This design comes from an exercise in tuning for small area, a short achievable clock period and few clock cycles per item on the open sky130 flow, not from production work. At most, simulation tests tie the RTL to the original design; equivalence was not proved. The series may have gaps, and a smaller design here may also do less where the tests do not look. For runs 3 to 5, 7, 8 and 12, only the layout was checked, not whether the RTL still works.

[design/flow/config.mk]
export PLATFORM = sky130hd
export DESIGN_NAME = NTT
export DESIGN_NICKNAME = NTT
export VERILOG_FILES = /design/flow/design.v
export SDC_FILE = /design/flow/constraint.sdc
export NUM_CORES = 8
export LEC_CHECK = 0
export CAP_MARGIN = 20
export CORE_MARGIN = 2
export CORE_UTILIZATION = 40
export PLACE_DENSITY = 0.6
export SLEW_MARGIN = 20
[design/flow/run.sh]
#!/bin/bash
# synth_recipe.tcl (not shown) runs the flow's synth.tcl, then flattens the netlist and writes it again
# the make line also repeats each setting of config.mk as NAME=value (left out here)
make -C /OpenROAD-flow-scripts/flow DESIGN_CONFIG=/design/flow/config.mk WORK_HOME=/design/flow/orfs CLKGATE_MAP_FILE= SYNTH_SCRIPT=/design/flow/synth_recipe.tcl finish
[design/flow/constraint.sdc]
create_clock -name core_clock -period 8.0 [get_ports {clk}]
set_input_delay 1.6000 -clock core_clock [delete_from_list [all_inputs] [get_ports {clk}]]
set_output_delay 1.6000 -clock core_clock [all_outputs]
set_load 0.01 [all_outputs]
[design/flow/design.v]
`timescale 1ns / 1ps
module Shift_Reg #(parameter MSB = 8) (
  input       clk,
  input  wire din,
  output wire dout
);
reg [MSB-1:0] state;
always @(posedge clk) begin
  state <= {state[MSB-2 : 0], din};
end
assign dout = state[MSB-1];
endmodule
module Zeta (
  input             clka,
  input      [6:0]  addra,
  output reg [15:0] douta
);
always @(posedge clka)
  case (addra)
    7'd0: douta <= 16'd2285;
    7'd1: douta <= 16'd2571;
    7'd2: douta <= 16'd2970;
    7'd3: douta <= 16'd1812;
    7'd4: douta <= 16'd1493;
    7'd5: douta <= 16'd1422;
    7'd6: douta <= 16'd287;
    7'd7: douta <= 16'd202;
    7'd8: douta <= 16'd3158;
    7'd9: douta <= 16'd622;
    7'd10: douta <= 16'd1577;
    7'd11: douta <= 16'd182;
    7'd12: douta <= 16'd962;
    7'd13: douta <= 16'd2127;
    7'd14: douta <= 16'd1855;
    7'd15: douta <= 16'd1468;
    7'd16: douta <= 16'd573;
    7'd17: douta <= 16'd2004;
    7'd18: douta <= 16'd264;
    7'd19: douta <= 16'd383;
    7'd20: douta <= 16'd2500;
    7'd21: douta <= 16'd1458;
    7'd22: douta <= 16'd1727;
    7'd23: douta <= 16'd3199;
    7'd24: douta <= 16'd2648;
    7'd25: douta <= 16'd1017;
    7'd26: douta <= 16'd732;
    7'd27: douta <= 16'd608;
    7'd28: douta <= 16'd1787;
    7'd29: douta <= 16'd411;
    7'd30: douta <= 16'd3124;
    7'd31: douta <= 16'd1758;
    7'd32: douta <= 16'd1223;
    7'd33: douta <= 16'd652;
    7'd34: douta <= 16'd2777;
    7'd35: douta <= 16'd1015;
    7'd36: douta <= 16'd2036;
    7'd37: douta <= 16'd1491;
    7'd38: douta <= 16'd3047;
    7'd39: douta <= 16'd1785;
    7'd40: douta <= 16'd516;
    7'd41: douta <= 16'd3321;
    7'd42: douta <= 16'd3009;
    7'd43: douta <= 16'd2663;
    7'd44: douta <= 16'd1711;
    7'd45: douta <= 16'd2167;
    7'd46: douta <= 16'd126;
    7'd47: douta <= 16'd1469;
    7'd48: douta <= 16'd2476;
    7'd49: douta <= 16'd3239;
    7'd50: douta <= 16'd3058;
    7'd51: douta <= 16'd830;
    7'd52: douta <= 16'd107;
    7'd53: douta <= 16'd1908;
    7'd54: douta <= 16'd3082;
    7'd55: douta <= 16'd2378;
    7'd56: douta <= 16'd2931;
    7'd57: douta <= 16'd961;
    7'd58: douta <= 16'd1821;
    7'd59: douta <= 16'd2604;
    7'd60: douta <= 16'd448;
    7'd61: douta <= 16'd2264;
    7'd62: douta <= 16'd677;
    7'd63: douta <= 16'd2054;
    7'd64: douta <= 16'd2226;
    7'd65: douta <= 16'd430;
    7'd66: douta <= 16'd555;
    7'd67: douta <= 16'd843;
    7'd68: douta <= 16'd2078;
    7'd69: douta <= 16'd871;
    7'd70: douta <= 16'd1550;
    7'd71: douta <= 16'd105;
    7'd72: douta <= 16'd422;
    7'd73: douta <= 16'd587;
    7'd74: douta <= 16'd177;
    7'd75: douta <= 16'd3094;
    7'd76: douta <= 16'd3038;
    7'd77: douta <= 16'd2869;
    7'd78: douta <= 16'd1574;
    7'd79: douta <= 16'd1653;
    7'd80: douta <= 16'd3083;
    7'd81: douta <= 16'd778;
    7'd82: douta <= 16'd1159;
    7'd83: douta <= 16'd3182;
    7'd84: douta <= 16'd2552;
    7'd85: douta <= 16'd1483;
    7'd86: douta <= 16'd2727;
    7'd87: douta <= 16'd1119;
    7'd88: douta <= 16'd1739;
    7'd89: douta <= 16'd644;
    7'd90: douta <= 16'd2457;
    7'd91: douta <= 16'd349;
    7'd92: douta <= 16'd418;
    7'd93: douta <= 16'd329;
    7'd94: douta <= 16'd3173;
    7'd95: douta <= 16'd3254;
    7'd96: douta <= 16'd817;
    7'd97: douta <= 16'd1097;
    7'd98: douta <= 16'd603;
    7'd99: douta <= 16'd610;
    7'd100: douta <= 16'd1322;
    7'd101: douta <= 16'd2044;
    7'd102: douta <= 16'd1864;
    7'd103: douta <= 16'd384;
    7'd104: douta <= 16'd2114;
    7'd105: douta <= 16'd3193;
    7'd106: douta <= 16'd1218;
    7'd107: douta <= 16'd1994;
    7'd108: douta <= 16'd2455;
    7'd109: douta <= 16'd220;
    7'd110: douta <= 16'd2142;
    7'd111: douta <= 16'd1670;
    7'd112: douta <= 16'd2144;
    7'd113: douta <= 16'd1799;
    7'd114: douta <= 16'd2051;
    7'd115: douta <= 16'd794;
    7'd116: douta <= 16'd1819;
    7'd117: douta <= 16'd2475;
    7'd118: douta <= 16'd2459;
    7'd119: douta <= 16'd478;
    7'd120: douta <= 16'd3221;
    7'd121: douta <= 16'd3021;
    7'd122: douta <= 16'd996;
    7'd123: douta <= 16'd991;
    7'd124: douta <= 16'd958;
    7'd125: douta <= 16'd1869;
    7'd126: douta <= 16'd1522;
    7'd127: douta <= 16'd1628;
    default: douta <= 16'd0;
  endcase
endmodule
`timescale 1ns / 1ps
module Montgomery_Reduce #(
  parameter MontgomeryR_QINV = 62209,
  parameter KYBER_Q = 3329)
(
  input                 clk,
  input                 ce,
  input   signed [31:0] iCoeffs_a,
  output  reg    [15:0] oCoeffs,
  output  wire          reduce_done
);
localparam K = 4;
reg signed [31:0] a;
reg signed [31:0] t;
reg signed [15:0] u;
wire signed [31:0] fifo_out;
reg [K-1:0] state;
assign reduce_done = state[K-1];
always @(posedge clk)
  state <= {state[K-2:0], ce};
always @(posedge clk) begin
  a <= iCoeffs_a;
  u <= a * $signed(MontgomeryR_QINV);
  t <= u * $signed(KYBER_Q);
  oCoeffs <= $signed(fifo_out - t) >>> 16;
end
Shift_Reg #(.MSB(K-1)) FIFO[31:0] (
  .clk(clk),
  .din(iCoeffs_a),
  .dout(fifo_out)
);
endmodule
`timescale 1ns / 1ps
module NTT #(
  parameter KYBER_K = 2,
  parameter KYBER_N = 256,
  parameter KYBER_Q = 3329,
  parameter COEFF_SZ = 16
)(
	input clk,		
	input reset_n,
	input enable,
  input [COEFF_SZ-1 : 0] Coef_RData,
  output reg  [7 : 0] Coef_RAd,
  output reg  [0 : 0] Coef_WEN,
  output reg  [7 : 0] Coef_WAd,
  output reg  [COEFF_SZ-1 : 0] Coef_WData,
  output reg Poly_NTT_done
);
localparam LOG2_N = $clog2(KYBER_N);
reg [9:0] index;
reg   [7:0] stage;
reg   [8:0] start;
reg   [7:0] j, k;
reg         update, pass, P0_reduce_enable;
wire        P0_reduce_done;
wire  [7:0] len, j_plus_len;
wire [COEFF_SZ-1:0] zeta_k;
wire [COEFF_SZ-1:0] Montgomery_oCoeffs;
reg        [COEFF_SZ-1:0] A_j;  
reg signed [      32-1:0] a;
reg [2:0] cstate, nstate;
localparam [2:0] IDLE      = 3'd0;
localparam [2:0] COMPUTE_R = 3'd1;
localparam [2:0] REDUCE    = 3'd2;
localparam [2:0] COMPUTE_W = 3'd3;
localparam [2:0] WAIT      = 3'd4;
assign len = 128 >> stage;
assign j_plus_len = len + j;
always @(posedge clk)
  if (!reset_n) cstate <= IDLE;
  else          cstate <= nstate;
always @(cstate, enable, stage, update, P0_reduce_done, pass) begin
  case (cstate)
    IDLE:       if (enable)             nstate = COMPUTE_R;
                else                    nstate = IDLE;
    COMPUTE_R:  if (stage == LOG2_N-1)  nstate = IDLE;
                else if (update)        nstate = WAIT;
                else                    nstate = COMPUTE_R;
    WAIT:                               nstate = REDUCE;
    REDUCE:     if (P0_reduce_done)     nstate = COMPUTE_W;
                else                    nstate = REDUCE;
    COMPUTE_W:                          nstate = COMPUTE_R;
    default:                            nstate = IDLE;
  endcase
end
always @(posedge clk, negedge reset_n) begin
  if (!reset_n) begin
    Coef_WEN  <= 0;
    stage     <= 0;
    start     <= 0;
    j         <= 0;
    k         <= 1;
    index     <= 0;
    update    <= 0;
    pass      <= 0;
    P0_reduce_enable <= 0;
    Poly_NTT_done <= 0;
    Coef_RAd  <= 0;
  end else begin
    case ({cstate,nstate})
      {IDLE,IDLE}: Poly_NTT_done <= 0;
      {IDLE,COMPUTE_R}: begin
        Poly_NTT_done <= 0;
        stage <= 0;
        start <= 0;
        j     <= 0;
        k     <= 1;
        index <= 0;
      end
      {COMPUTE_R,COMPUTE_R}: begin
        Coef_WEN    <= 0;
        if (start < KYBER_N) begin
          if (j < start + len) begin
            update   <= 1;
            Coef_RAd <= j_plus_len;
          end else begin
            k     <= k + 1;
            start <= j + len;
            j     <= j + len;
          end
        end else begin
          stage <= stage + 1;
          start <= 0;
          j     <= 0;
        end
      end
      {COMPUTE_R,WAIT}: begin
        update  <= 0; 
      end
      {WAIT,REDUCE}: begin
        update            <= 0;
        P0_reduce_enable  <= 1;
        a                 <= $signed(Coef_RData) * $signed(zeta_k);
      end
      {REDUCE,REDUCE}: begin
        P0_reduce_enable  <= 0;
        Coef_RAd          <= j;
        A_j               <= Coef_RData;
      end
      {REDUCE,COMPUTE_W}: begin
        Coef_RAd    <= Coef_RAd;  
        Coef_WEN    <= 1;
        Coef_WAd    <= j_plus_len;
        Coef_WData  <= A_j - Montgomery_oCoeffs;
      end
      {COMPUTE_W,COMPUTE_R}: begin
        Coef_WAd    <= j;
        Coef_WData  <= A_j + Montgomery_oCoeffs;
        index       <= index + 1;
        j           <= j + 1;        
      end
      {COMPUTE_R,IDLE}: begin
        Coef_WEN      <= 0;        
        Poly_NTT_done <= 1;
      end
      default: ;
    endcase
  end
end
Zeta M0(
.clka(clk),
.addra(k[6:0]),
.douta(zeta_k)
);    
Montgomery_Reduce P0 (
.clk(clk),
.ce(P0_reduce_enable),
.iCoeffs_a(a),
.oCoeffs(Montgomery_oCoeffs),
.reduce_done(P0_reduce_done)
);
endmodule
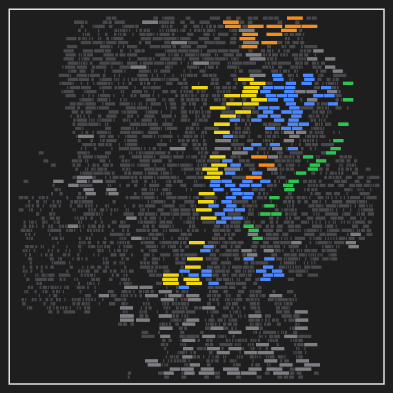
**Above:** run 1 (where the registers sit).
(1.5 px per um) Other sequential cells in the stronger grey, the rest of the logic in the fainter grey.
P0.FIFO.state -> blue  # placed flops 88
a -> yellow  # placed flops 32
P0.t -> green  # placed flops 21, where east
Coef_WData -> orange  # placed flops 16

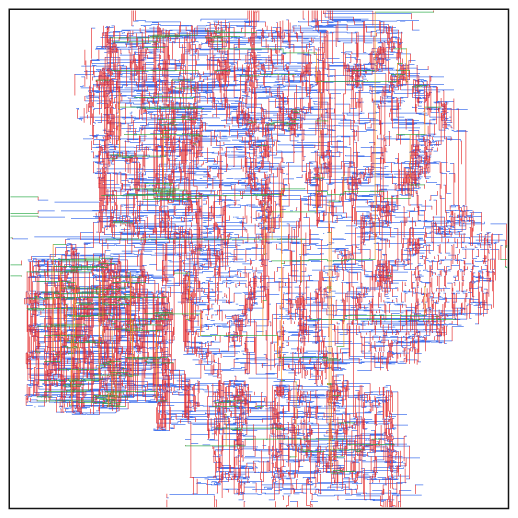
**Above:** run 1 (metal layers overlaid).
(2 px per um)
M1 -> blue  # wire length 27.5 mm
M3 -> green  # wire length 2,910 um
M2 -> red  # wire length 27.2 mm
M4 -> orange  # wire length 1,350 um

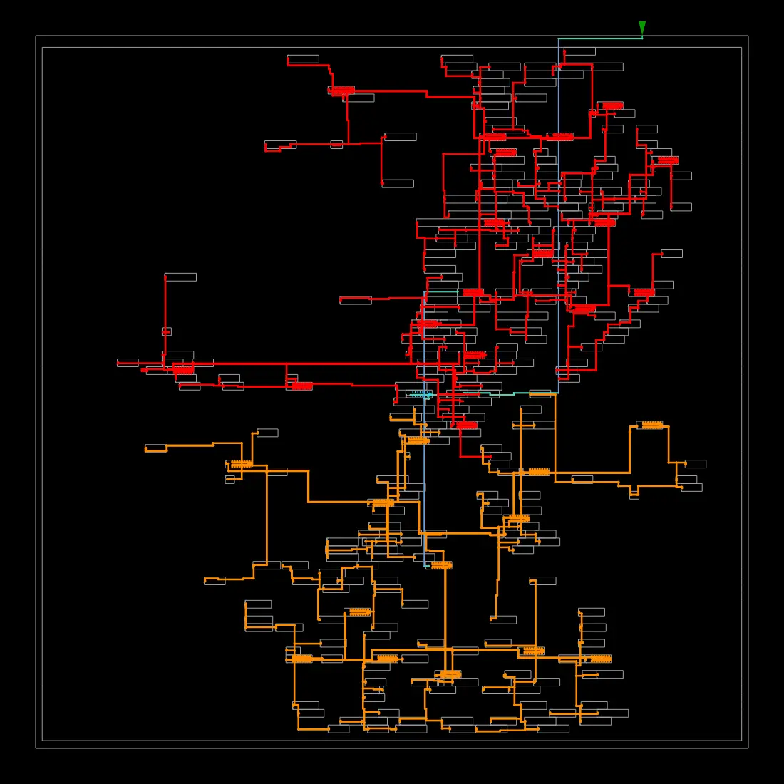
**Above:** run 1 (CTS result over the die).
# clock sinks: 268
Seq cells: 268
H-tree levels: 1

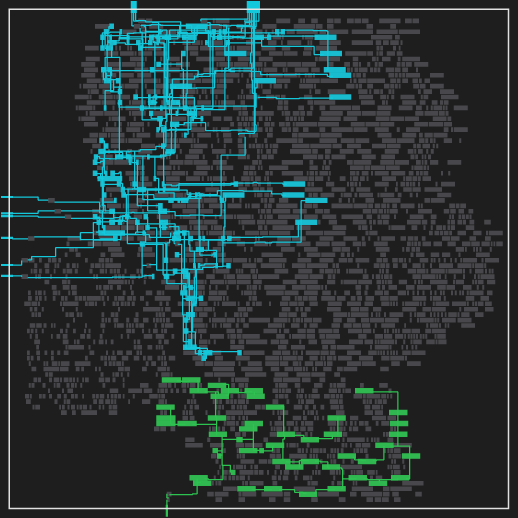
**Above:** run 1 (wires at chosen ports, followed through buffers).
(2 px per um)
Coef_RData -> cyan  # bits 16, direction input, edge 10 north, 6 west, end cells 208, wire 4,420 um
reset_n -> green  # bits 1, direction input, edge south, end cells 49, wire 461 um
PortBufs: 52
I/O Pins: 53

==> out/results.ini, run 1 <==
[timing]
maxSlewHeadroom_pct=29.6
final.setup_skew_ns=0.0278

[status]
outcome=no timing/DRC/antenna violations

[logic_synthesis]
synth_simple_gate_area_share_pct=12.5
synthMuxAreaShare_pct=1.27
synthMostInstantiatedCell=inv_1
synth_area_mm2=0.0240
synth-main-ff-cell=dfxtp_1
synth_top_cell_by_area=fa_1
ys_seq_area_share_pct=26.3

[grt]
grt_pass1_vias=18770
grt.met3_usage_pct=1.96
antenna_found_initial=0

[routing]
drc_errors=0
routed_via_density=5.24

[cells_and_area]
reg_top3=P0.FIFO.state (88), a (32), P0.t (21)
buf_share_pct=3.20
multi_input_area_share_pct=58.9

[clock_network]
clk-insertion-delay-late_ns=0.60
post_cts_resized=0
postCtsHoldBufs=0

[setup_path]
rrSetupSlack_ns=1.54
required_ns=8.34
crit_start=Coef_RData[8]

[place]
place_congestion=0.947

Testbench counts for the RTL of run 1, summed over its fixed seeds: cycles 262,400, ntts 32.
**Run 1: supply network**

(2 px per um) Pins as bars on the die edge. Tap cells in grey.
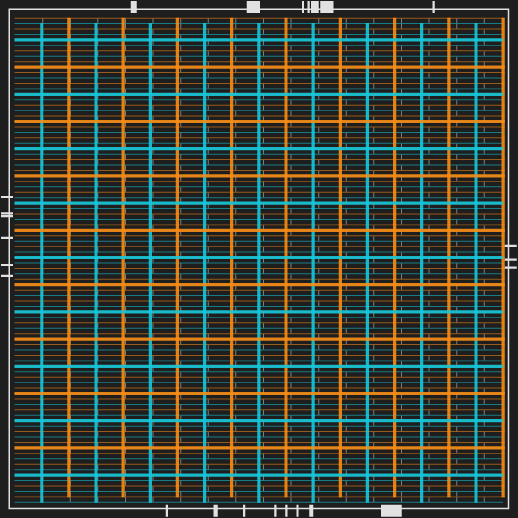

==> run 2: a larger rewrite; changed files in full <==
==> design/flow/design.v <==
module Zeta (
  input             clka,
  input      [6:0]  addra,
  output reg [11:0] douta
);
always @(posedge clka)
  case (addra)
    7'd0: douta <= 12'd2285;
    7'd1: douta <= 12'd2571;
    7'd2: douta <= 12'd2970;
    7'd3: douta <= 12'd1812;
    7'd4: douta <= 12'd1493;
    7'd5: douta <= 12'd1422;
    7'd6: douta <= 12'd287;
    7'd7: douta <= 12'd202;
    7'd8: douta <= 12'd3158;
    7'd9: douta <= 12'd622;
    7'd10: douta <= 12'd1577;
    7'd11: douta <= 12'd182;
    7'd12: douta <= 12'd962;
    7'd13: douta <= 12'd2127;
    7'd14: douta <= 12'd1855;
    7'd15: douta <= 12'd1468;
    7'd16: douta <= 12'd573;
    7'd17: douta <= 12'd2004;
    7'd18: douta <= 12'd264;
    7'd19: douta <= 12'd383;
    7'd20: douta <= 12'd2500;
    7'd21: douta <= 12'd1458;
    7'd22: douta <= 12'd1727;
    7'd23: douta <= 12'd3199;
    7'd24: douta <= 12'd2648;
    7'd25: douta <= 12'd1017;
    7'd26: douta <= 12'd732;
    7'd27: douta <= 12'd608;
    7'd28: douta <= 12'd1787;
    7'd29: douta <= 12'd411;
    7'd30: douta <= 12'd3124;
    7'd31: douta <= 12'd1758;
    7'd32: douta <= 12'd1223;
    7'd33: douta <= 12'd652;
    7'd34: douta <= 12'd2777;
    7'd35: douta <= 12'd1015;
    7'd36: douta <= 12'd2036;
    7'd37: douta <= 12'd1491;
    7'd38: douta <= 12'd3047;
    7'd39: douta <= 12'd1785;
    7'd40: douta <= 12'd516;
    7'd41: douta <= 12'd3321;
    7'd42: douta <= 12'd3009;
    7'd43: douta <= 12'd2663;
    7'd44: douta <= 12'd1711;
    7'd45: douta <= 12'd2167;
    7'd46: douta <= 12'd126;
    7'd47: douta <= 12'd1469;
    7'd48: douta <= 12'd2476;
    7'd49: douta <= 12'd3239;
    7'd50: douta <= 12'd3058;
    7'd51: douta <= 12'd830;
    7'd52: douta <= 12'd107;
    7'd53: douta <= 12'd1908;
    7'd54: douta <= 12'd3082;
    7'd55: douta <= 12'd2378;
    7'd56: douta <= 12'd2931;
    7'd57: douta <= 12'd961;
    7'd58: douta <= 12'd1821;
    7'd59: douta <= 12'd2604;
    7'd60: douta <= 12'd448;
    7'd61: douta <= 12'd2264;
    7'd62: douta <= 12'd677;
    7'd63: douta <= 12'd2054;
    7'd64: douta <= 12'd2226;
    7'd65: douta <= 12'd430;
    7'd66: douta <= 12'd555;
    7'd67: douta <= 12'd843;
    7'd68: douta <= 12'd2078;
    7'd69: douta <= 12'd871;
    7'd70: douta <= 12'd1550;
    7'd71: douta <= 12'd105;
    7'd72: douta <= 12'd422;
    7'd73: douta <= 12'd587;
    7'd74: douta <= 12'd177;
    7'd75: douta <= 12'd3094;
    7'd76: douta <= 12'd3038;
    7'd77: douta <= 12'd2869;
    7'd78: douta <= 12'd1574;
    7'd79: douta <= 12'd1653;
    7'd80: douta <= 12'd3083;
    7'd81: douta <= 12'd778;
    7'd82: douta <= 12'd1159;
    7'd83: douta <= 12'd3182;
    7'd84: douta <= 12'd2552;
    7'd85: douta <= 12'd1483;
    7'd86: douta <= 12'd2727;
    7'd87: douta <= 12'd1119;
    7'd88: douta <= 12'd1739;
    7'd89: douta <= 12'd644;
    7'd90: douta <= 12'd2457;
    7'd91: douta <= 12'd349;
    7'd92: douta <= 12'd418;
    7'd93: douta <= 12'd329;
    7'd94: douta <= 12'd3173;
    7'd95: douta <= 12'd3254;
    7'd96: douta <= 12'd817;
    7'd97: douta <= 12'd1097;
    7'd98: douta <= 12'd603;
    7'd99: douta <= 12'd610;
    7'd100: douta <= 12'd1322;
    7'd101: douta <= 12'd2044;
    7'd102: douta <= 12'd1864;
    7'd103: douta <= 12'd384;
    7'd104: douta <= 12'd2114;
    7'd105: douta <= 12'd3193;
    7'd106: douta <= 12'd1218;
    7'd107: douta <= 12'd1994;
    7'd108: douta <= 12'd2455;
    7'd109: douta <= 12'd220;
    7'd110: douta <= 12'd2142;
    7'd111: douta <= 12'd1670;
    7'd112: douta <= 12'd2144;
    7'd113: douta <= 12'd1799;
    7'd114: douta <= 12'd2051;
    7'd115: douta <= 12'd794;
    7'd116: douta <= 12'd1819;
    7'd117: douta <= 12'd2475;
    7'd118: douta <= 12'd2459;
    7'd119: douta <= 12'd478;
    7'd120: douta <= 12'd3221;
    7'd121: douta <= 12'd3021;
    7'd122: douta <= 12'd996;
    7'd123: douta <= 12'd991;
    7'd124: douta <= 12'd958;
    7'd125: douta <= 12'd1869;
    7'd126: douta <= 12'd1522;
    7'd127: douta <= 12'd1628;
    default: douta <= 12'd0;
  endcase
endmodule
module Montgomery_Reduce (
  input                    clk,
  input      signed [15:0] v,
  input             [11:0] zeta,
  output reg signed [12:0] r
);
reg signed [27:0] a;
reg signed [15:0] t;
reg signed [11:0] ah1, ah2, tqh;
wire signed [27:0] tq = t * $signed(16'sd3329);
always @(posedge clk) begin
  a   <= v * $signed({1'b0, zeta});
  t   <= a[15:0] * 16'd62209;
  ah1 <= a[27:16];
  tqh <= tq[27:16];
  ah2 <= ah1;
  r   <= ah2 - tqh;
end
endmodule
module NTT #(
  parameter KYBER_K = 2,
  parameter KYBER_N = 256,
  parameter KYBER_Q = 3329,
  parameter COEFF_SZ = 16
)(
  input clk,
  input reset_n,
  input enable,
  input [COEFF_SZ-1 : 0] Coef_RData,
  output reg  [7 : 0] Coef_RAd,
  output reg  [0 : 0] Coef_WEN,
  output reg  [7 : 0] Coef_WAd,
  output reg  [COEFF_SZ-1 : 0] Coef_WData,
  output reg Poly_NTT_done
);
localparam [10:0] LAST_WRITE = 11'd1037;
reg        running;
reg [10:0] c;
wire [10:0] cn = c + 11'd1;      
function [7:0] addr;
  input [7:0] G;
  input [1:0] xsel;
  case (G[7:6])
    2'd0:    addr = {xsel, G[5:0]};
    2'd1:    addr = {G[5], xsel, G[4:0]};
    2'd2:    addr = {G[5:3], xsel, G[2:0]};
    default: addr = {G[5:1], xsel, G[0]};
  endcase
endfunction
function [6:0] zidx1;
  input [7:0] G;
  case (G[7:6])
    2'd0:    zidx1 = 7'd1;
    2'd1:    zidx1 = {6'd1, G[5]};
    2'd2:    zidx1 = {4'd1, G[5:3]};
    default: zidx1 = {2'd1, G[5:1]};
  endcase
endfunction
function [6:0] zidx2;
  input [7:0] G;
  input       d;
  case (G[7:6])
    2'd1:    zidx2 = {5'd1, G[5], d};
    2'd2:    zidx2 = {3'd1, G[5:3], d};
    default: zidx2 = {1'd1, G[5:1], d};
  endcase
endfunction
wire [7:0] gn  = cn[9:2];
wire [7:0] gn1 = gn - 8'd1;
reg  [7:0] raddr_n;
always @(*)
  case (cn[1:0])
    2'd0: raddr_n = addr(gn,  2'd3);
    2'd1: raddr_n = addr(gn1, 2'd2);
    2'd2: raddr_n = addr(gn1, 2'd0);
    default: raddr_n = addr(gn, 2'd1);
  endcase
wire [10:0] cz  = c + 11'd2;
wire [7:0]  gz  = cz[9:2];
wire [7:0]  gz1 = gz - 8'd1;
wire [7:0]  gz2 = gz - 8'd2;
reg  [6:0]  zidx_n, zidx;
always @(*)
  case (cz[1:0])
    2'd2: zidx_n = zidx1(gz);
    2'd3: zidx_n = zidx1(gz1);
    2'd0: zidx_n = zidx2(gz2, 1'b0);
    default: zidx_n = zidx2(gz2, 1'b1);
  endcase
wire [11:0] zeta;
Zeta M0 (.clka(clk), .addra(zidx), .douta(zeta));
wire        dbl   = (cn >= 11'd270);
wire [10:0] w14   = cn - 11'd14;
wire [10:0] w8    = cn - 11'd8;
wire [10:0] w13   = cn - 11'd13;
reg  [7:0]  waddr_n;
reg         wen_n;
always @(*) begin
  if (dbl) begin
    wen_n = (cn <= LAST_WRITE);
    case (w14[1:0])
      2'd0: waddr_n = addr(w14[9:2], 2'd0);
      2'd1: waddr_n = addr(w14[9:2], 2'd2);
      2'd2: waddr_n = addr(w14[9:2], 2'd3);
      default: waddr_n = addr(w14[9:2], 2'd1);
    endcase
  end else begin
    case (cn[1:0])
      2'd0: begin wen_n = (cn >= 11'd8)  && w8[9:8] == 2'd0;  waddr_n = addr(w8[9:2],  2'd1); end
      2'd3: begin wen_n = (cn >= 11'd11) && w8[9:8] == 2'd0;  waddr_n = addr(w8[9:2],  2'd3); end
      2'd1: begin wen_n = (cn >= 11'd13) && w13[9:8] == 2'd0; waddr_n = addr(w13[9:2], 2'd0); end
      default: begin wen_n = (cn >= 11'd14) && w13[9:8] == 2'd0; waddr_n = addr(w13[9:2], 2'd2); end
    endcase
  end
end
wire [1:0] wsel = cn[1:0] + {dbl, 1'b0};
reg  signed [15:0] V, U0, U1, O0, O1, X, Y;
wire signed [12:0] R;
reg  signed [15:0] u;
Montgomery_Reduce P0 (.clk(clk), .v(V), .zeta(zeta), .r(R));
always @(*)
  case (c[1:0])
    2'd2: u = U1;
    2'd3: u = U0;
    2'd0: u = O0;
    default: u = X;
  endcase
always @(posedge clk) begin
  case (c[1:0])
    2'd1, 2'd2: V <= Coef_RData;
    2'd3:       V <= O0;
    default:    V <= X;
  endcase
  if (c[1:0] == 2'd0) U1 <= Coef_RData;
  if (c[1:0] == 2'd3) U0 <= Coef_RData;
  O0 <= u + R;
  O1 <= u - R;
  X  <= O1;
  if (!c[0]) Y <= X;
  zidx <= zidx_n;
  case (wsel)
    2'd0, 2'd1: Coef_WData <= O0;
    2'd2:       Coef_WData <= X;
    default:    Coef_WData <= Y;
  endcase
  Coef_WAd <= waddr_n;
end
always @(posedge clk, negedge reset_n) begin
  if (!reset_n) begin
    running       <= 1'b0;
    c             <= 11'd0;
    Coef_RAd      <= 8'd0;
    Coef_WEN      <= 1'b0;
    Poly_NTT_done <= 1'b0;
  end else begin
    Poly_NTT_done <= running && (c == LAST_WRITE);
    if (running) begin
      c        <= cn;
      Coef_RAd <= raddr_n;
      Coef_WEN <= wen_n;
      if (c == LAST_WRITE) begin
        running  <= 1'b0;
        Coef_WEN <= 1'b0;
      end
    end else if (enable) begin
      running  <= 1'b1;
      c        <= 11'd0;
      Coef_RAd <= addr(8'd0, 2'd3);
      Coef_WEN <= 1'b0;
    end
  end
end
endmodule
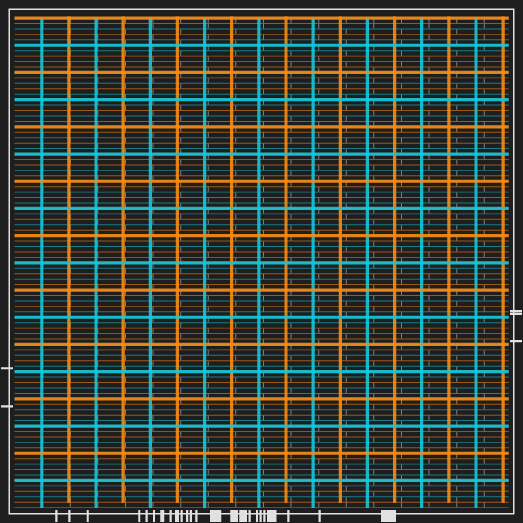
**Above:** run 2 (supply network).
(2 px per um) Pins as bars on the die edge. Tap cells in grey.
VSS -> cyan
VDD -> orange
met4 straps = 18
met5 straps = 18
rows = 90

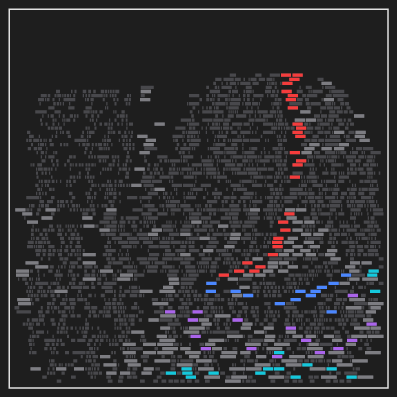
**Above:** run 2 (where the registers sit).
(1.5 px per um) Other sequential cells in the stronger grey, the rest of the logic in the fainter grey.
Coef_WData -> cyan  # placed flops 16
P0.a -> red  # placed flops 28
P0.r -> blue  # placed flops 13, where south-east
O0 -> purple  # placed flops 15
not coloured = 197
Util after Layout: 44.3%
FF/Latch Area: 0.00598 mm^2
sequential portion of the cell area: 22.3%

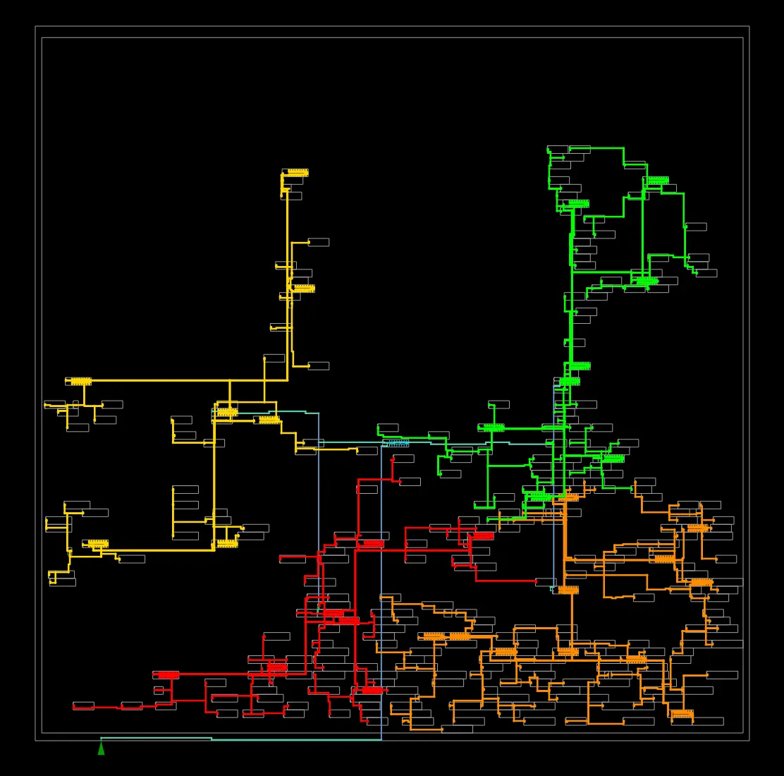
**Above:** run 2 (CTS result over the die).
TritonCTS Buffers: 34
H-tree levels: 2
Seq cells: 269
# clock sinks: 269

==> out/results.ini, run 2 <==
[setup_path]
critPathMostFrequentCell=fa_1
required_ns=8.47  ; +0.13 ns
rrSetupSlack_ns=2.19  ; +0.65 ns
worst-path-buf-inv=3
cp.depth=18
crit_start=M0.douta[6]
worstPathMaxFanout=16
rr_worst_depth=18

[timing]
final.setup_skew_ns=0.0178  ; -0.0100 ns
maxSlewHeadroom_pct=32.3  ; +2.6 points
setup_ws_ns=2.19

[routing]
routed_via_density=5.35  ; +2.1%
ant_nets=0
wire_per_inst_um=17.7
dr.max_layer_used=met4
drc_errors=0  ; unchanged

[status]
outcome=no timing/DRC/antenna violations

[grt]
grt-busiest-layer=met2
use_met1_pct=27.2
grt_pass1_wl_mm=102
antenna_found_initial=0  ; unchanged
grt.met3_usage_pct=2.96  ; +1.0 points
grt_pass1_vias=19313  ; +2.9%

[cells_and_area]
layoutNonFillerInstCount=3590
fin_nets=3254
multi_input_area_share_pct=60.4  ; +1.5 points
n_clock_buffer=48
buf_share_pct=2.59  ; -0.61 points

[clock_network]
post_cts_resized=0  ; unchanged
clk-insertion-delay-late_ns=0.55  ; -0.05 ns
postCtsHoldBufs=0  ; unchanged

[logic_synthesis]
synthMostInstantiatedCell=inv_1
synthAdderAreaFrac_pct=29.7
ys_ff_latch=269
synth_area_mm2=0.0245  ; +2.2%
ys.warnings.count=3
synthMuxAreaShare_pct=1.94  ; +0.68 points
synth-main-ff-cell=dfxtp_1
synth-edff-count=48
ys_seq_area_share_pct=24.4  ; -1.9 points
synth_simple_gate_area_share_pct=14.4  ; +1.8 points
synth_top_cell_by_area=fa_1

[place]
place_congestion=0.909  ; -4.0%
dp_hpwl_mm=48.1
placement.io_buffers=52  ; unchanged

[floorplanning]
ios=53  ; unchanged

Testbench counts for the RTL of run 2, summed over its fixed seeds: cycles 33,248, ntts 32.
**Run 2: metal layers overlaid**

(2 px per um)
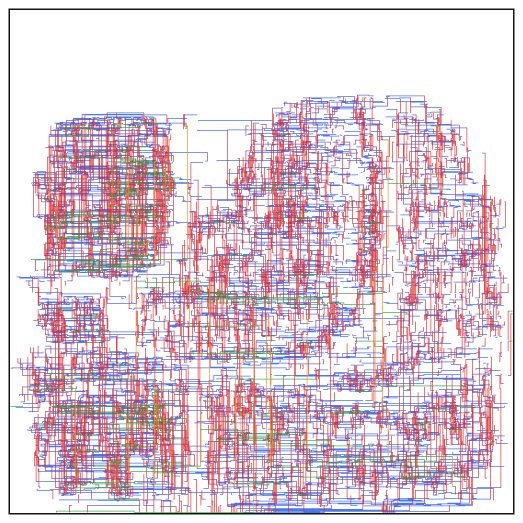

## Run 3: large edit since run 2, in outline
design/flow/design.v: 311 -> 1580 lines; modules unchanged: 1
  Montgomery_Reduce: edited, 19 -> 1176 lines
  Butterfly: new, 107 lines
  FA: new, 4 lines
  HA: new, 4 lines
  NTT: edited, 154 -> 151 lines
==> module NTT as of run 3 <==
module NTT #(
  parameter KYBER_K = 2,
  parameter KYBER_N = 256,
  parameter KYBER_Q = 3329,
  parameter COEFF_SZ = 16
)(
  input clk,
  input reset_n,
  input enable,
  input [COEFF_SZ-1 : 0] Coef_RData,
  output reg  [7 : 0] Coef_RAd,
  output reg  [0 : 0] Coef_WEN,
  output reg  [7 : 0] Coef_WAd,
  output reg  [COEFF_SZ-1 : 0] Coef_WData,
  output reg Poly_NTT_done
);
function [7:0] addr;
  input [7:0] G;
  input [1:0] xsel;
  case (G[7:6])
    2'd0:    addr = {xsel, G[5:0]};
    2'd1:    addr = {G[5], xsel, G[4:0]};
    2'd2:    addr = {G[5:3], xsel, G[2:0]};
    default: addr = {G[5:1], xsel, G[0]};
  endcase
endfunction
function [6:0] zidx1;
  input [7:0] G;
  case (G[7:6])
    2'd0:    zidx1 = 7'd1;
    2'd1:    zidx1 = {6'd1, G[5]};
    2'd2:    zidx1 = {4'd1, G[5:3]};
    default: zidx1 = {2'd1, G[5:1]};
  endcase
endfunction
function [6:0] zidx2;
  input [7:0] G;
  case (G[7:6])
    2'd1:    zidx2 = {5'd1, G[5], 1'b0};
    2'd2:    zidx2 = {3'd1, G[5:3], 1'b0};
    default: zidx2 = {1'd1, G[5:1], 1'b0};
  endcase
endfunction
reg       running;
reg [3:0] sl;             
reg [8:0] nF, nFm1;       
reg       wdbl;           
wire [3:0] ns = {sl[2:0], sl[3]};    
wire [7:0] rG   = (ns[0] | ns[3]) ? nF[7:0] : nFm1[7:0];
wire [1:0] rsel = {ns[0] | ns[1], ns[0] | ns[3]};
wire [7:0] raddr_n = addr(rG, rsel);
reg  [6:0] zidx;
reg  [6:0] zidx_n;
always @(*)
  case (1'b1)
    ns[1]:   zidx_n = zidx1(nF[7:0]);
    ns[2]:   zidx_n = zidx1(nFm1[7:0]);
    ns[3]:   zidx_n = zidx2(nFm1[7:0]);
    default: zidx_n = {zidx[6:1], 1'b1};
  endcase
wire [11:0] zeta;
Zeta M0 (.clka(clk), .addra(zidx), .douta(zeta));
reg  [8:0] wP, wQ;
wire       wuseP = wdbl ? (ns[2] | ns[3]) : (ns[0] | ns[3]);
wire [8:0] wG = wuseP ? wP : wQ;
reg  [1:0] wsel;
always @(*)
  case (1'b1)
    ns[0]:   wsel = wdbl ? 2'd3 : 2'd1;
    ns[1]:   wsel = wdbl ? 2'd1 : 2'd0;
    ns[2]:   wsel = wdbl ? 2'd0 : 2'd2;
    default: wsel = wdbl ? 2'd2 : 2'd3;
  endcase
wire       wvalid = wdbl ? (~wG[8] & (wG[7:6] != 2'd0)) : (wG[8:6] == 3'd0);
wire [7:0] waddr_n = addr(wG[7:0], wsel);
wire       wd_o0 = wdbl ? (ns[2] | ns[3]) : (ns[0] | ns[1]);
wire       wd_x  = wdbl ? ns[0] : ns[2];
reg  [15:0] V, U0, U1, O0, O1, X, Y;
wire [15:0] rS, rC, o0, o1;
wire        rk;
reg  [15:0] u;
Montgomery_Reduce P0 (.clk(clk), .v(V), .zeta(zeta), .rS(rS), .rC(rC), .rk(rk));
Butterfly BF (.u(u), .rS(rS), .rC(rC), .rk(rk), .o0(o0), .o1(o1));
always @(*)
  case (1'b1)
    sl[2]:   u = U1;
    sl[3]:   u = U0;
    sl[0]:   u = O0;
    default: u = X;
  endcase
always @(posedge clk) begin
  if (sl[1] | sl[2])  V <= Coef_RData;
  else if (sl[3])     V <= O0;
  else                V <= X;
  if (sl[0]) U1 <= Coef_RData;
  if (sl[3]) U0 <= Coef_RData;
  O0 <= o0;
  O1 <= o1;
  X  <= O1;
  if (sl[0] | sl[2]) Y <= X;
  zidx <= zidx_n;
  if (wd_o0)     Coef_WData <= O0;
  else if (wd_x) Coef_WData <= X;
  else           Coef_WData <= Y;
  Coef_WAd <= waddr_n;
end
always @(posedge clk, negedge reset_n) begin
  if (!reset_n) begin
    running       <= 1'b0;
    sl            <= 4'd1;
    nF            <= 9'd0;
    nFm1          <= 9'd0;
    wP            <= 9'd0;
    wQ            <= 9'd0;
    wdbl          <= 1'b0;
    Coef_RAd      <= 8'd0;
    Coef_WEN      <= 1'b0;
    Poly_NTT_done <= 1'b0;
  end else begin
    Poly_NTT_done <= running && ns[2] && nF == 9'd259;
    if (running) begin
      sl       <= ns;
      Coef_RAd <= raddr_n;
      Coef_WEN <= wvalid;
      if (sl[2]) begin
        nF   <= nF + 9'd1;
        nFm1 <= nF;
        if (nF == 9'd66) wdbl <= 1'b1;
        else begin
          wP <= wP + 9'd1;
          wQ <= wP;
        end
      end
      if (ns[2] && nF == 9'd259) begin
        running  <= 1'b0;
        Coef_WEN <= 1'b0;
      end
    end else if (enable) begin
      running  <= 1'b1;
      sl       <= 4'd1;
      nF       <= 9'd0;
      nFm1     <= 9'h1ff;
      wP       <= 9'h1fe;
      wQ       <= 9'h1fd;
      wdbl     <= 1'b0;
      Coef_RAd <= addr(8'd0, 2'd3);
      Coef_WEN <= 1'b0;
    end
  end
end
endmodule
==> module HA as of run 3 <==
module HA (input a, input b, output s, output co);
assign s = a ^ b;
assign co = a & b;
endmodule
==> module Butterfly as of run 3 <==
module Butterfly (
  input  [15:0] u,
  input  [15:0] rS,
  input  [15:0] rC,
  input         rk,
  output [15:0] o0,
  output [15:0] o1
);
wire b_1;
wire b_2;
wire b_3;
wire b_4;
wire b_5;
wire b_6;
wire b_7;
wire b_8;
wire b_9;
wire b_10;
wire b_11;
wire b_12;
wire b_13;
wire b_14;
wire b_15;
wire b_16;
wire b_17;
wire b_18;
wire b_19;
wire b_20;
wire b_21;
wire b_22;
wire b_23;
wire b_24;
wire b_25;
wire b_26;
wire b_27;
wire b_28;
wire b_29;
wire b_30;
wire b_31;
wire b_32;
wire b_33;
wire b_34;
wire b_35;
wire b_36;
wire b_37;
wire b_38;
wire b_39;
wire b_40;
wire b_41;
wire b_42;
wire b_43;
wire b_44;
wire b_45;
wire b_46;
wire b_47;
wire b_48;
wire b_49;
wire b_50;
wire b_51;
wire b_52;
wire b_53;
wire b_54;
wire b_55;
wire b_56;
wire b_57;
wire b_58;
wire b_59;
wire b_60;
wire b_61;
wire b_62;
wire b_63;
wire b_64;
FA b_fa1 (.a(u[0]), .b(rS[0]), .c(rC[0]), .s(b_1), .co(b_2));
FA b_fa2 (.a(~u[0]), .b(rS[0]), .c(rC[0]), .s(b_3), .co(b_4));
FA b_fa3 (.a(u[1]), .b(rS[1]), .c(rC[1]), .s(b_5), .co(b_6));
FA b_fa4 (.a(~u[1]), .b(rS[1]), .c(rC[1]), .s(b_7), .co(b_8));
FA b_fa5 (.a(u[2]), .b(rS[2]), .c(rC[2]), .s(b_9), .co(b_10));
FA b_fa6 (.a(~u[2]), .b(rS[2]), .c(rC[2]), .s(b_11), .co(b_12));
FA b_fa7 (.a(u[3]), .b(rS[3]), .c(rC[3]), .s(b_13), .co(b_14));
FA b_fa8 (.a(~u[3]), .b(rS[3]), .c(rC[3]), .s(b_15), .co(b_16));
FA b_fa9 (.a(u[4]), .b(rS[4]), .c(rC[4]), .s(b_17), .co(b_18));
FA b_fa10 (.a(~u[4]), .b(rS[4]), .c(rC[4]), .s(b_19), .co(b_20));
FA b_fa11 (.a(u[5]), .b(rS[5]), .c(rC[5]), .s(b_21), .co(b_22));
FA b_fa12 (.a(~u[5]), .b(rS[5]), .c(rC[5]), .s(b_23), .co(b_24));
FA b_fa13 (.a(u[6]), .b(rS[6]), .c(rC[6]), .s(b_25), .co(b_26));
FA b_fa14 (.a(~u[6]), .b(rS[6]), .c(rC[6]), .s(b_27), .co(b_28));
FA b_fa15 (.a(u[7]), .b(rS[7]), .c(rC[7]), .s(b_29), .co(b_30));
FA b_fa16 (.a(~u[7]), .b(rS[7]), .c(rC[7]), .s(b_31), .co(b_32));
FA b_fa17 (.a(u[8]), .b(rS[8]), .c(rC[8]), .s(b_33), .co(b_34));
FA b_fa18 (.a(~u[8]), .b(rS[8]), .c(rC[8]), .s(b_35), .co(b_36));
FA b_fa19 (.a(u[9]), .b(rS[9]), .c(rC[9]), .s(b_37), .co(b_38));
FA b_fa20 (.a(~u[9]), .b(rS[9]), .c(rC[9]), .s(b_39), .co(b_40));
FA b_fa21 (.a(u[10]), .b(rS[10]), .c(rC[10]), .s(b_41), .co(b_42));
FA b_fa22 (.a(~u[10]), .b(rS[10]), .c(rC[10]), .s(b_43), .co(b_44));
FA b_fa23 (.a(u[11]), .b(rS[11]), .c(rC[11]), .s(b_45), .co(b_46));
FA b_fa24 (.a(~u[11]), .b(rS[11]), .c(rC[11]), .s(b_47), .co(b_48));
FA b_fa25 (.a(u[12]), .b(rS[12]), .c(rC[12]), .s(b_49), .co(b_50));
FA b_fa26 (.a(~u[12]), .b(rS[12]), .c(rC[12]), .s(b_51), .co(b_52));
FA b_fa27 (.a(u[13]), .b(rS[13]), .c(rC[13]), .s(b_53), .co(b_54));
FA b_fa28 (.a(~u[13]), .b(rS[13]), .c(rC[13]), .s(b_55), .co(b_56));
FA b_fa29 (.a(u[14]), .b(rS[14]), .c(rC[14]), .s(b_57), .co(b_58));
FA b_fa30 (.a(~u[14]), .b(rS[14]), .c(rC[14]), .s(b_59), .co(b_60));
FA b_fa31 (.a(u[15]), .b(rS[15]), .c(rC[15]), .s(b_61), .co(b_62));
FA b_fa32 (.a(~u[15]), .b(rS[15]), .c(rC[15]), .s(b_63), .co(b_64));
assign o0 = {b_61, b_57, b_53, b_49, b_45, b_41, b_37, b_33, b_29, b_25, b_21, b_17, b_13, b_9, b_5, b_1} + {{b_58, b_54, b_50, b_46, b_42, b_38, b_34, b_30, b_26, b_22, b_18, b_14, b_10, b_6, b_2}, rk};
assign o1 = ~({b_63, b_59, b_55, b_51, b_47, b_43, b_39, b_35, b_31, b_27, b_23, b_19, b_15, b_11, b_7, b_3} + {{b_60, b_56, b_52, b_48, b_44, b_40, b_36, b_32, b_28, b_24, b_20, b_16, b_12, b_8, b_4}, rk});
endmodule
==> module FA as of run 3 <==
module FA (input a, input b, input c, output s, output co);
assign s = a ^ b ^ c;
assign co = (a & b) | (a & c) | (b & c);
endmodule
--- a/design/flow/config.mk
+++ b/design/flow/config.mk
@@ -11,2 +11,4 @@
 export PLACE_DENSITY = 0.6
 export SLEW_MARGIN = 20
+export SYNTH_HIERARCHICAL = 1
+export SYNTH_MINIMUM_KEEP_SIZE = 0
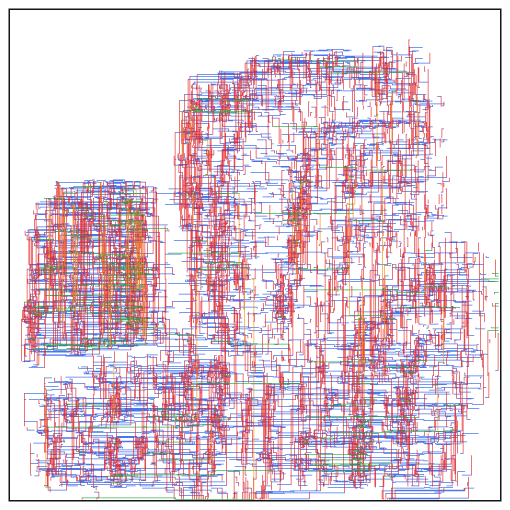
**Above:** run 3 (metal layers overlaid).
(2 px per um)
M4 -> orange  # wire length 2,000 um
M1 -> blue  # wire length 27.5 mm
M2 -> red  # wire length 27.5 mm
M3 -> green  # wire length 2,830 um

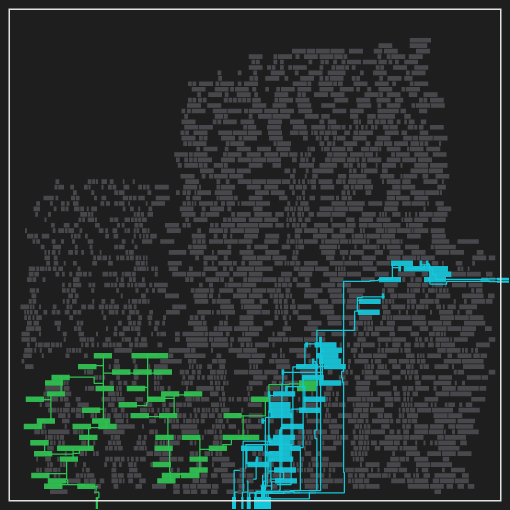
**Above:** run 3 (wires at chosen ports, followed through buffers).
(2 px per um)
reset_n -> green  # bits 1, direction input, edge south, end cells 51, wire 457 um
Coef_RData -> cyan  # bits 16, direction input, edge 14 south, 2 east, end cells 48, wire 1,290 um

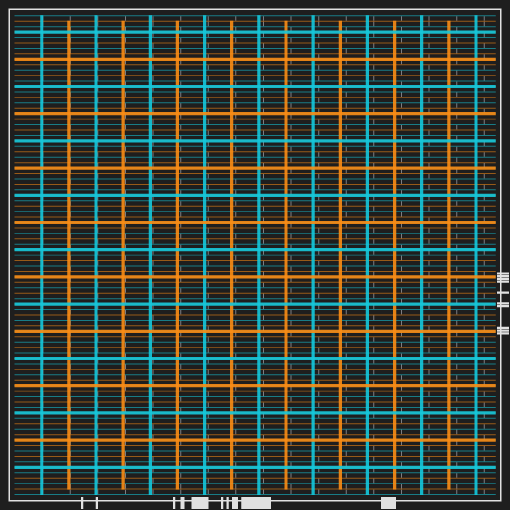
**Above:** run 3 (supply network).
(2 px per um) Pins as bars on the die edge. Tap cells in grey.
VSS -> cyan
VDD -> orange
met1 rails = 89
met5 straps = 17
signal pins = 53

==> out/results.ini, run 3 <==
[status]
outcome=no timing/DRC/antenna violations

[cells_and_area]
regArea_mm2=0.00819  ; +37%
seq_cells=369  ; +37%
seq_share_pct=31.9  ; +9.6 points
buf_share_pct=2.36  ; -0.23 points
layoutNonFillerInstCount=3020  ; -16%
fin_util_pct=44.5  ; +0.22 points

[place]
dp_hpwl_mm=44.3  ; -7.7%
place_congestion=0.940  ; +3.4%

[logic_synthesis]
synth_simple_gate_area_share_pct=15.0  ; +0.65 points
synth_top_cell_by_area=dfxtp_1
synth-main-ff-cell=dfxtp_1
synth_area_mm2=0.0232  ; -5.2%

[clock_network]
cts.sinks=369  ; +37%
post_cts_resized=0  ; unchanged

[routing]
wire_per_inst_um=19.8  ; +12%
routed_via_density=5.52  ; +3.0%

[timing]
maxSlewHeadroom_pct=35.9  ; +3.7 points

[setup_path]
crit_start=sl[0]
worst-path-buf-inv=2  ; -1
required_ns=8.49  ; +0.02 ns
rr_worst_depth=14  ; -4
cp.depth=14  ; -4

[grt]
antenna_found_initial=0  ; unchanged

**Run 3: where the registers sit**

(1.5 px per um) Other sequential cells in the stronger grey, the rest of the logic in the fainter grey.
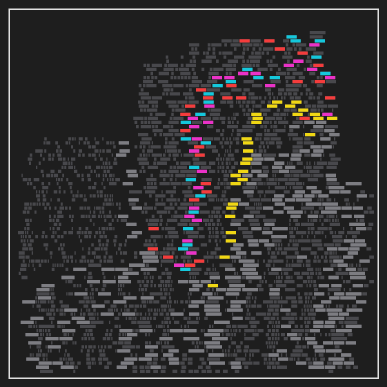

==> run 4: changes to the inputs <==
--- a/design/flow/config.mk
+++ b/design/flow/config.mk
@@ -10,4 +10,5 @@
 export CORE_UTILIZATION = 40
 export PLACE_DENSITY = 0.6
+export SETUP_SLACK_MARGIN = 5
 export SLEW_MARGIN = 20
 export SYNTH_HIERARCHICAL = 1
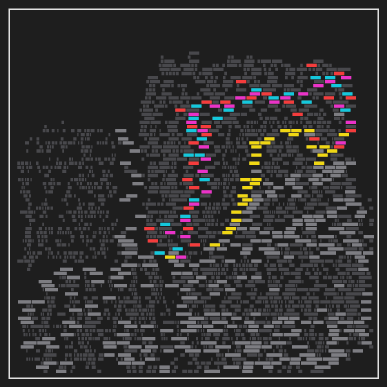
**Above:** run 4 (where the registers sit).
(1.5 px per um) Other sequential cells in the stronger grey, the rest of the logic in the fainter grey.
P0.ar -> yellow  # placed flops 29
P0.m2 -> cyan  # placed flops 24
P0.m1 -> magenta  # placed flops 25
P0.m0 -> red  # placed flops 27
not coloured = 264

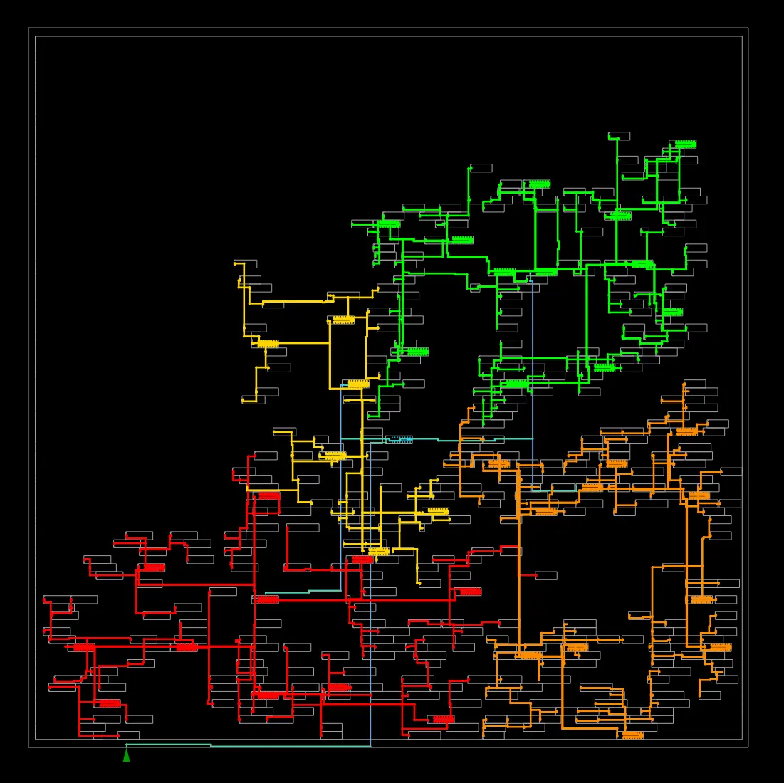
**Above:** run 4 (CTS result over the die).
CTS root buffer: clkbuf_16
Seq cells: 369

==> out/results.ini, run 4 <==
[clock_network]
post_cts_resized=97  ; +97
numCtsBuffers=41
cts.sinks=369  ; unchanged

[setup_path]
cp.depth=17  ; +3
crit_start=sl[0]
rr_worst_depth=17  ; +3
worst-path-buf-inv=4  ; +2
required_ns=8.46  ; -0.03 ns

[place]
dp_hpwl_mm=44.4  ; +0.11%
place_congestion=0.952  ; +1.3%

[logic_synthesis]
synth_top_family_by_area=adder cells
synth_area_leaders=dfxtp_1, fa_1, edfxtp_1
synth_simple_gate_area_share_pct=15.0  ; unchanged
synth_area_mm2=0.0232  ; unchanged
synth_top_area_share_pct=22.8

[routing]
wire_per_inst_um=20.3  ; +2.6%
routed_via_density=5.60  ; +1.5%

[cells_and_area]
seq_share_pct=31.0  ; -0.91 points
regArea_mm2=0.00822  ; +0.37%
n_fill_cell=5253
layoutNonFillerInstCount=3059  ; +1.3%
fin_util_pct=46.0  ; +1.5 points

[status]
outcome=no timing/DRC/antenna violations

[grt]
antenna_found_initial=0  ; unchanged

[floorplanning]
n_tap_cell=765
die_x_um=245

[timing]
setup_viol_count_final=0

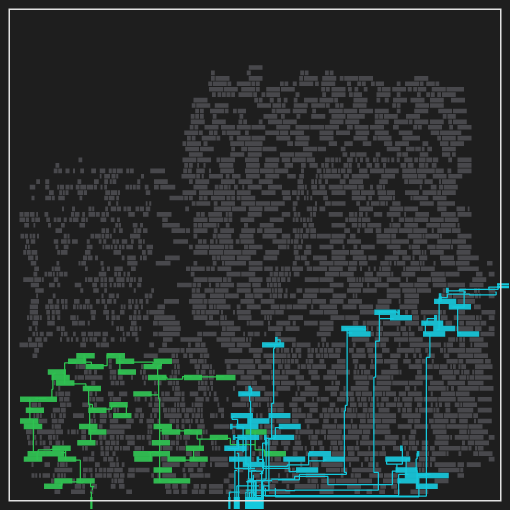
**Above:** run 4 (wires at chosen ports, followed through buffers).
(2 px per um)
Coef_RData -> cyan  # bits 16, direction input, edge 14 south, 2 east, end cells 48, wire 1,470 um
reset_n -> green  # bits 1, direction input, edge south, end cells 51, wire 440 um

**Run 4: supply network**

(2 px per um) Pins as bars on the die edge. Tap cells in grey.
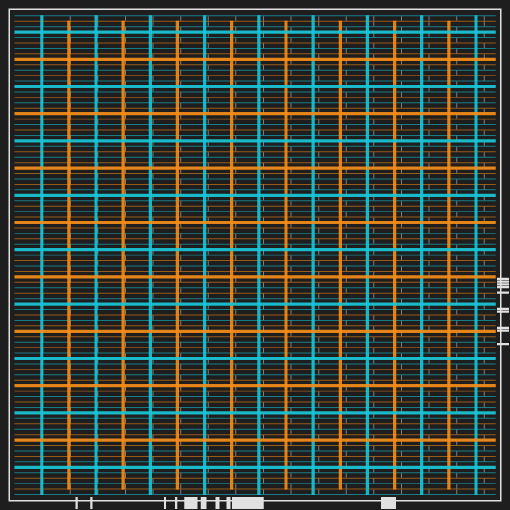

==> run 5: changes to the inputs <==
--- a/design/flow/design.v
+++ b/design/flow/design.v
@@ -1508,14 +1508,7 @@
 wire [15:0] rS, rC, o0, o1;
 wire        rk;
-reg  [15:0] u;
+reg  [15:0] u;            
 Montgomery_Reduce P0 (.clk(clk), .v(V), .zeta(zeta), .rS(rS), .rC(rC), .rk(rk));
 Butterfly BF (.u(u), .rS(rS), .rC(rC), .rk(rk), .o0(o0), .o1(o1));
-always @(*)
-  case (1'b1)
-    sl[2]:   u = U1;
-    sl[3]:   u = U0;
-    sl[0]:   u = O0;
-    default: u = X;
-  endcase
 always @(posedge clk) begin
   if (sl[1] | sl[2])  V <= Coef_RData;
@@ -1524,4 +1517,8 @@
   if (sl[0]) U1 <= Coef_RData;
   if (sl[3]) U0 <= Coef_RData;
+  if (sl[1])      u <= U1;
+  else if (sl[2]) u <= U0;
+  else if (sl[3]) u <= o0;
+  else            u <= O1;
   O0 <= o0;
   O1 <= o1;
@@ -1534,46 +1531,40 @@
   Coef_WAd <= waddr_n;
 end
+always @(posedge clk) begin
+  if (running) begin
+    sl       <= ns;
+    Coef_RAd <= raddr_n;
+    if (sl[2]) begin
+      nF   <= nF + 9'd1;
+      nFm1 <= nF;
+      if (nF == 9'd66) wdbl <= 1'b1;
+      else begin
+        wP <= wP + 9'd1;
+        wQ <= wP;
+      end
+    end
+  end else begin
+    sl       <= 4'd1;
+    nF       <= 9'd0;
+    nFm1     <= 9'h1ff;
+    wP       <= 9'h1fe;
+    wQ       <= 9'h1fd;
+    wdbl     <= 1'b0;
+    Coef_RAd <= addr(8'd0, 2'd3);
+  end
+end
+wire last = ns[2] && nF == 9'd259;    
 always @(posedge clk, negedge reset_n) begin
   if (!reset_n) begin
     running       <= 1'b0;
-    sl            <= 4'd1;
-    nF            <= 9'd0;
-    nFm1          <= 9'd0;
-    wP            <= 9'd0;
-    wQ            <= 9'd0;
-    wdbl          <= 1'b0;
-    Coef_RAd      <= 8'd0;
     Coef_WEN      <= 1'b0;
     Poly_NTT_done <= 1'b0;
   end else begin
-    Poly_NTT_done <= running && ns[2] && nF == 9'd259;
+    Poly_NTT_done <= running && last;
+    Coef_WEN      <= running && !last && wvalid;
     if (running) begin
-      sl       <= ns;
-      Coef_RAd <= raddr_n;
-      Coef_WEN <= wvalid;
-      if (sl[2]) begin
-        nF   <= nF + 9'd1;
-        nFm1 <= nF;
-        if (nF == 9'd66) wdbl <= 1'b1;
-        else begin
-          wP <= wP + 9'd1;
-          wQ <= wP;
-        end
-      end
-      if (ns[2] && nF == 9'd259) begin
-        running  <= 1'b0;
-        Coef_WEN <= 1'b0;
-      end
-    end else if (enable) begin
-      running  <= 1'b1;
-      sl       <= 4'd1;
-      nF       <= 9'd0;
-      nFm1     <= 9'h1ff;
-      wP       <= 9'h1fe;
-      wQ       <= 9'h1fd;
-      wdbl     <= 1'b0;
-      Coef_RAd <= addr(8'd0, 2'd3);
-      Coef_WEN <= 1'b0;
-    end
+      if (last) running <= 1'b0;
+    end else if (enable)
+      running <= 1'b1;
   end
 end
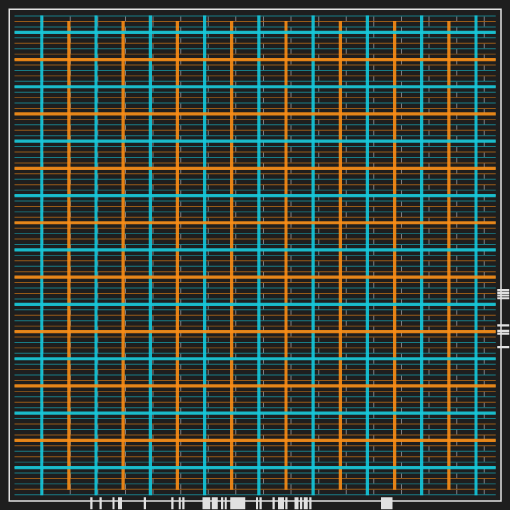
**Above:** run 5 (supply network).
(2 px per um) Pins as bars on the die edge. Tap cells in grey.
VDD -> orange
VSS -> cyan
met4 straps = 17
signal pins = 53
rows = 88
met5 straps = 17
core area: 0.0576 mm^2
Die W: 245 um

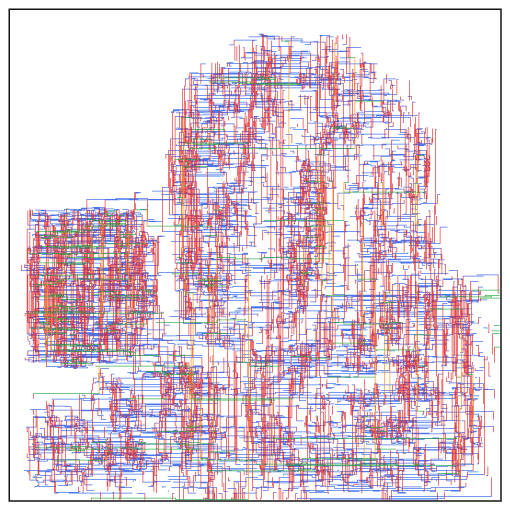
**Above:** run 5 (metal layers overlaid).
(2 px per um)
M3 -> green  # wire length 2,960 um
M1 -> blue  # wire length 26.0 mm
M4 -> orange  # wire length 1,940 um
M2 -> red  # wire length 26.9 mm

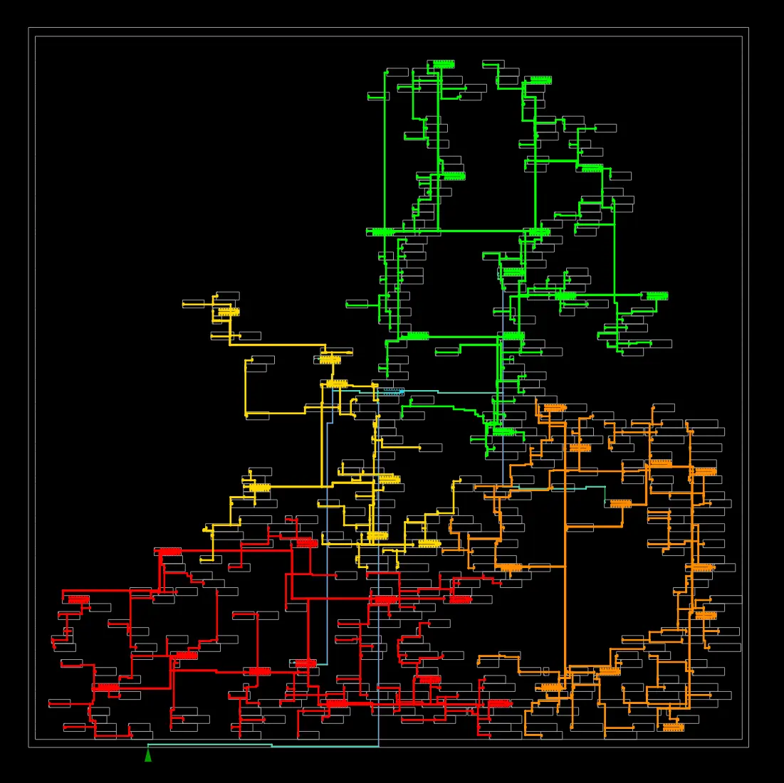
**Above:** run 5 (CTS result over the die).
Seq cells: 385
# clock sinks: 385
TritonCTS Buffers: 43

==> out/results.ini, run 5 <==
[cells_and_area]
regArea_mm2=0.00831  ; +1.1%
seq_share_pct=32.0  ; +0.95 points
layoutNonFillerInstCount=3034  ; -0.82%
fin_util_pct=45.2  ; -0.87 points
buf_share_pct=2.69
n_clock_buffer=63
regMostFlops=P0.ar
n_fill_cell=5357  ; +2.0%

[routing]
routed_via_density=5.41  ; -3.3%
route.met2.wl_mm=26.9
wire_per_inst_um=19.0  ; -6.5%

[status]
outcome=no timing/DRC/antenna violations

[grt]
grt-busiest-layer=met2
use_met1_pct=26.1
grt.met3_usage_pct=2.98
grt_use_met2_pct=31.7
grt_max_degree=89
antenna_found_initial=0  ; unchanged

[clock_network]
clk-insertion-delay-late_ns=0.58
clock-root-buffer=clkbuf_16
post_cts_resized=51  ; -47%

[setup_path]
critPathMostFrequentCell=o21ai_1
crit_start=u[2]
startpoint_type=flop
worst-path-buf-inv=0  ; -4
required_ns=8.52  ; +0.06 ns
cp.arrival_ns=3.46
cp.depth=12  ; -5
worstSetupPathType=reg -> reg
rr_worst_depth=12  ; -5
worstPathMaxFanout=4

[logic_synthesis]
synth_xor_area_share_pct=2.79
synth_top_area_share_pct=28.2  ; +5.5 points
synth_area_mm2=0.0233  ; +0.11%
synthAdderAreaFrac_pct=24.8
async_flop_share_pct=0.779
synth-main-ff-cell=dfxtp_1
yosys-top-cells-count=dfxtp_1, fa_1, and2_1
synth_top_family_by_area=adder cells
synth_compound_area_share_pct=13.5
synth_area_leaders=dfxtp_1, fa_1, edfxtp_1
synth_simple_gate_area_share_pct=15.1  ; +0.059 points
netlist_instances=2243

[place]
placement.io_buffers=52
place_congestion=0.953  ; about the same
dp_hpwl_mm=41.9  ; -5.7%

[timing]
timing.final.crit_period_ns=2.95
setup_viol_count_final=0  ; unchanged
tns_ns=0
drv_slew=0

[floorplanning]
n_tap_cell=765  ; unchanged

[min_path]
holdPathEnd=P0.a2[28]

**Run 5: where the registers sit**

(1.5 px per um) Other sequential cells in the stronger grey, the rest of the logic in the fainter grey.
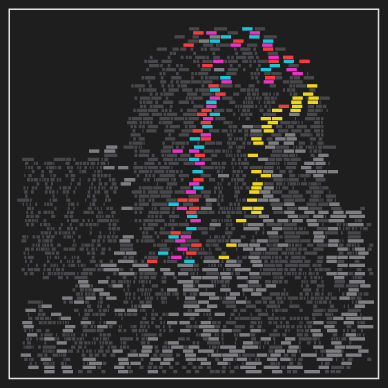

==> run 6: changes to the inputs <==
--- a/design/flow/design.v
+++ b/design/flow/design.v
@@ -1491,19 +1491,18 @@
 Zeta M0 (.clka(clk), .addra(zidx), .douta(zeta));
 reg  [8:0] wP, wQ;
-wire       wuseP = wdbl ? (ns[2] | ns[3]) : (ns[0] | ns[3]);
+wire       wuseP = wdbl ? (ns[2] | ns[3]) : (ns[0] | ns[2]);
 wire [8:0] wG = wuseP ? wP : wQ;
 reg  [1:0] wsel;
 always @(*)
   case (1'b1)
-    ns[0]:   wsel = wdbl ? 2'd3 : 2'd1;
-    ns[1]:   wsel = wdbl ? 2'd1 : 2'd0;
-    ns[2]:   wsel = wdbl ? 2'd0 : 2'd2;
-    default: wsel = wdbl ? 2'd2 : 2'd3;
+    ns[0]:   wsel = 2'd1;
+    ns[1]:   wsel = wdbl ? 2'd3 : 2'd0;
+    ns[2]:   wsel = wdbl ? 2'd0 : 2'd3;
+    default: wsel = 2'd2;
   endcase
 wire       wvalid = wdbl ? (~wG[8] & (wG[7:6] != 2'd0)) : (wG[8:6] == 3'd0);
 wire [7:0] waddr_n = addr(wG[7:0], wsel);
 wire       wd_o0 = wdbl ? (ns[2] | ns[3]) : (ns[0] | ns[1]);
-wire       wd_x  = wdbl ? ns[0] : ns[2];
-reg  [15:0] V, U0, U1, O0, O1, X, Y;
+reg  [15:0] V, RD, U0, O0, O1, X, Y;
 wire [15:0] rS, rC, o0, o1;
 wire        rk;
@@ -1515,7 +1514,7 @@
   else if (sl[3])     V <= O0;
   else                V <= X;
-  if (sl[0]) U1 <= Coef_RData;
+  RD <= Coef_RData;
   if (sl[3]) U0 <= Coef_RData;
-  if (sl[1])      u <= U1;
+  if (sl[1])      u <= RD;
   else if (sl[2]) u <= U0;
   else if (sl[3]) u <= o0;
@@ -1524,9 +1523,7 @@
   O1 <= o1;
   X  <= O1;
-  if (sl[0] | sl[2]) Y <= X;
+  Y  <= X;
   zidx <= zidx_n;
-  if (wd_o0)     Coef_WData <= O0;
-  else if (wd_x) Coef_WData <= X;
-  else           Coef_WData <= Y;
+  Coef_WData <= wd_o0 ? O0 : Y;
   Coef_WAd <= waddr_n;
 end
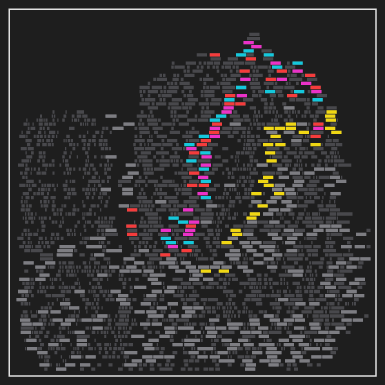
**Above:** run 6 (where the registers sit).
(1.5 px per um) Other sequential cells in the stronger grey, the rest of the logic in the fainter grey.
P0.m2 -> cyan  # placed flops 24
P0.m0 -> red  # placed flops 27
P0.ar -> yellow  # placed flops 29
P0.m1 -> magenta  # placed flops 25
not coloured = 280
Util after Layout: 45.1%
sequential portion of the cell area: 31.3%
FF/Latch Area: 0.00799 mm^2

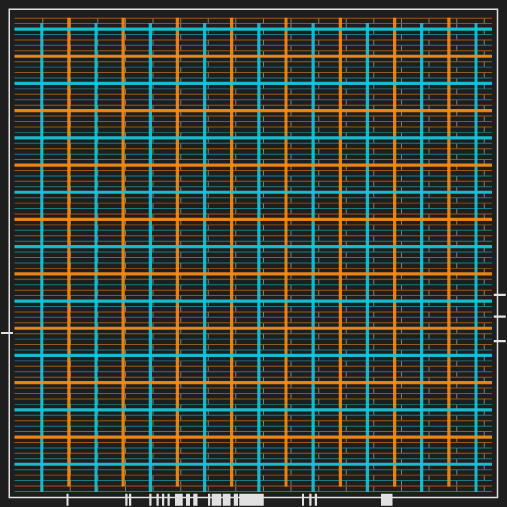
**Above:** run 6 (supply network).
(2 px per um) Pins as bars on the die edge. Tap cells in grey.
VDD -> orange
VSS -> cyan
met5 straps = 17
met4 straps = 17
signal pins = 53
met1 rails = 88

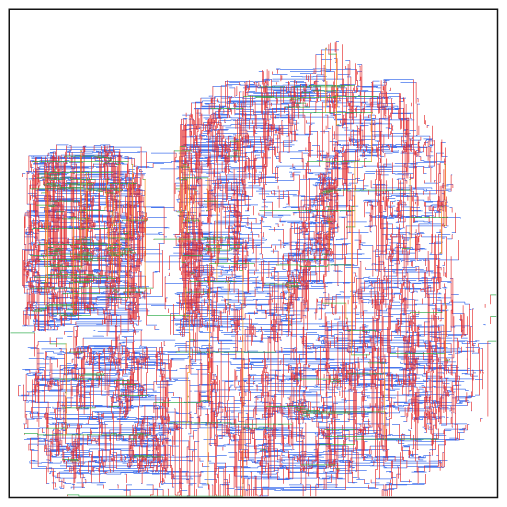
**Above:** run 6 (metal layers overlaid).
(2 px per um)
M3 -> green  # wire length 2,520 um
M2 -> red  # wire length 27.2 mm
M1 -> blue  # wire length 26.4 mm
M4 -> orange  # wire length 1,490 um

==> out/results.ini, run 6 <==
[logic_synthesis]
synthAdderAreaFrac_pct=25.5  ; +0.62 points
synth_area_leaders=dfxtp_1, fa_1, ha_1
synth_top_area_share_pct=31.4  ; +3.2 points
netlist_instances=2228  ; -0.67%
yosys-top-cells-count=dfxtp_1, fa_1, and2_1
ys_seq_area_share_pct=34.6
synth_top_family_by_area=adder cells
synth_area_mm2=0.0229  ; -1.4%
synth_simple_gate_area_share_pct=15.3  ; +0.25 points
synth-main-ff-cell=dfxtp_1
synth_xor_area_share_pct=2.75  ; -0.038 points
synth_compound_area_share_pct=13.4  ; -0.12 points

[clock_network]
clock-root-buffer=clkbuf_16
cts.sinks=385  ; unchanged
post_cts_resized=52  ; +2.0%
cts_tree=done
numCtsBuffers=42  ; -2.3%
clk-insertion-delay-late_ns=0.57  ; about the same

[grt]
antenna_found_initial=2  ; +2
grt-busiest-layer=met2
use_met1_pct=27.0  ; +0.85 points
grt_max_degree=95  ; +6.7%
grt.met3_usage_pct=2.37  ; -0.62 points
grt_use_met2_pct=32.0  ; +0.30 points

[setup_path]
cpPeakStageDelay_ns=0.52
rr_worst_depth=12  ; unchanged
cp.arrival_ns=3.45  ; about the same
cp.depth=12  ; unchanged
worstPathMaxFanout=4  ; unchanged
critPathMostFrequentCell=o21ai_1
required_ns=8.50  ; -0.02 ns
crit_start=P0.rS[2]
worstSetupPathType=reg -> reg

[timing]
setup_viol_count_final=0  ; unchanged
tns_ns=0  ; unchanged
timing.final.crit_period_ns=2.95  ; +0.00542 ns

[routing]
route.met2.wl_mm=27.2  ; +1.3%
wire_per_inst_um=19.1  ; +0.65%
routed_via_density=5.35  ; -1.2%

[cells_and_area]
regMostFlops=P0.ar
n_clock_buffer=62  ; -1.6%
buf_share_pct=2.51  ; -0.18 points
layoutNonFillerInstCount=3007  ; -0.89%
seq_cells=385  ; unchanged
n_fill_cell=5300  ; -1.1%

[place]
dp_hpwl_mm=42.1  ; +0.51%
placement.io_buffers=52  ; unchanged
place_congestion=0.924  ; -3.1%
place_area_mm2=0.0239

[min_path]
holdPathEnd=P0.a2[25]

[status]
outcome=no timing/DRC/antenna violations

[floorplanning]
n_tap_cell=756  ; -1.2%

Testbench counts for the RTL of run 6, summed over its fixed seeds: cycles 33,248, ntts 32.
**Run 6: CTS result over the die**

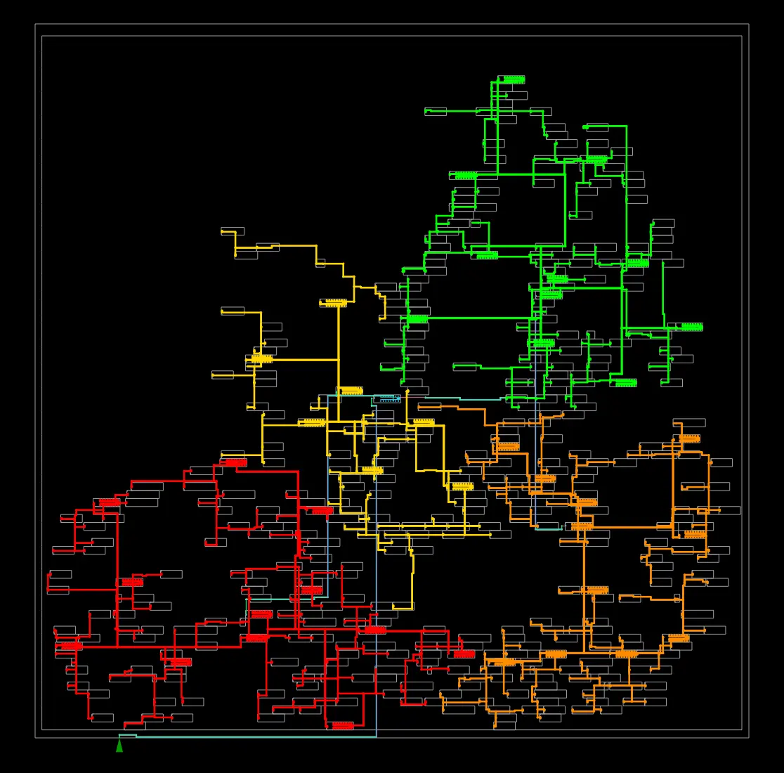

==> run 7: too many edits to list; what changed since run 6 <==
design/flow/design.v: 1568 -> 1617 lines; modules unchanged: 5
  Montgomery_Reduce: edited, 1176 -> 1225 lines
--- a/design/flow/config.mk
+++ b/design/flow/config.mk
@@ -9,4 +9,7 @@
 export CORE_MARGIN = 2
 export CORE_UTILIZATION = 40
+export CTS_BUF_LIST = sky130_fd_sc_hd__clkbuf_16
+export CTS_CLUSTER_DIAMETER = 80
+export CTS_CLUSTER_SIZE = 24
 export PLACE_DENSITY = 0.6
 export SETUP_SLACK_MARGIN = 5
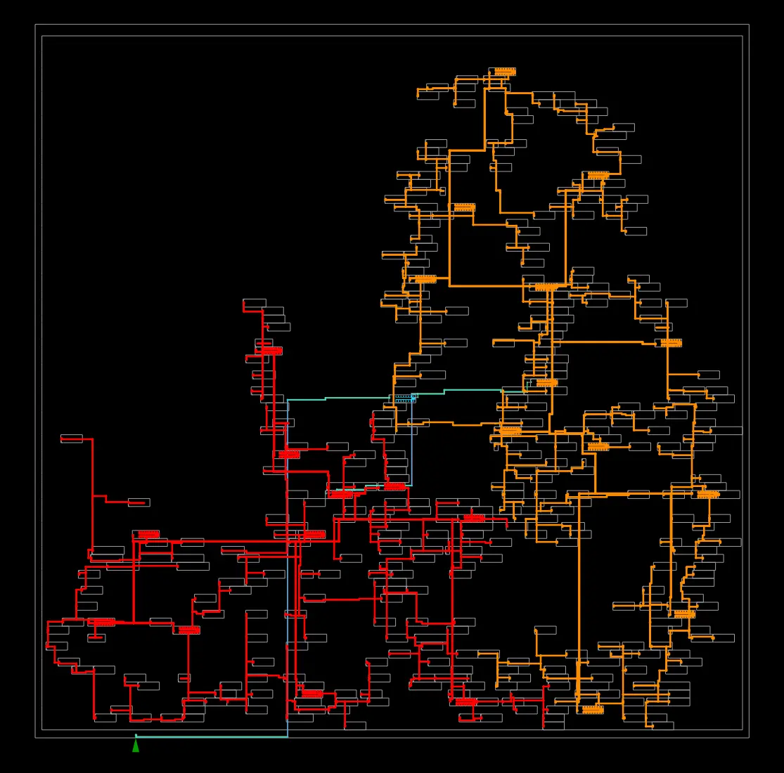
**Above:** run 7 (CTS result over the die).
TritonCTS Buffers: 24
H-tree levels: 1

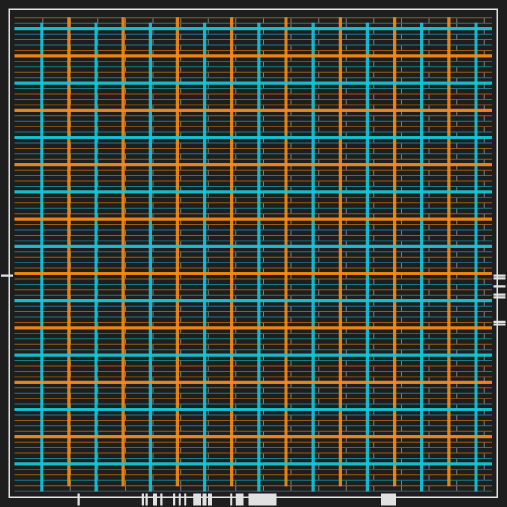
**Above:** run 7 (supply network).
(2 px per um) Pins as bars on the die edge. Tap cells in grey.
VDD -> orange
VSS -> cyan
rows = 87
met5 straps = 17
signal pins = 53
met1 rails = 88
met4 straps = 17
Die W: 243 um
Die Y: 243 um

==> out/results.ini, run 7 <==
[grt]
grt.met3_usage_pct=2.31  ; -0.055 points
grt_use_met2_pct=32.2  ; +0.25 points
use_met1_pct=25.9  ; -1.1 points
grt_max_degree=81  ; -15%

[setup_path]
cp.arrival_ns=3.38  ; -0.07 ns
cpPeakStageDelay_ns=0.53  ; about the same
worstPathMaxFanout=4  ; unchanged
crit_start=u[2]

[cells_and_area]
seq_share_pct=32.1  ; +0.84 points
layoutNonFillerInstCount=3011  ; +0.13%
n_fill_cell=5317  ; +0.32%
seq_cells=385  ; unchanged
buf_share_pct=2.56  ; +0.050 points
n_clock_buffer=25  ; -60%
regMostFlops=P0.ar

[clock_network]
post_cts_resized=65  ; +25%
cts.sinks=385  ; unchanged

[logic_synthesis]
synthAdderAreaFrac_pct=26.1  ; +0.66 points
synth_area_mm2=0.0229  ; -0.13%
synth_top_area_share_pct=31.5  ; +0.041 points
synth-main-ff-cell=dfxtp_1

[place]
place_congestion=0.933  ; +1.1%
placement.io_buffers=52  ; unchanged

[routing]
route.met2.wl_mm=27.2  ; about the same

[status]
outcome=no timing/DRC/antenna violations

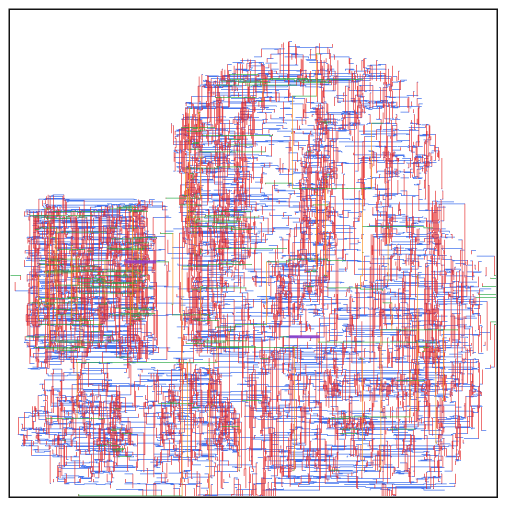
**Above:** run 7 (metal layers overlaid).
(2 px per um)
M1 -> blue  # wire length 25.7 mm
M3 -> green  # wire length 2,550 um
M2 -> red  # wire length 27.2 mm
M5 -> purple  # wire length 27.6 um
M4 -> orange  # wire length 1,600 um
Routed Wire Length: 57.1 mm
DR WL/cell: 18.9 um

**Run 7: wires at chosen ports, followed through buffers**

(2 px per um)
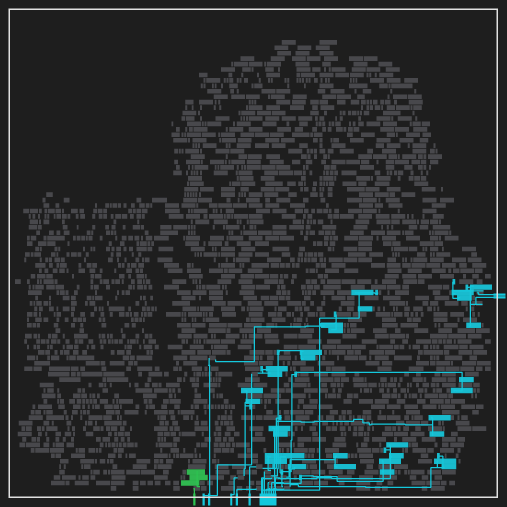

==> run 8: changes to the inputs <==
--- a/design/flow/config.mk
+++ b/design/flow/config.mk
@@ -10,6 +10,6 @@
 export CORE_UTILIZATION = 40
 export CTS_BUF_LIST = sky130_fd_sc_hd__clkbuf_16
-export CTS_CLUSTER_DIAMETER = 80
-export CTS_CLUSTER_SIZE = 24
+export CTS_CLUSTER_DIAMETER = 60
+export CTS_CLUSTER_SIZE = 32
 export PLACE_DENSITY = 0.6
 export SETUP_SLACK_MARGIN = 5
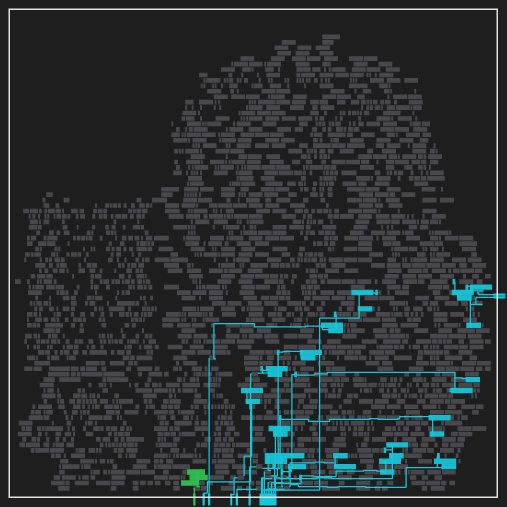
**Above:** run 8 (wires at chosen ports, followed through buffers).
(2 px per um)
Coef_RData -> cyan  # bits 16, direction input, edge 14 south, 2 east, end cells 48, wire 1,400 um
reset_n -> green  # bits 1, direction input, edge south, end cells 3, wire 13.7 um

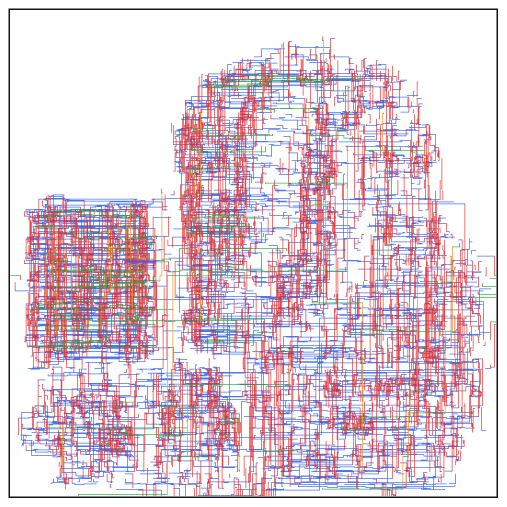
**Above:** run 8 (metal layers overlaid).
(2 px per um)
M5 -> purple  # wire length 13.8 um
M3 -> green  # wire length 2,720 um
M1 -> blue  # wire length 25.7 mm
M2 -> red  # wire length 27.4 mm
M4 -> orange  # wire length 1,510 um
via count: 16,358
GRT Total Usage: 19.4%
Routed Wire Length: 57.4 mm
DR WL/cell: 19.0 um

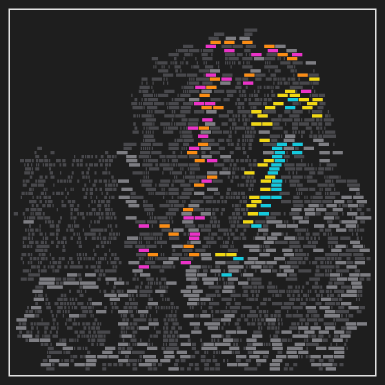
**Above:** run 8 (where the registers sit).
(1.5 px per um) Other sequential cells in the stronger grey, the rest of the logic in the fainter grey.
P0.a2 -> cyan  # placed flops 22, where east
P0.m0 -> magenta  # placed flops 26
P0.ar -> yellow  # placed flops 29
P0.m2 -> orange  # placed flops 25

==> out/results.ini, run 8 <==
[setup_path]
cp.arrival_ns=3.42  ; +0.04 ns
worstPathMaxFanout=25  ; +21
critical_path.endpoint=M0.douta[9]
crit_start=zidx[1]
cp.depth=8

[grt]
grt_use_met2_pct=32.3  ; +0.092 points
grt.met3_usage_pct=2.90  ; +0.58 points
grt_max_degree=81  ; unchanged
use_met1_pct=25.9  ; about the same

[cells_and_area]
layoutNonFillerInstCount=3028  ; +0.56%
seq_cells=385  ; unchanged
n_fill_cell=5254  ; -1.2%
seq_share_pct=31.6  ; -0.56 points
area_growth_pct=10.4
buffers=72
n_clock_buffer=36  ; +44%
regMostFlops=P0.ar
buf_share_pct=2.51  ; -0.043 points

[routing]
route.met2.wl_mm=27.4  ; +0.95%

[logic_synthesis]
synth_top_area_share_pct=31.5  ; unchanged
synth_area_mm2=0.0229  ; unchanged
synth-main-ff-cell=dfxtp_1
synthAdderAreaFrac_pct=26.1  ; unchanged

[clock_network]
post_cts_resized=64  ; -1.5%
htreeDepth=2  ; +1
cts.sinks=385  ; unchanged
numCtsBuffers=34  ; +42%

[place]
place_congestion=0.933  ; unchanged
placedCellCount=2959
placement.io_buffers=52  ; unchanged

[status]
outcome=no timing/DRC/antenna violations

[floorplanning]
die_x_um=243  ; unchanged
die_h_um=243  ; unchanged
dieArea_mm2=0.0592

**Run 8: CTS result over the die**

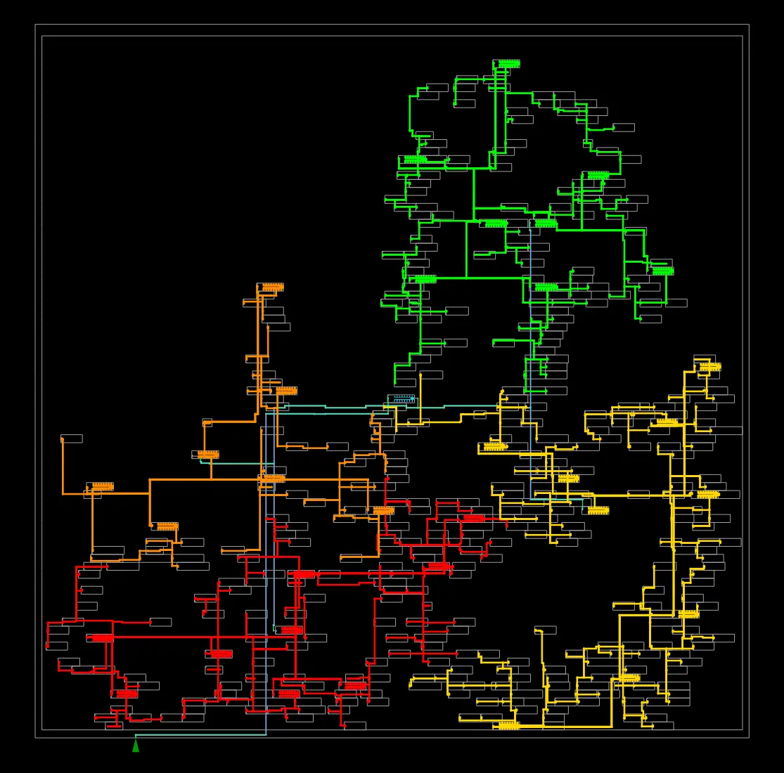

==> run 9: changes to the inputs <==
--- a/design/flow/design.v
+++ b/design/flow/design.v
@@ -1525,6 +1525,6 @@
 reg       wdbl;           
 wire [3:0] ns = {sl[2:0], sl[3]};    
-wire [7:0] rG   = (ns[0] | ns[3]) ? nF[7:0] : nFm1[7:0];
-wire [1:0] rsel = {ns[0] | ns[1], ns[0] | ns[3]};
+wire [7:0] rG   = (ns[0] | ns[2]) ? nF[7:0] : nFm1[7:0];
+wire [1:0] rsel = {ns[0] | ns[1], ns[0] | ns[2]};
 wire [7:0] raddr_n = addr(rG, rsel);
 reg  [6:0] zidx;
@@ -1553,5 +1553,5 @@
 wire [7:0] waddr_n = addr(wG[7:0], wsel);
 wire       wd_o0 = wdbl ? (ns[2] | ns[3]) : (ns[0] | ns[1]);
-reg  [15:0] V, RD, U0, O0, O1, X, Y;
+reg  [15:0] V, RD, RD2, O0, O1, X, Y;
 wire [15:0] rS, rC, o0, o1;
 wire        rk;
@@ -1563,10 +1563,9 @@
   else if (sl[3])     V <= O0;
   else                V <= X;
-  RD <= Coef_RData;
-  if (sl[3]) U0 <= Coef_RData;
-  if (sl[1])      u <= RD;
-  else if (sl[2]) u <= U0;
-  else if (sl[3]) u <= o0;
-  else            u <= O1;
+  RD  <= Coef_RData;
+  RD2 <= RD;
+  if (sl[1] | sl[2]) u <= RD2;
+  else if (sl[3])    u <= o0;
+  else               u <= O1;
   O0 <= o0;
   O1 <= o1;
--- a/design/flow/config.mk
+++ b/design/flow/config.mk
@@ -10,6 +10,6 @@
 export CORE_UTILIZATION = 40
 export CTS_BUF_LIST = sky130_fd_sc_hd__clkbuf_16
-export CTS_CLUSTER_DIAMETER = 60
-export CTS_CLUSTER_SIZE = 32
+export CTS_CLUSTER_DIAMETER = 80
+export CTS_CLUSTER_SIZE = 24
 export PLACE_DENSITY = 0.6
 export SETUP_SLACK_MARGIN = 5
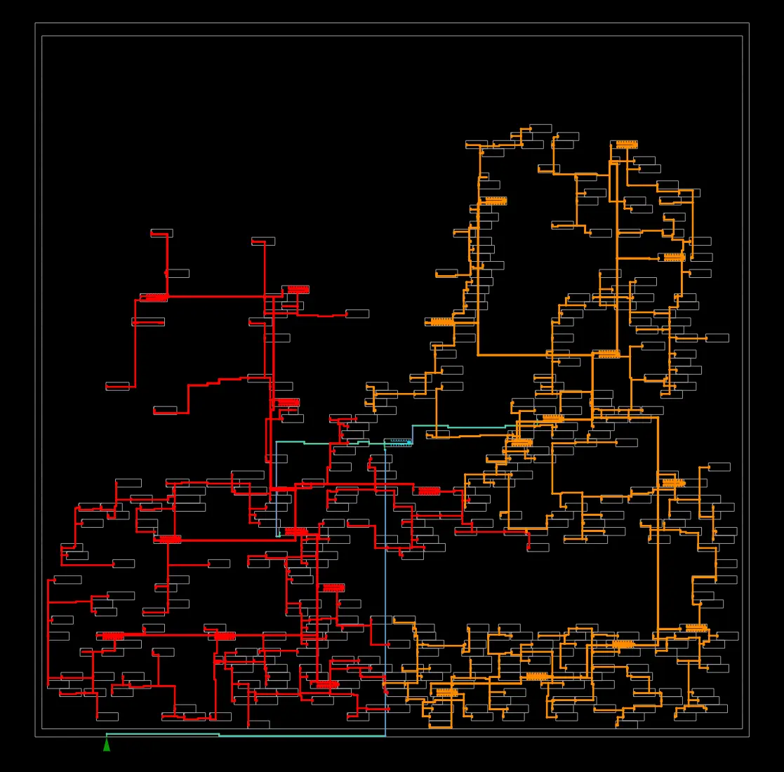
**Above:** run 9 (CTS result over the die).
TritonCTS Buffers: 23

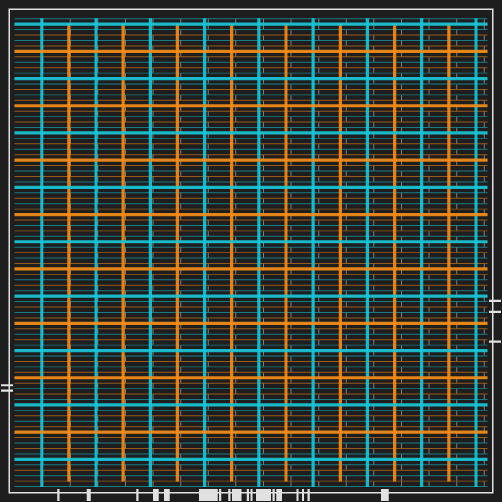
**Above:** run 9 (supply network).
(2 px per um) Pins as bars on the die edge. Tap cells in grey.
VSS -> cyan
VDD -> orange
met4 straps = 17
met1 rails = 87
met5 straps = 17
Die W: 241 um
Die Y: 241 um

==> out/results.ini, run 9 <==
[status]
outcome=no timing/DRC/antenna violations

[grt]
antenna_found_initial=0
grt_max_degree=92  ; +14%
grt.met3_usage_pct=2.53  ; -0.37 points
grt_use_met2_pct=31.7  ; -0.59 points
use_met1_pct=25.3  ; -0.63 points
grt_usage_pct=18.8  ; -0.62 points

[setup_path]
crit_start=u[0]
cp.arrival_ns=3.41  ; about the same
worstPathMaxFanout=4  ; -84%
cp.depth=11  ; +3
critical_path.endpoint=u[12]

[clock_network]
post_cts_resized=57  ; -11%
cts.sinks=385  ; unchanged
htreeDepth=1  ; -1

[cells_and_area]
multi_input_area_mm2=0.0137
n_clock_buffer=23  ; -36%
seq_share_pct=32.3  ; +0.68 points
seq_cells=385  ; unchanged
buffers=71  ; -1.4%
area_growth_pct=8.01
regMostFlops=P0.ar
buf_share_pct=2.57  ; +0.060 points
n_fill_cell=5335  ; +1.5%
layoutNonFillerInstCount=2958  ; -2.3%

[place]
placement.io_buffers=52  ; unchanged
place_area_mm2=0.0234
pre_cts_ws_ns=4.85
place_congestion=0.913  ; -2.2%
placedCellCount=2915  ; -1.5%

[timing]
tightest_slew_ns=0.961
finalCritPeriodShare_pct=36.4
hold_slack_ns=0.320
timing.final.crit_period_ns=2.91

[floorplanning]
dieArea_mm2=0.0581  ; -1.9%

[routing]
wire_per_inst_um=18.4  ; -3.1%
route.met2.wl_mm=26.2  ; -4.5%

[logic_synthesis]
synth_top_area_share_pct=33.5  ; +2.0 points
synthAdderAreaFrac_pct=26.6  ; +0.51 points
synth_area_mm2=0.0225  ; -1.9%
ys_seq_area_share_pct=34.6

Testbench counts for the RTL of run 9, summed over its fixed seeds: cycles 33,248, ntts 32.
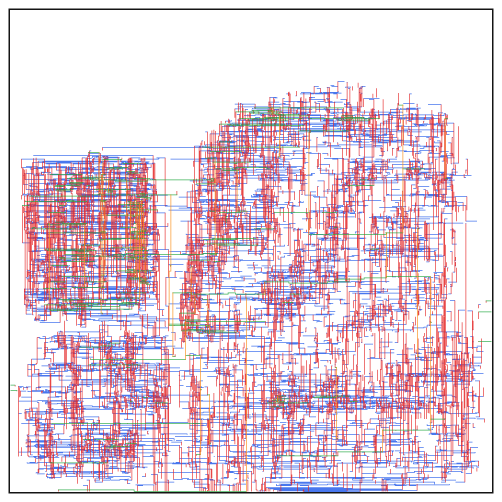
**Above:** run 9 (metal layers overlaid).
(2 px per um)
M3 -> green  # wire length 2,710 um
M1 -> blue  # wire length 24.1 mm
M2 -> red  # wire length 26.2 mm
M4 -> orange  # wire length 1,280 um
via count: 16,017
Routed Wire Length: 54.3 mm

**Run 9: wires at chosen ports, followed through buffers**

(2 px per um)
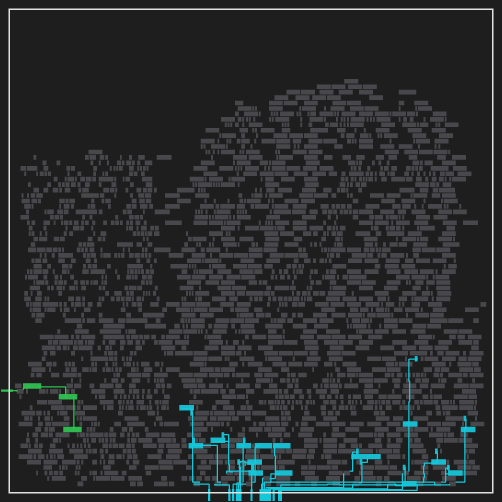

==> run 10: changes to the inputs <==
--- a/design/flow/config.mk
+++ b/design/flow/config.mk
@@ -10,6 +10,6 @@
 export CORE_UTILIZATION = 40
 export CTS_BUF_LIST = sky130_fd_sc_hd__clkbuf_16
-export CTS_CLUSTER_DIAMETER = 80
-export CTS_CLUSTER_SIZE = 24
+export CTS_CLUSTER_DIAMETER = 100
+export CTS_CLUSTER_SIZE = 30
 export PLACE_DENSITY = 0.6
 export SETUP_SLACK_MARGIN = 5
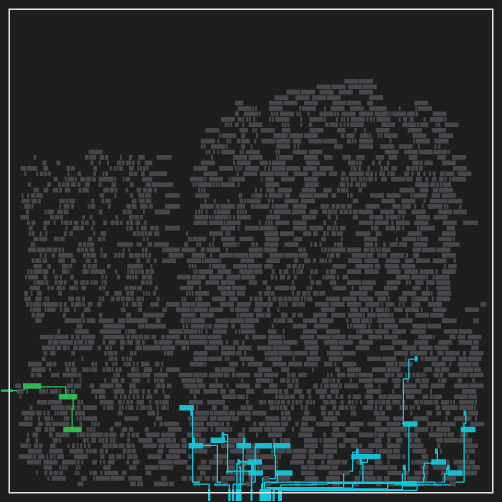
**Above:** run 10 (wires at chosen ports, followed through buffers).
(2 px per um)
reset_n -> green  # bits 1, direction input, edge west, end cells 3, wire 45.7 um
Coef_RData -> cyan  # bits 16, direction input, edge south, end cells 32, wire 982 um

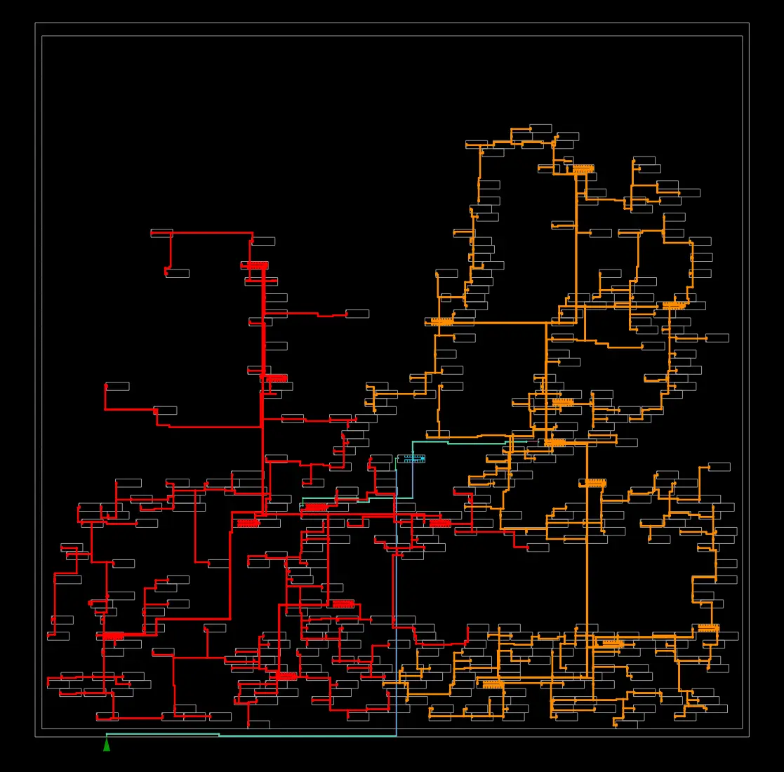
**Above:** run 10 (CTS result over the die).
TritonCTS Buffers: 18

==> out/results.ini, run 10 <==
[grt]
grt_use_met2_pct=31.8  ; +0.070 points
grt_usage_pct=18.8  ; -0.065 points
grt_max_degree=92  ; unchanged
antenna_found_initial=0  ; unchanged
grt.met3_usage_pct=2.28  ; -0.25 points

[place]
pre_cts_ws_ns=4.85  ; unchanged
placement.io_buffers=52  ; unchanged
place_congestion=0.913  ; unchanged

[clock_network]
htreeDepth=1  ; unchanged
post_cts_resized=61  ; +7.0%

[timing]
hold_slack_ns=0.336  ; +0.0166 ns
tightest_slew_ns=0.929  ; -0.0320 ns
timing.final.crit_period_ns=2.92  ; +0.00198 ns

[routing]
routed_wl_mm=54.3  ; about the same
num_vias=16017  ; unchanged

[status]
outcome=no timing/DRC/antenna violations

[cells_and_area]
multi_input_area_mm2=0.0137  ; -0.12%
n_fill_cell=5364  ; +0.54%
seq_share_pct=32.5  ; +0.22 points
layoutNonFillerInstCount=2947  ; -0.37%
buffers=70  ; -1.4%

[logic_synthesis]
synth_area_mm2=0.0225  ; unchanged

[floorplanning]
die_x_um=241  ; unchanged
dieArea_mm2=0.0581  ; unchanged
die_h_um=241  ; unchanged

[setup_path]
cp.depth=11  ; unchanged

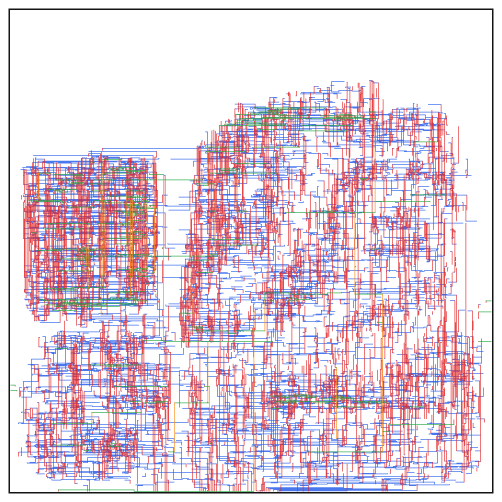
**Above:** run 10 (metal layers overlaid).
(2 px per um)
M2 -> red  # wire length 26.2 mm
M3 -> green  # wire length 2,530 um
M1 -> blue  # wire length 24.3 mm
M4 -> orange  # wire length 1,290 um

**Run 10: where the registers sit**

(1.5 px per um) Other sequential cells in the stronger grey, the rest of the logic in the fainter grey.
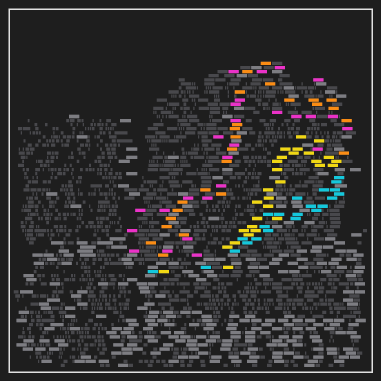

==> run 11: changes to the inputs <==
==> design/flow/flow/run.sh (new file) <==
#!/bin/bash
# The standard layout (standard.sh: ORFS synthesis to final layout),
# with timing repair aiming for a setup slack of 5.5 ns at the design's 8 ns
# clock, that is for paths of at most 2.5 ns.
set -euo pipefail
bash standard.sh SETUP_SLACK_MARGIN=5.5 finish > standard.log 2>&1
==> design/flow/standard.sh (new file) <==
#!/bin/bash
# synth_recipe.tcl (not shown) runs the flow's synth.tcl, then flattens the netlist and writes it again
# the make line also repeats each setting of config.mk as NAME=value (left out here)
make -C /OpenROAD-flow-scripts/flow DESIGN_CONFIG=/design/flow/config.mk WORK_HOME=/design/flow/orfs CLKGATE_MAP_FILE= SYNTH_SCRIPT=/design/flow/synth_recipe.tcl "${@:-finish}"
--- a/design/flow/config.mk
+++ b/design/flow/config.mk
@@ -13,5 +13,4 @@
 export CTS_CLUSTER_SIZE = 30
 export PLACE_DENSITY = 0.6
-export SETUP_SLACK_MARGIN = 5
 export SLEW_MARGIN = 20
 export SYNTH_HIERARCHICAL = 1
removed: design/flow/run.sh
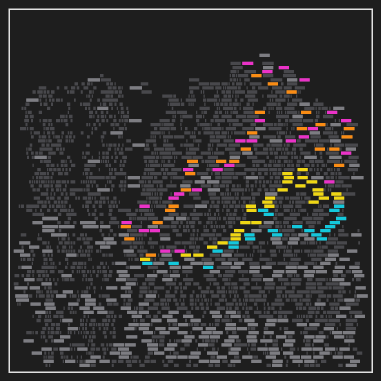
**Above:** run 11 (where the registers sit).
(1.5 px per um) Other sequential cells in the stronger grey, the rest of the logic in the fainter grey.
P0.m2 -> orange  # placed flops 25
P0.ar -> yellow  # placed flops 29
P0.a2 -> cyan  # placed flops 22
P0.m0 -> magenta  # placed flops 26
not coloured = 283
sequential portion of the cell area: 30.1%
FF/Latch Area: 0.00794 mm^2

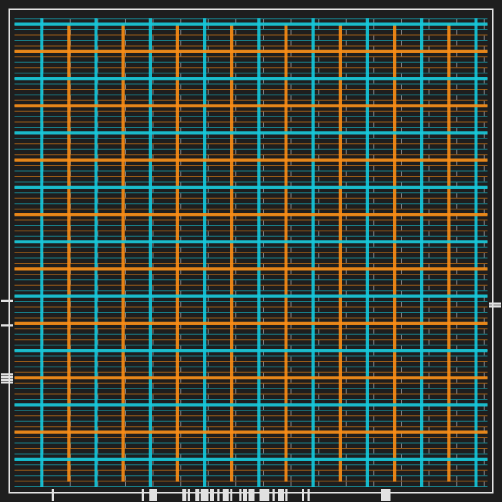
**Above:** run 11 (supply network).
(2 px per um) Pins as bars on the die edge. Tap cells in grey.
VDD -> orange
VSS -> cyan
signal pins = 53
met5 straps = 17
met1 rails = 87
rows = 86
core area: 0.0553 mm^2

==> out/results.ini, run 11 <==
[status]
outcome=no timing/DRC/antenna violations

[clock_network]
htreeDepth=1  ; unchanged
post_cts_resized=369  ; +500%
clk-insertion-delay-late_ns=0.55
post_cts.repair.setup_buffers=98
cts_tree=done

[timing]
setup_viol_count_final=0
drv_slew=0
hold_slack_ns=0.329  ; -0.00762 ns
rsz0062_at_grt=true
final.setup_skew_ns=0.0272
tightest_slew_ns=0.721  ; -0.209 ns
timing.final.crit_period_ns=2.78  ; -0.133 ns
fmax_ghz=0.359

[floorplanning]
n_tap_cell=748
die_h_um=241  ; unchanged
die_x_um=241  ; unchanged
dieArea_mm2=0.0581  ; unchanged

[cells_and_area]
fin_util_pct=47.7
insertedDiodeCount=0
multi_input_area_mm2=0.0147  ; +6.8%
layoutNonFillerInstCount=3081  ; +4.5%
buffers=200  ; +190%
n_fill_cell=5173  ; -3.6%
largest_cell_class=multi-input gates
seq_cells=385
regMostFlops=P0.ar

[grt]
antenna_found_initial=0  ; unchanged
grt.met3_usage_pct=2.32  ; +0.046 points
grt_usage_pct=20.5  ; +1.7 points
grt_use_met2_pct=34.2  ; +2.4 points
grt_max_degree=101  ; +9.8%

[routing]
routed_via_density=5.43
num_vias=16719  ; +4.4%
drt_iter0_drc=1306
routed_wl_mm=59.4  ; +9.4%

[place]
placement.io_buffers=52  ; unchanged
place_congestion=0.888  ; -2.7%
pre_cts_ws_ns=4.73  ; -0.118 ns

[min_path]
min_path_cells=0

[setup_path]
cp.depth=5  ; -6
worstPathMaxFanout=12
r2r_end=P0.m1[15]
required_ns=8.44
cp.arrival_ns=3.22

[logic_synthesis]
synth_top_cell_by_area=dfxtp_1
ys_seq_area_share_pct=34.6
synth_area_mm2=0.0225  ; unchanged
synthMostInstantiatedCell=dfxtp_1

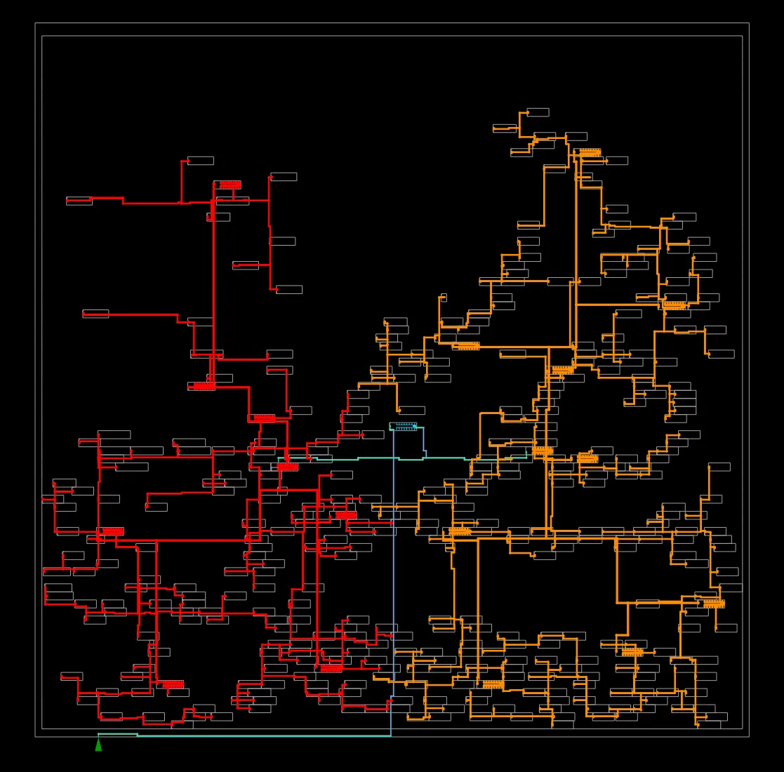
**Above:** run 11 (CTS result over the die).
TritonCTS Buffers: 19

**Run 11: metal layers overlaid**

(2 px per um)
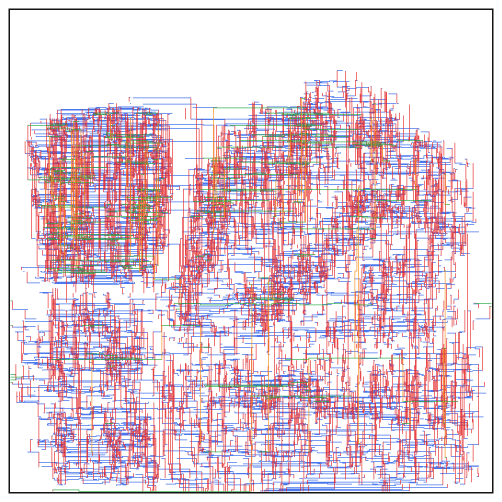

==> run 12: changes to the inputs <==
--- a/design/flow/design.v
+++ b/design/flow/design.v
@@ -1496,108 +1496,190 @@
   input [7:0] G;
   input [1:0] xsel;
-  case (G[7:6])
-    2'd0:    addr = {xsel, G[5:0]};
-    2'd1:    addr = {G[5], xsel, G[4:0]};
-    2'd2:    addr = {G[5:3], xsel, G[2:0]};
-    default: addr = {G[5:1], xsel, G[0]};
-  endcase
+  addr = G[6] ? {G[5:1], xsel, G[0]} : {G[5:3], xsel, G[2:0]};
 endfunction
 function [6:0] zidx1;
   input [7:0] G;
-  case (G[7:6])
-    2'd0:    zidx1 = 7'd1;
-    2'd1:    zidx1 = {6'd1, G[5]};
-    2'd2:    zidx1 = {4'd1, G[5:3]};
-    default: zidx1 = {2'd1, G[5:1]};
-  endcase
+  zidx1 = G[6] ? {2'd1, G[5:1]} : {4'd1, G[5:3]};
 endfunction
 function [6:0] zidx2;
   input [7:0] G;
-  case (G[7:6])
-    2'd1:    zidx2 = {5'd1, G[5], 1'b0};
-    2'd2:    zidx2 = {3'd1, G[5:3], 1'b0};
-    default: zidx2 = {1'd1, G[5:1], 1'b0};
-  endcase
+  zidx2 = G[6] ? {1'd1, G[5:1], 1'b0} : {3'd1, G[5:3], 1'b0};
 endfunction
-reg       running;
+reg running;    
+reg        p0;           
+reg [11:0] q;            
+reg [5:0]  f0, f0m1, f0m2;    
+reg        ownV, ownU, ownZ;  
+wire [11:0] qn = {q[10:0], q[11]};             
+wire [5:0]  f0n = q[11] ? f0 + 6'd1 : f0;       
+reg [2:0] rk0;
+always @(*)
+  case (1'b1)
+    qn[0]:   rk0 = 3'd7;
+    qn[2]:   rk0 = 3'd3;
+    qn[4]:   rk0 = 3'd6;
+    qn[5]:   rk0 = 3'd5;
+    qn[6]:   rk0 = 3'd2;
+    qn[7]:   rk0 = 3'd1;
+    qn[9]:   rk0 = 3'd4;
+    default: rk0 = 3'd0;
+  endcase
+wire [7:0] raddr0 = {rk0, f0n[4:0]};
+reg [2:0] wk0;
+always @(*)
+  case (1'b1)
+    qn[9]:   wk0 = 3'd4;
+    qn[10]:  wk0 = 3'd2;
+    qn[11]:  wk0 = 3'd6;
+    qn[0]:   wk0 = 3'd3;
+    qn[1]:   wk0 = 3'd7;
+    qn[2]:   wk0 = 3'd5;
+    qn[4]:   wk0 = 3'd0;
+    default: wk0 = 3'd1;
+  endcase
+wire [5:0] wG0     = (qn[9] | qn[10] | qn[11] | qn[0]) ? f0m1 : f0m2;
+wire       wslot0  = ~(qn[3] | qn[6] | qn[7] | qn[8]);
+wire       wvalid0 = p0 & wslot0 & ~wG0[5];
+wire [7:0] waddr0  = {wk0, wG0[4:0]};
+reg [6:0] zidx0;
+always @(*)
+  case (1'b1)
+    q[1]:         zidx0 = 7'd6;
+    q[2]:         zidx0 = 7'd5;
+    q[3]:         zidx0 = 7'd7;
+    q[6] | q[10]: zidx0 = 7'd2;
+    q[7] | q[11]: zidx0 = 7'd3;
+    q[8]:         zidx0 = 7'd4;
+    default:      zidx0 = 7'd1;
+  endcase
+reg       p1;             
 reg [3:0] sl;             
 reg [8:0] nF, nFm1;       
-reg       wdbl;           
+reg [8:0] wP, wQ;         
 wire [3:0] ns = {sl[2:0], sl[3]};    
 wire [7:0] rG   = (ns[0] | ns[2]) ? nF[7:0] : nFm1[7:0];
 wire [1:0] rsel = {ns[0] | ns[1], ns[0] | ns[2]};
-wire [7:0] raddr_n = addr(rG, rsel);
+wire [7:0] raddr1 = addr(rG, rsel);
 reg  [6:0] zidx;
-reg  [6:0] zidx_n;
+reg  [6:0] zidx1_n;
 always @(*)
   case (1'b1)
-    ns[1]:   zidx_n = zidx1(nF[7:0]);
-    ns[2]:   zidx_n = zidx1(nFm1[7:0]);
-    ns[3]:   zidx_n = zidx2(nFm1[7:0]);
-    default: zidx_n = {zidx[6:1], 1'b1};
+    ns[1]:   zidx1_n = zidx1(nF[7:0]);
+    ns[2]:   zidx1_n = zidx1(nFm1[7:0]);
+    ns[3]:   zidx1_n = zidx2(nFm1[7:0]);
+    default: zidx1_n = {zidx[6:1], 1'b1};
   endcase
-wire [11:0] zeta;
-Zeta M0 (.clka(clk), .addra(zidx), .douta(zeta));
-reg  [8:0] wP, wQ;
-wire       wuseP = wdbl ? (ns[2] | ns[3]) : (ns[0] | ns[2]);
-wire [8:0] wG = wuseP ? wP : wQ;
-reg  [1:0] wsel;
+wire [8:0] wG1     = (ns[2] | ns[3]) ? wP : wQ;
+reg  [1:0] wsel1;
 always @(*)
   case (1'b1)
-    ns[0]:   wsel = 2'd1;
-    ns[1]:   wsel = wdbl ? 2'd3 : 2'd0;
-    ns[2]:   wsel = wdbl ? 2'd0 : 2'd3;
-    default: wsel = 2'd2;
-  endcase
-wire       wvalid = wdbl ? (~wG[8] & (wG[7:6] != 2'd0)) : (wG[8:6] == 3'd0);
-wire [7:0] waddr_n = addr(wG[7:0], wsel);
-wire       wd_o0 = wdbl ? (ns[2] | ns[3]) : (ns[0] | ns[1]);
-reg  [15:0] V, RD, RD2, O0, O1, X, Y;
+    ns[0]:   wsel1 = 2'd1;
+    ns[1]:   wsel1 = 2'd3;
+    ns[2]:   wsel1 = 2'd0;
+    default: wsel1 = 2'd2;
+  endcase
+wire       wvalid1 = p1 & ~wG1[8] & wG1[7];
+wire [7:0] waddr1  = addr(wG1[7:0], wsel1);
+wire       last    = p1 && ns[2] && nF == 9'd259;    
+reg  [15:0] V, RD, RD2, O0, O1, X, Y, H1, H2;
 wire [15:0] rS, rC, o0, o1;
 wire        rk;
 reg  [15:0] u;            
+wire [11:0] zeta;
+Zeta M0 (.clka(clk), .addra(zidx), .douta(zeta));
 Montgomery_Reduce P0 (.clk(clk), .v(V), .zeta(zeta), .rS(rS), .rC(rC), .rk(rk));
 Butterfly BF (.u(u), .rS(rS), .rC(rC), .rk(rk), .o0(o0), .o1(o1));
+wire vR  = ownV ? (q[1] | q[5] | q[6] | q[10]) : (sl[1] | sl[2]);
+wire vO0 = ownV ? (q[2] | q[7] | q[11])        : sl[3];
+wire vX  = ownV ? (q[0] | q[8])                : sl[0];
+wire vY  = ownV & (q[3] | q[4]);
+wire uD  = ownU ? (q[2] | q[5] | q[9] | q[10]) : (sl[1] | sl[2]);
+wire uo  = ownU ? (q[3] | q[11])               : sl[3];
+wire uO1 = ownU ? (q[0] | q[4])                : sl[0];
+wire uO0 = ownU & q[6];
+wire uY  = ownU & (q[7] | q[8]);
+wire wO0 = p0 ? (qn[9] | qn[10] | qn[11] | qn[4]) : (ns[2] | ns[3]);
+wire wY  = p0 ? (qn[0] | qn[1])                   : (ns[0] | ns[1]);
+wire wH1 = p0 & qn[2];
 always @(posedge clk) begin
-  if (sl[1] | sl[2])  V <= Coef_RData;
-  else if (sl[3])     V <= O0;
-  else                V <= X;
+  case (1'b1)
+    vR:      V <= Coef_RData;
+    vO0:     V <= O0;
+    vX:      V <= X;
+    vY:      V <= Y;
+    default: V <= H1;
+  endcase
   RD  <= Coef_RData;
   RD2 <= RD;
-  if (sl[1] | sl[2]) u <= RD2;
-  else if (sl[3])    u <= o0;
-  else               u <= O1;
+  case (1'b1)
+    uo:      u <= o0;
+    uD:      u <= RD2;
+    uO1:     u <= O1;
+    uO0:     u <= O0;
+    uY:      u <= Y;
+    default: u <= H2;
+  endcase
   O0 <= o0;
   O1 <= o1;
   X  <= O1;
   Y  <= X;
-  zidx <= zidx_n;
-  Coef_WData <= wd_o0 ? O0 : Y;
-  Coef_WAd <= waddr_n;
+  if (q[1])  H1 <= O0;
+  if (q[10]) H1 <= Y;
+  if (q[5])  H2 <= O0;
+  zidx <= ownZ ? zidx0 : zidx1_n;
+  case (1'b1)
+    wO0:     Coef_WData <= O0;
+    wY:      Coef_WData <= Y;
+    wH1:     Coef_WData <= H1;
+    default: Coef_WData <= X;
+  endcase
+  Coef_WAd <= p0 ? waddr0 : waddr1;
 end
 always @(posedge clk) begin
   if (running) begin
-    sl       <= ns;
-    Coef_RAd <= raddr_n;
-    if (sl[2]) begin
-      nF   <= nF + 9'd1;
-      nFm1 <= nF;
-      if (nF == 9'd66) wdbl <= 1'b1;
-      else begin
-        wP <= wP + 9'd1;
-        wQ <= wP;
+    if (p0) begin
+      q  <= qn;
+      f0 <= f0n;
+      if (q[11]) begin
+        f0m1 <= f0;
+        f0m2 <= f0m1;
+      end
+    end
+    if (f0[5] & ~f0[0] & q[8]) begin
+      ownZ     <= 1'b0;
+      p1       <= 1'b1;
+      Coef_RAd <= addr(8'd128, 2'd3);
+    end else
+      Coef_RAd <= p1 ? raddr1 : raddr0;
+    if (f0[5] & ~f0[0] & q[9]) ownV <= 1'b0;
+    if (f0[5] &  f0[0] & q[1]) ownU <= 1'b0;
+    if (f0[5] &  f0[0] & q[4]) p0   <= 1'b0;
+    if (p1) begin
+      sl <= ns;
+      if (sl[2]) begin
+        nF   <= nF + 9'd1;
+        nFm1 <= nF;
+        wP   <= wP + 9'd1;
+        wQ   <= wP;
       end
     end
   end else begin
+    p0       <= 1'b1;
+    q        <= 12'd1;
+    f0       <= 6'd0;
+    f0m1     <= 6'h3f;
+    f0m2     <= 6'h3e;
+    ownV     <= 1'b1;
+    ownU     <= 1'b1;
+    ownZ     <= 1'b1;
+    p1       <= 1'b0;
     sl       <= 4'd1;
-    nF       <= 9'd0;
-    nFm1     <= 9'h1ff;
-    wP       <= 9'h1fe;
-    wQ       <= 9'h1fd;
-    wdbl     <= 1'b0;
-    Coef_RAd <= addr(8'd0, 2'd3);
+    nF       <= 9'd128;
+    nFm1     <= 9'd127;
+    wP       <= 9'd125;
+    wQ       <= 9'd124;
+    Coef_RAd <= 8'd224;      
   end
 end
-wire last = ns[2] && nF == 9'd259;    
 always @(posedge clk, negedge reset_n) begin
   if (!reset_n) begin
@@ -1607,5 +1689,5 @@
   end else begin
     Poly_NTT_done <= running && last;
-    Coef_WEN      <= running && !last && wvalid;
+    Coef_WEN      <= running && !last && (wvalid0 | wvalid1);
     if (running) begin
       if (last) running <= 1'b0;
==> design/flow/run.sh (new file) <==
#!/bin/bash
# synth_recipe.tcl (not shown) runs the flow's synth.tcl, then flattens the netlist and writes it again
# the make line also repeats each setting of config.mk as NAME=value (left out here)
make -C /OpenROAD-flow-scripts/flow DESIGN_CONFIG=/design/flow/config.mk WORK_HOME=/design/flow/orfs CLKGATE_MAP_FILE= SYNTH_SCRIPT=/design/flow/synth_recipe.tcl finish
--- a/design/flow/config.mk
+++ b/design/flow/config.mk
@@ -13,4 +13,5 @@
 export CTS_CLUSTER_SIZE = 30
 export PLACE_DENSITY = 0.6
+export SETUP_SLACK_MARGIN = 5
 export SLEW_MARGIN = 20
 export SYNTH_HIERARCHICAL = 1
removed: design/flow/flow/run.sh
removed: design/flow/standard.sh
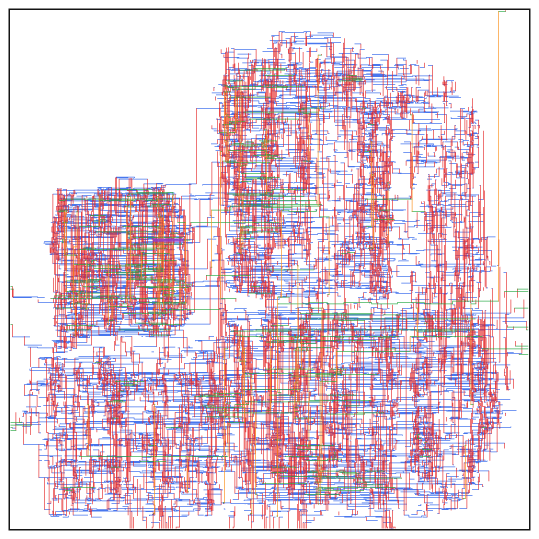
**Above:** run 12 (metal layers overlaid).
(2 px per um)
M1 -> blue  # wire length 31.5 mm
M4 -> orange  # wire length 2,500 um
M5 -> purple  # wire length 13.8 um
M3 -> green  # wire length 3,930 um
M2 -> red  # wire length 32.5 mm
DR WL/cell: 20.2 um
via count: 19,414

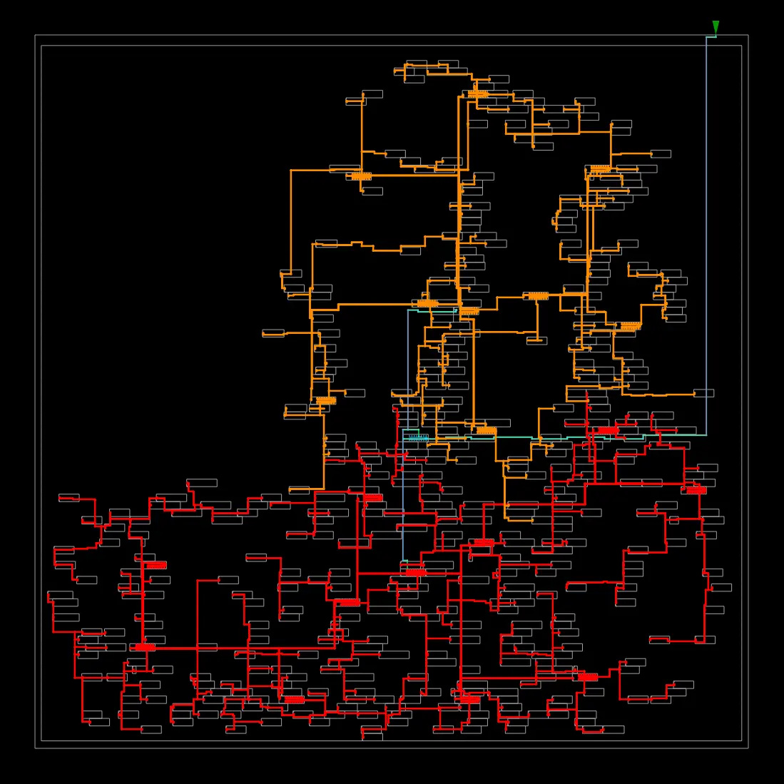
**Above:** run 12 (CTS result over the die).
# clock sinks: 450
Seq cells: 450

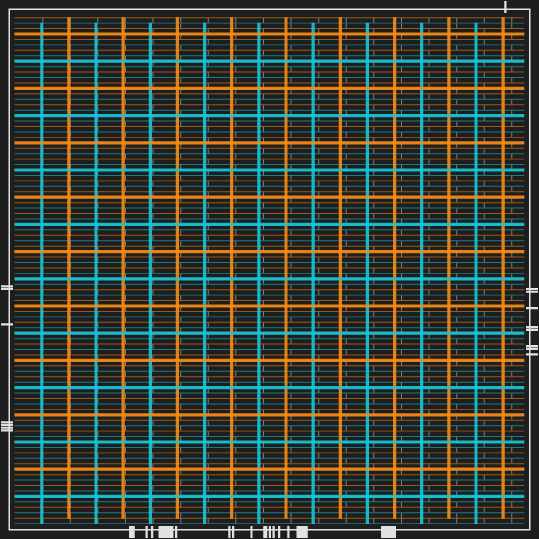
**Above:** run 12 (supply network).
(2 px per um) Pins as bars on the die edge. Tap cells in grey.
VSS -> cyan
VDD -> orange
tap cells = 855
rows = 93
Die Y: 260 um
Die W: 260 um
core area: 0.0645 mm^2

==> out/results.ini, run 12 <==
[status]
outcome=no timing/DRC/antenna violations

[clock_network]
post_cts_resized=56  ; -85%
numCtsBuffers=21  ; +2
htreeDepth=1  ; unchanged
cts_tree=done
clk-insertion-delay-late_ns=0.59  ; +0.04 ns

[grt]
grt.met3_usage_pct=2.00  ; -0.32 points
grt_usage_pct=20.6  ; +0.16 points

[place]
place_congestion=0.915  ; +3.0%
pre_cts_ws_ns=4.73  ; +0.00212 ns

[timing]
tightest_slew_ns=1.06  ; +0.339 ns
setup_viol_count_final=0  ; unchanged

[logic_synthesis]
synthMostInstantiatedCell=nand2_1
synth_area_mm2=0.0261  ; +16%
synth_top_cell_by_area=dfxtp_1

[cells_and_area]
multi_input_area_mm2=0.0157  ; +7.0%
regMostFlops=P0.ar
n_fill_cell=6239  ; +21%
insertedDiodeCount=1  ; +1

[setup_path]
worstPathMaxFanout=4  ; -8
cp.depth=11  ; +6
r2r_end=u[11]


==> gallery <==
Wires at chosen ports, followed through buffers.
(2 px per um)
(a)
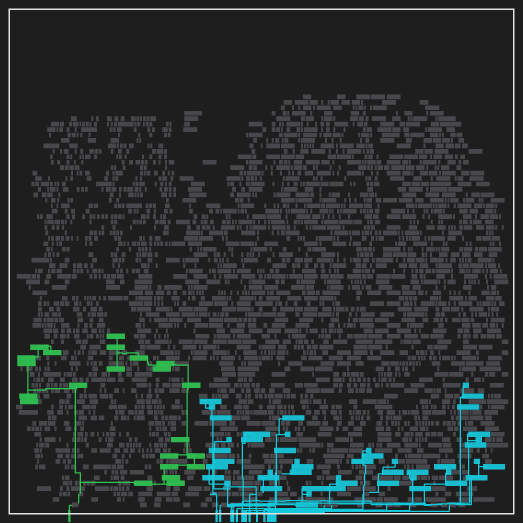
(b)
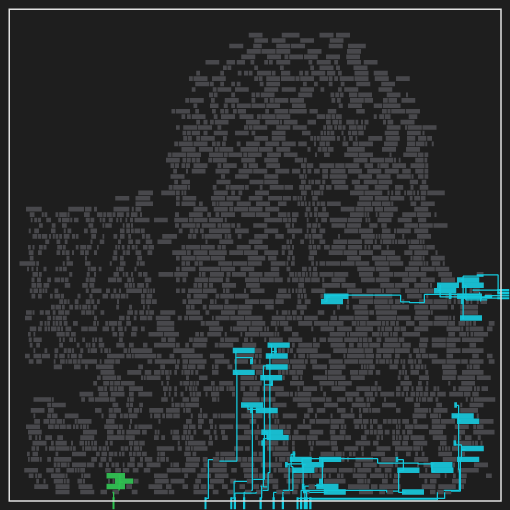
(c)
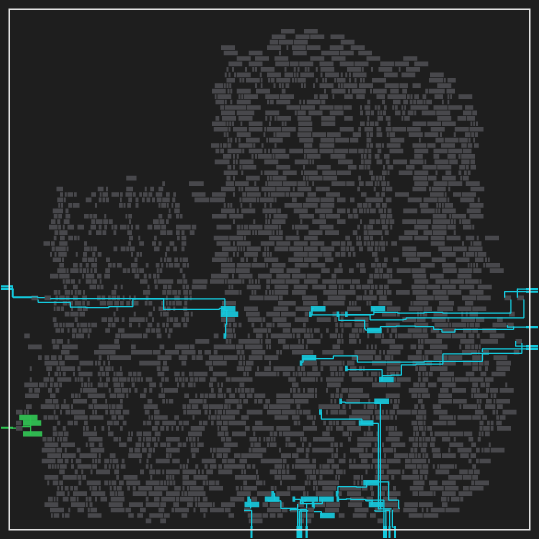
- (c) = run 12
- (b) = run 5
- (a) = run 2

Key to (c):
reset_n -> green  # bits 1, direction input, edge west, end cells 3, wire 16.5 um
Coef_RData -> cyan  # bits 16, direction input, edge 9 south, 5 east, 2 west, end cells 32, wire 1,270 um

[re-timing with driven ports]
The flow's constraints put no driver on any port. The routed layouts listed below were extracted and timed again, unchanged, in two steps.
Step 1, drivers: a clkbuf_16 drives clk and a buf_2 each remaining input, both assumed.
Step 2 adds t to the input delays and takes it off the output delays; t is the mean of the earliest and latest rising clock arrival at the registers after step 1. Input paths then give back, and output paths get back, about the clock's delay inside the block.
a / b / c = no drivers / after step 1 / after step 2; a / b = the first two.
run | t, ns | slack for setup (ns) | worst setup path at the end | slew at the worst register clock pin (ns) | worst data-port slew with drivers (ns)
run 1 | 0.641 | 0.459 / 0.492 / -0.149 | input to register | 0.07 / 0.07 | 0.07
run 2 | 0.591 | 2.192 / 2.192 / 2.192 | register to register | 0.06 / 0.06 | 0.11
run 3 | 0.599 | 3.934 / 3.934 / 3.934 | register to register | 0.06 / 0.06 | 0.04
run 4 | 0.597 | 4.499 / 4.499 / 4.499 | register to register | 0.07 / 0.07 | 0.04
run 5 | 0.613 | 5.053 / 5.053 / 5.053 | register to register | 0.06 / 0.06 | 0.06
run 6 | 0.607 | 5.048 / 5.048 / 5.048 | register to register | 0.06 / 0.06 | 0.05
run 7 | 0.609 | 5.053 / 5.053 / 5.053 | register to register | 0.10 / 0.10 | 0.08
run 8 | 0.600 | 5.046 / 5.046 / 5.046 | register to register | 0.09 / 0.09 | 0.08
run 9 | 0.601 | 5.085 / 5.085 / 5.085 | register to register | 0.10 / 0.10 | 0.10
run 10 | 0.579 | 5.083 / 5.083 / 5.083 | register to register | 0.11 / 0.11 | 0.10
run 11 | 0.594 | 5.217 / 5.217 / 5.217 | register to register | 0.12 / 0.12 | 0.09
run 12 | 0.627 | 4.993 / 4.993 / 4.993 | register to register | 0.12 / 0.12 | 0.04
With both steps, setup timing fails in run 1, where it was met with ideal ports. The setup slack of run 1, which loses most, moves by +0.033 ns with the drivers and by -0.608 ns with both steps.
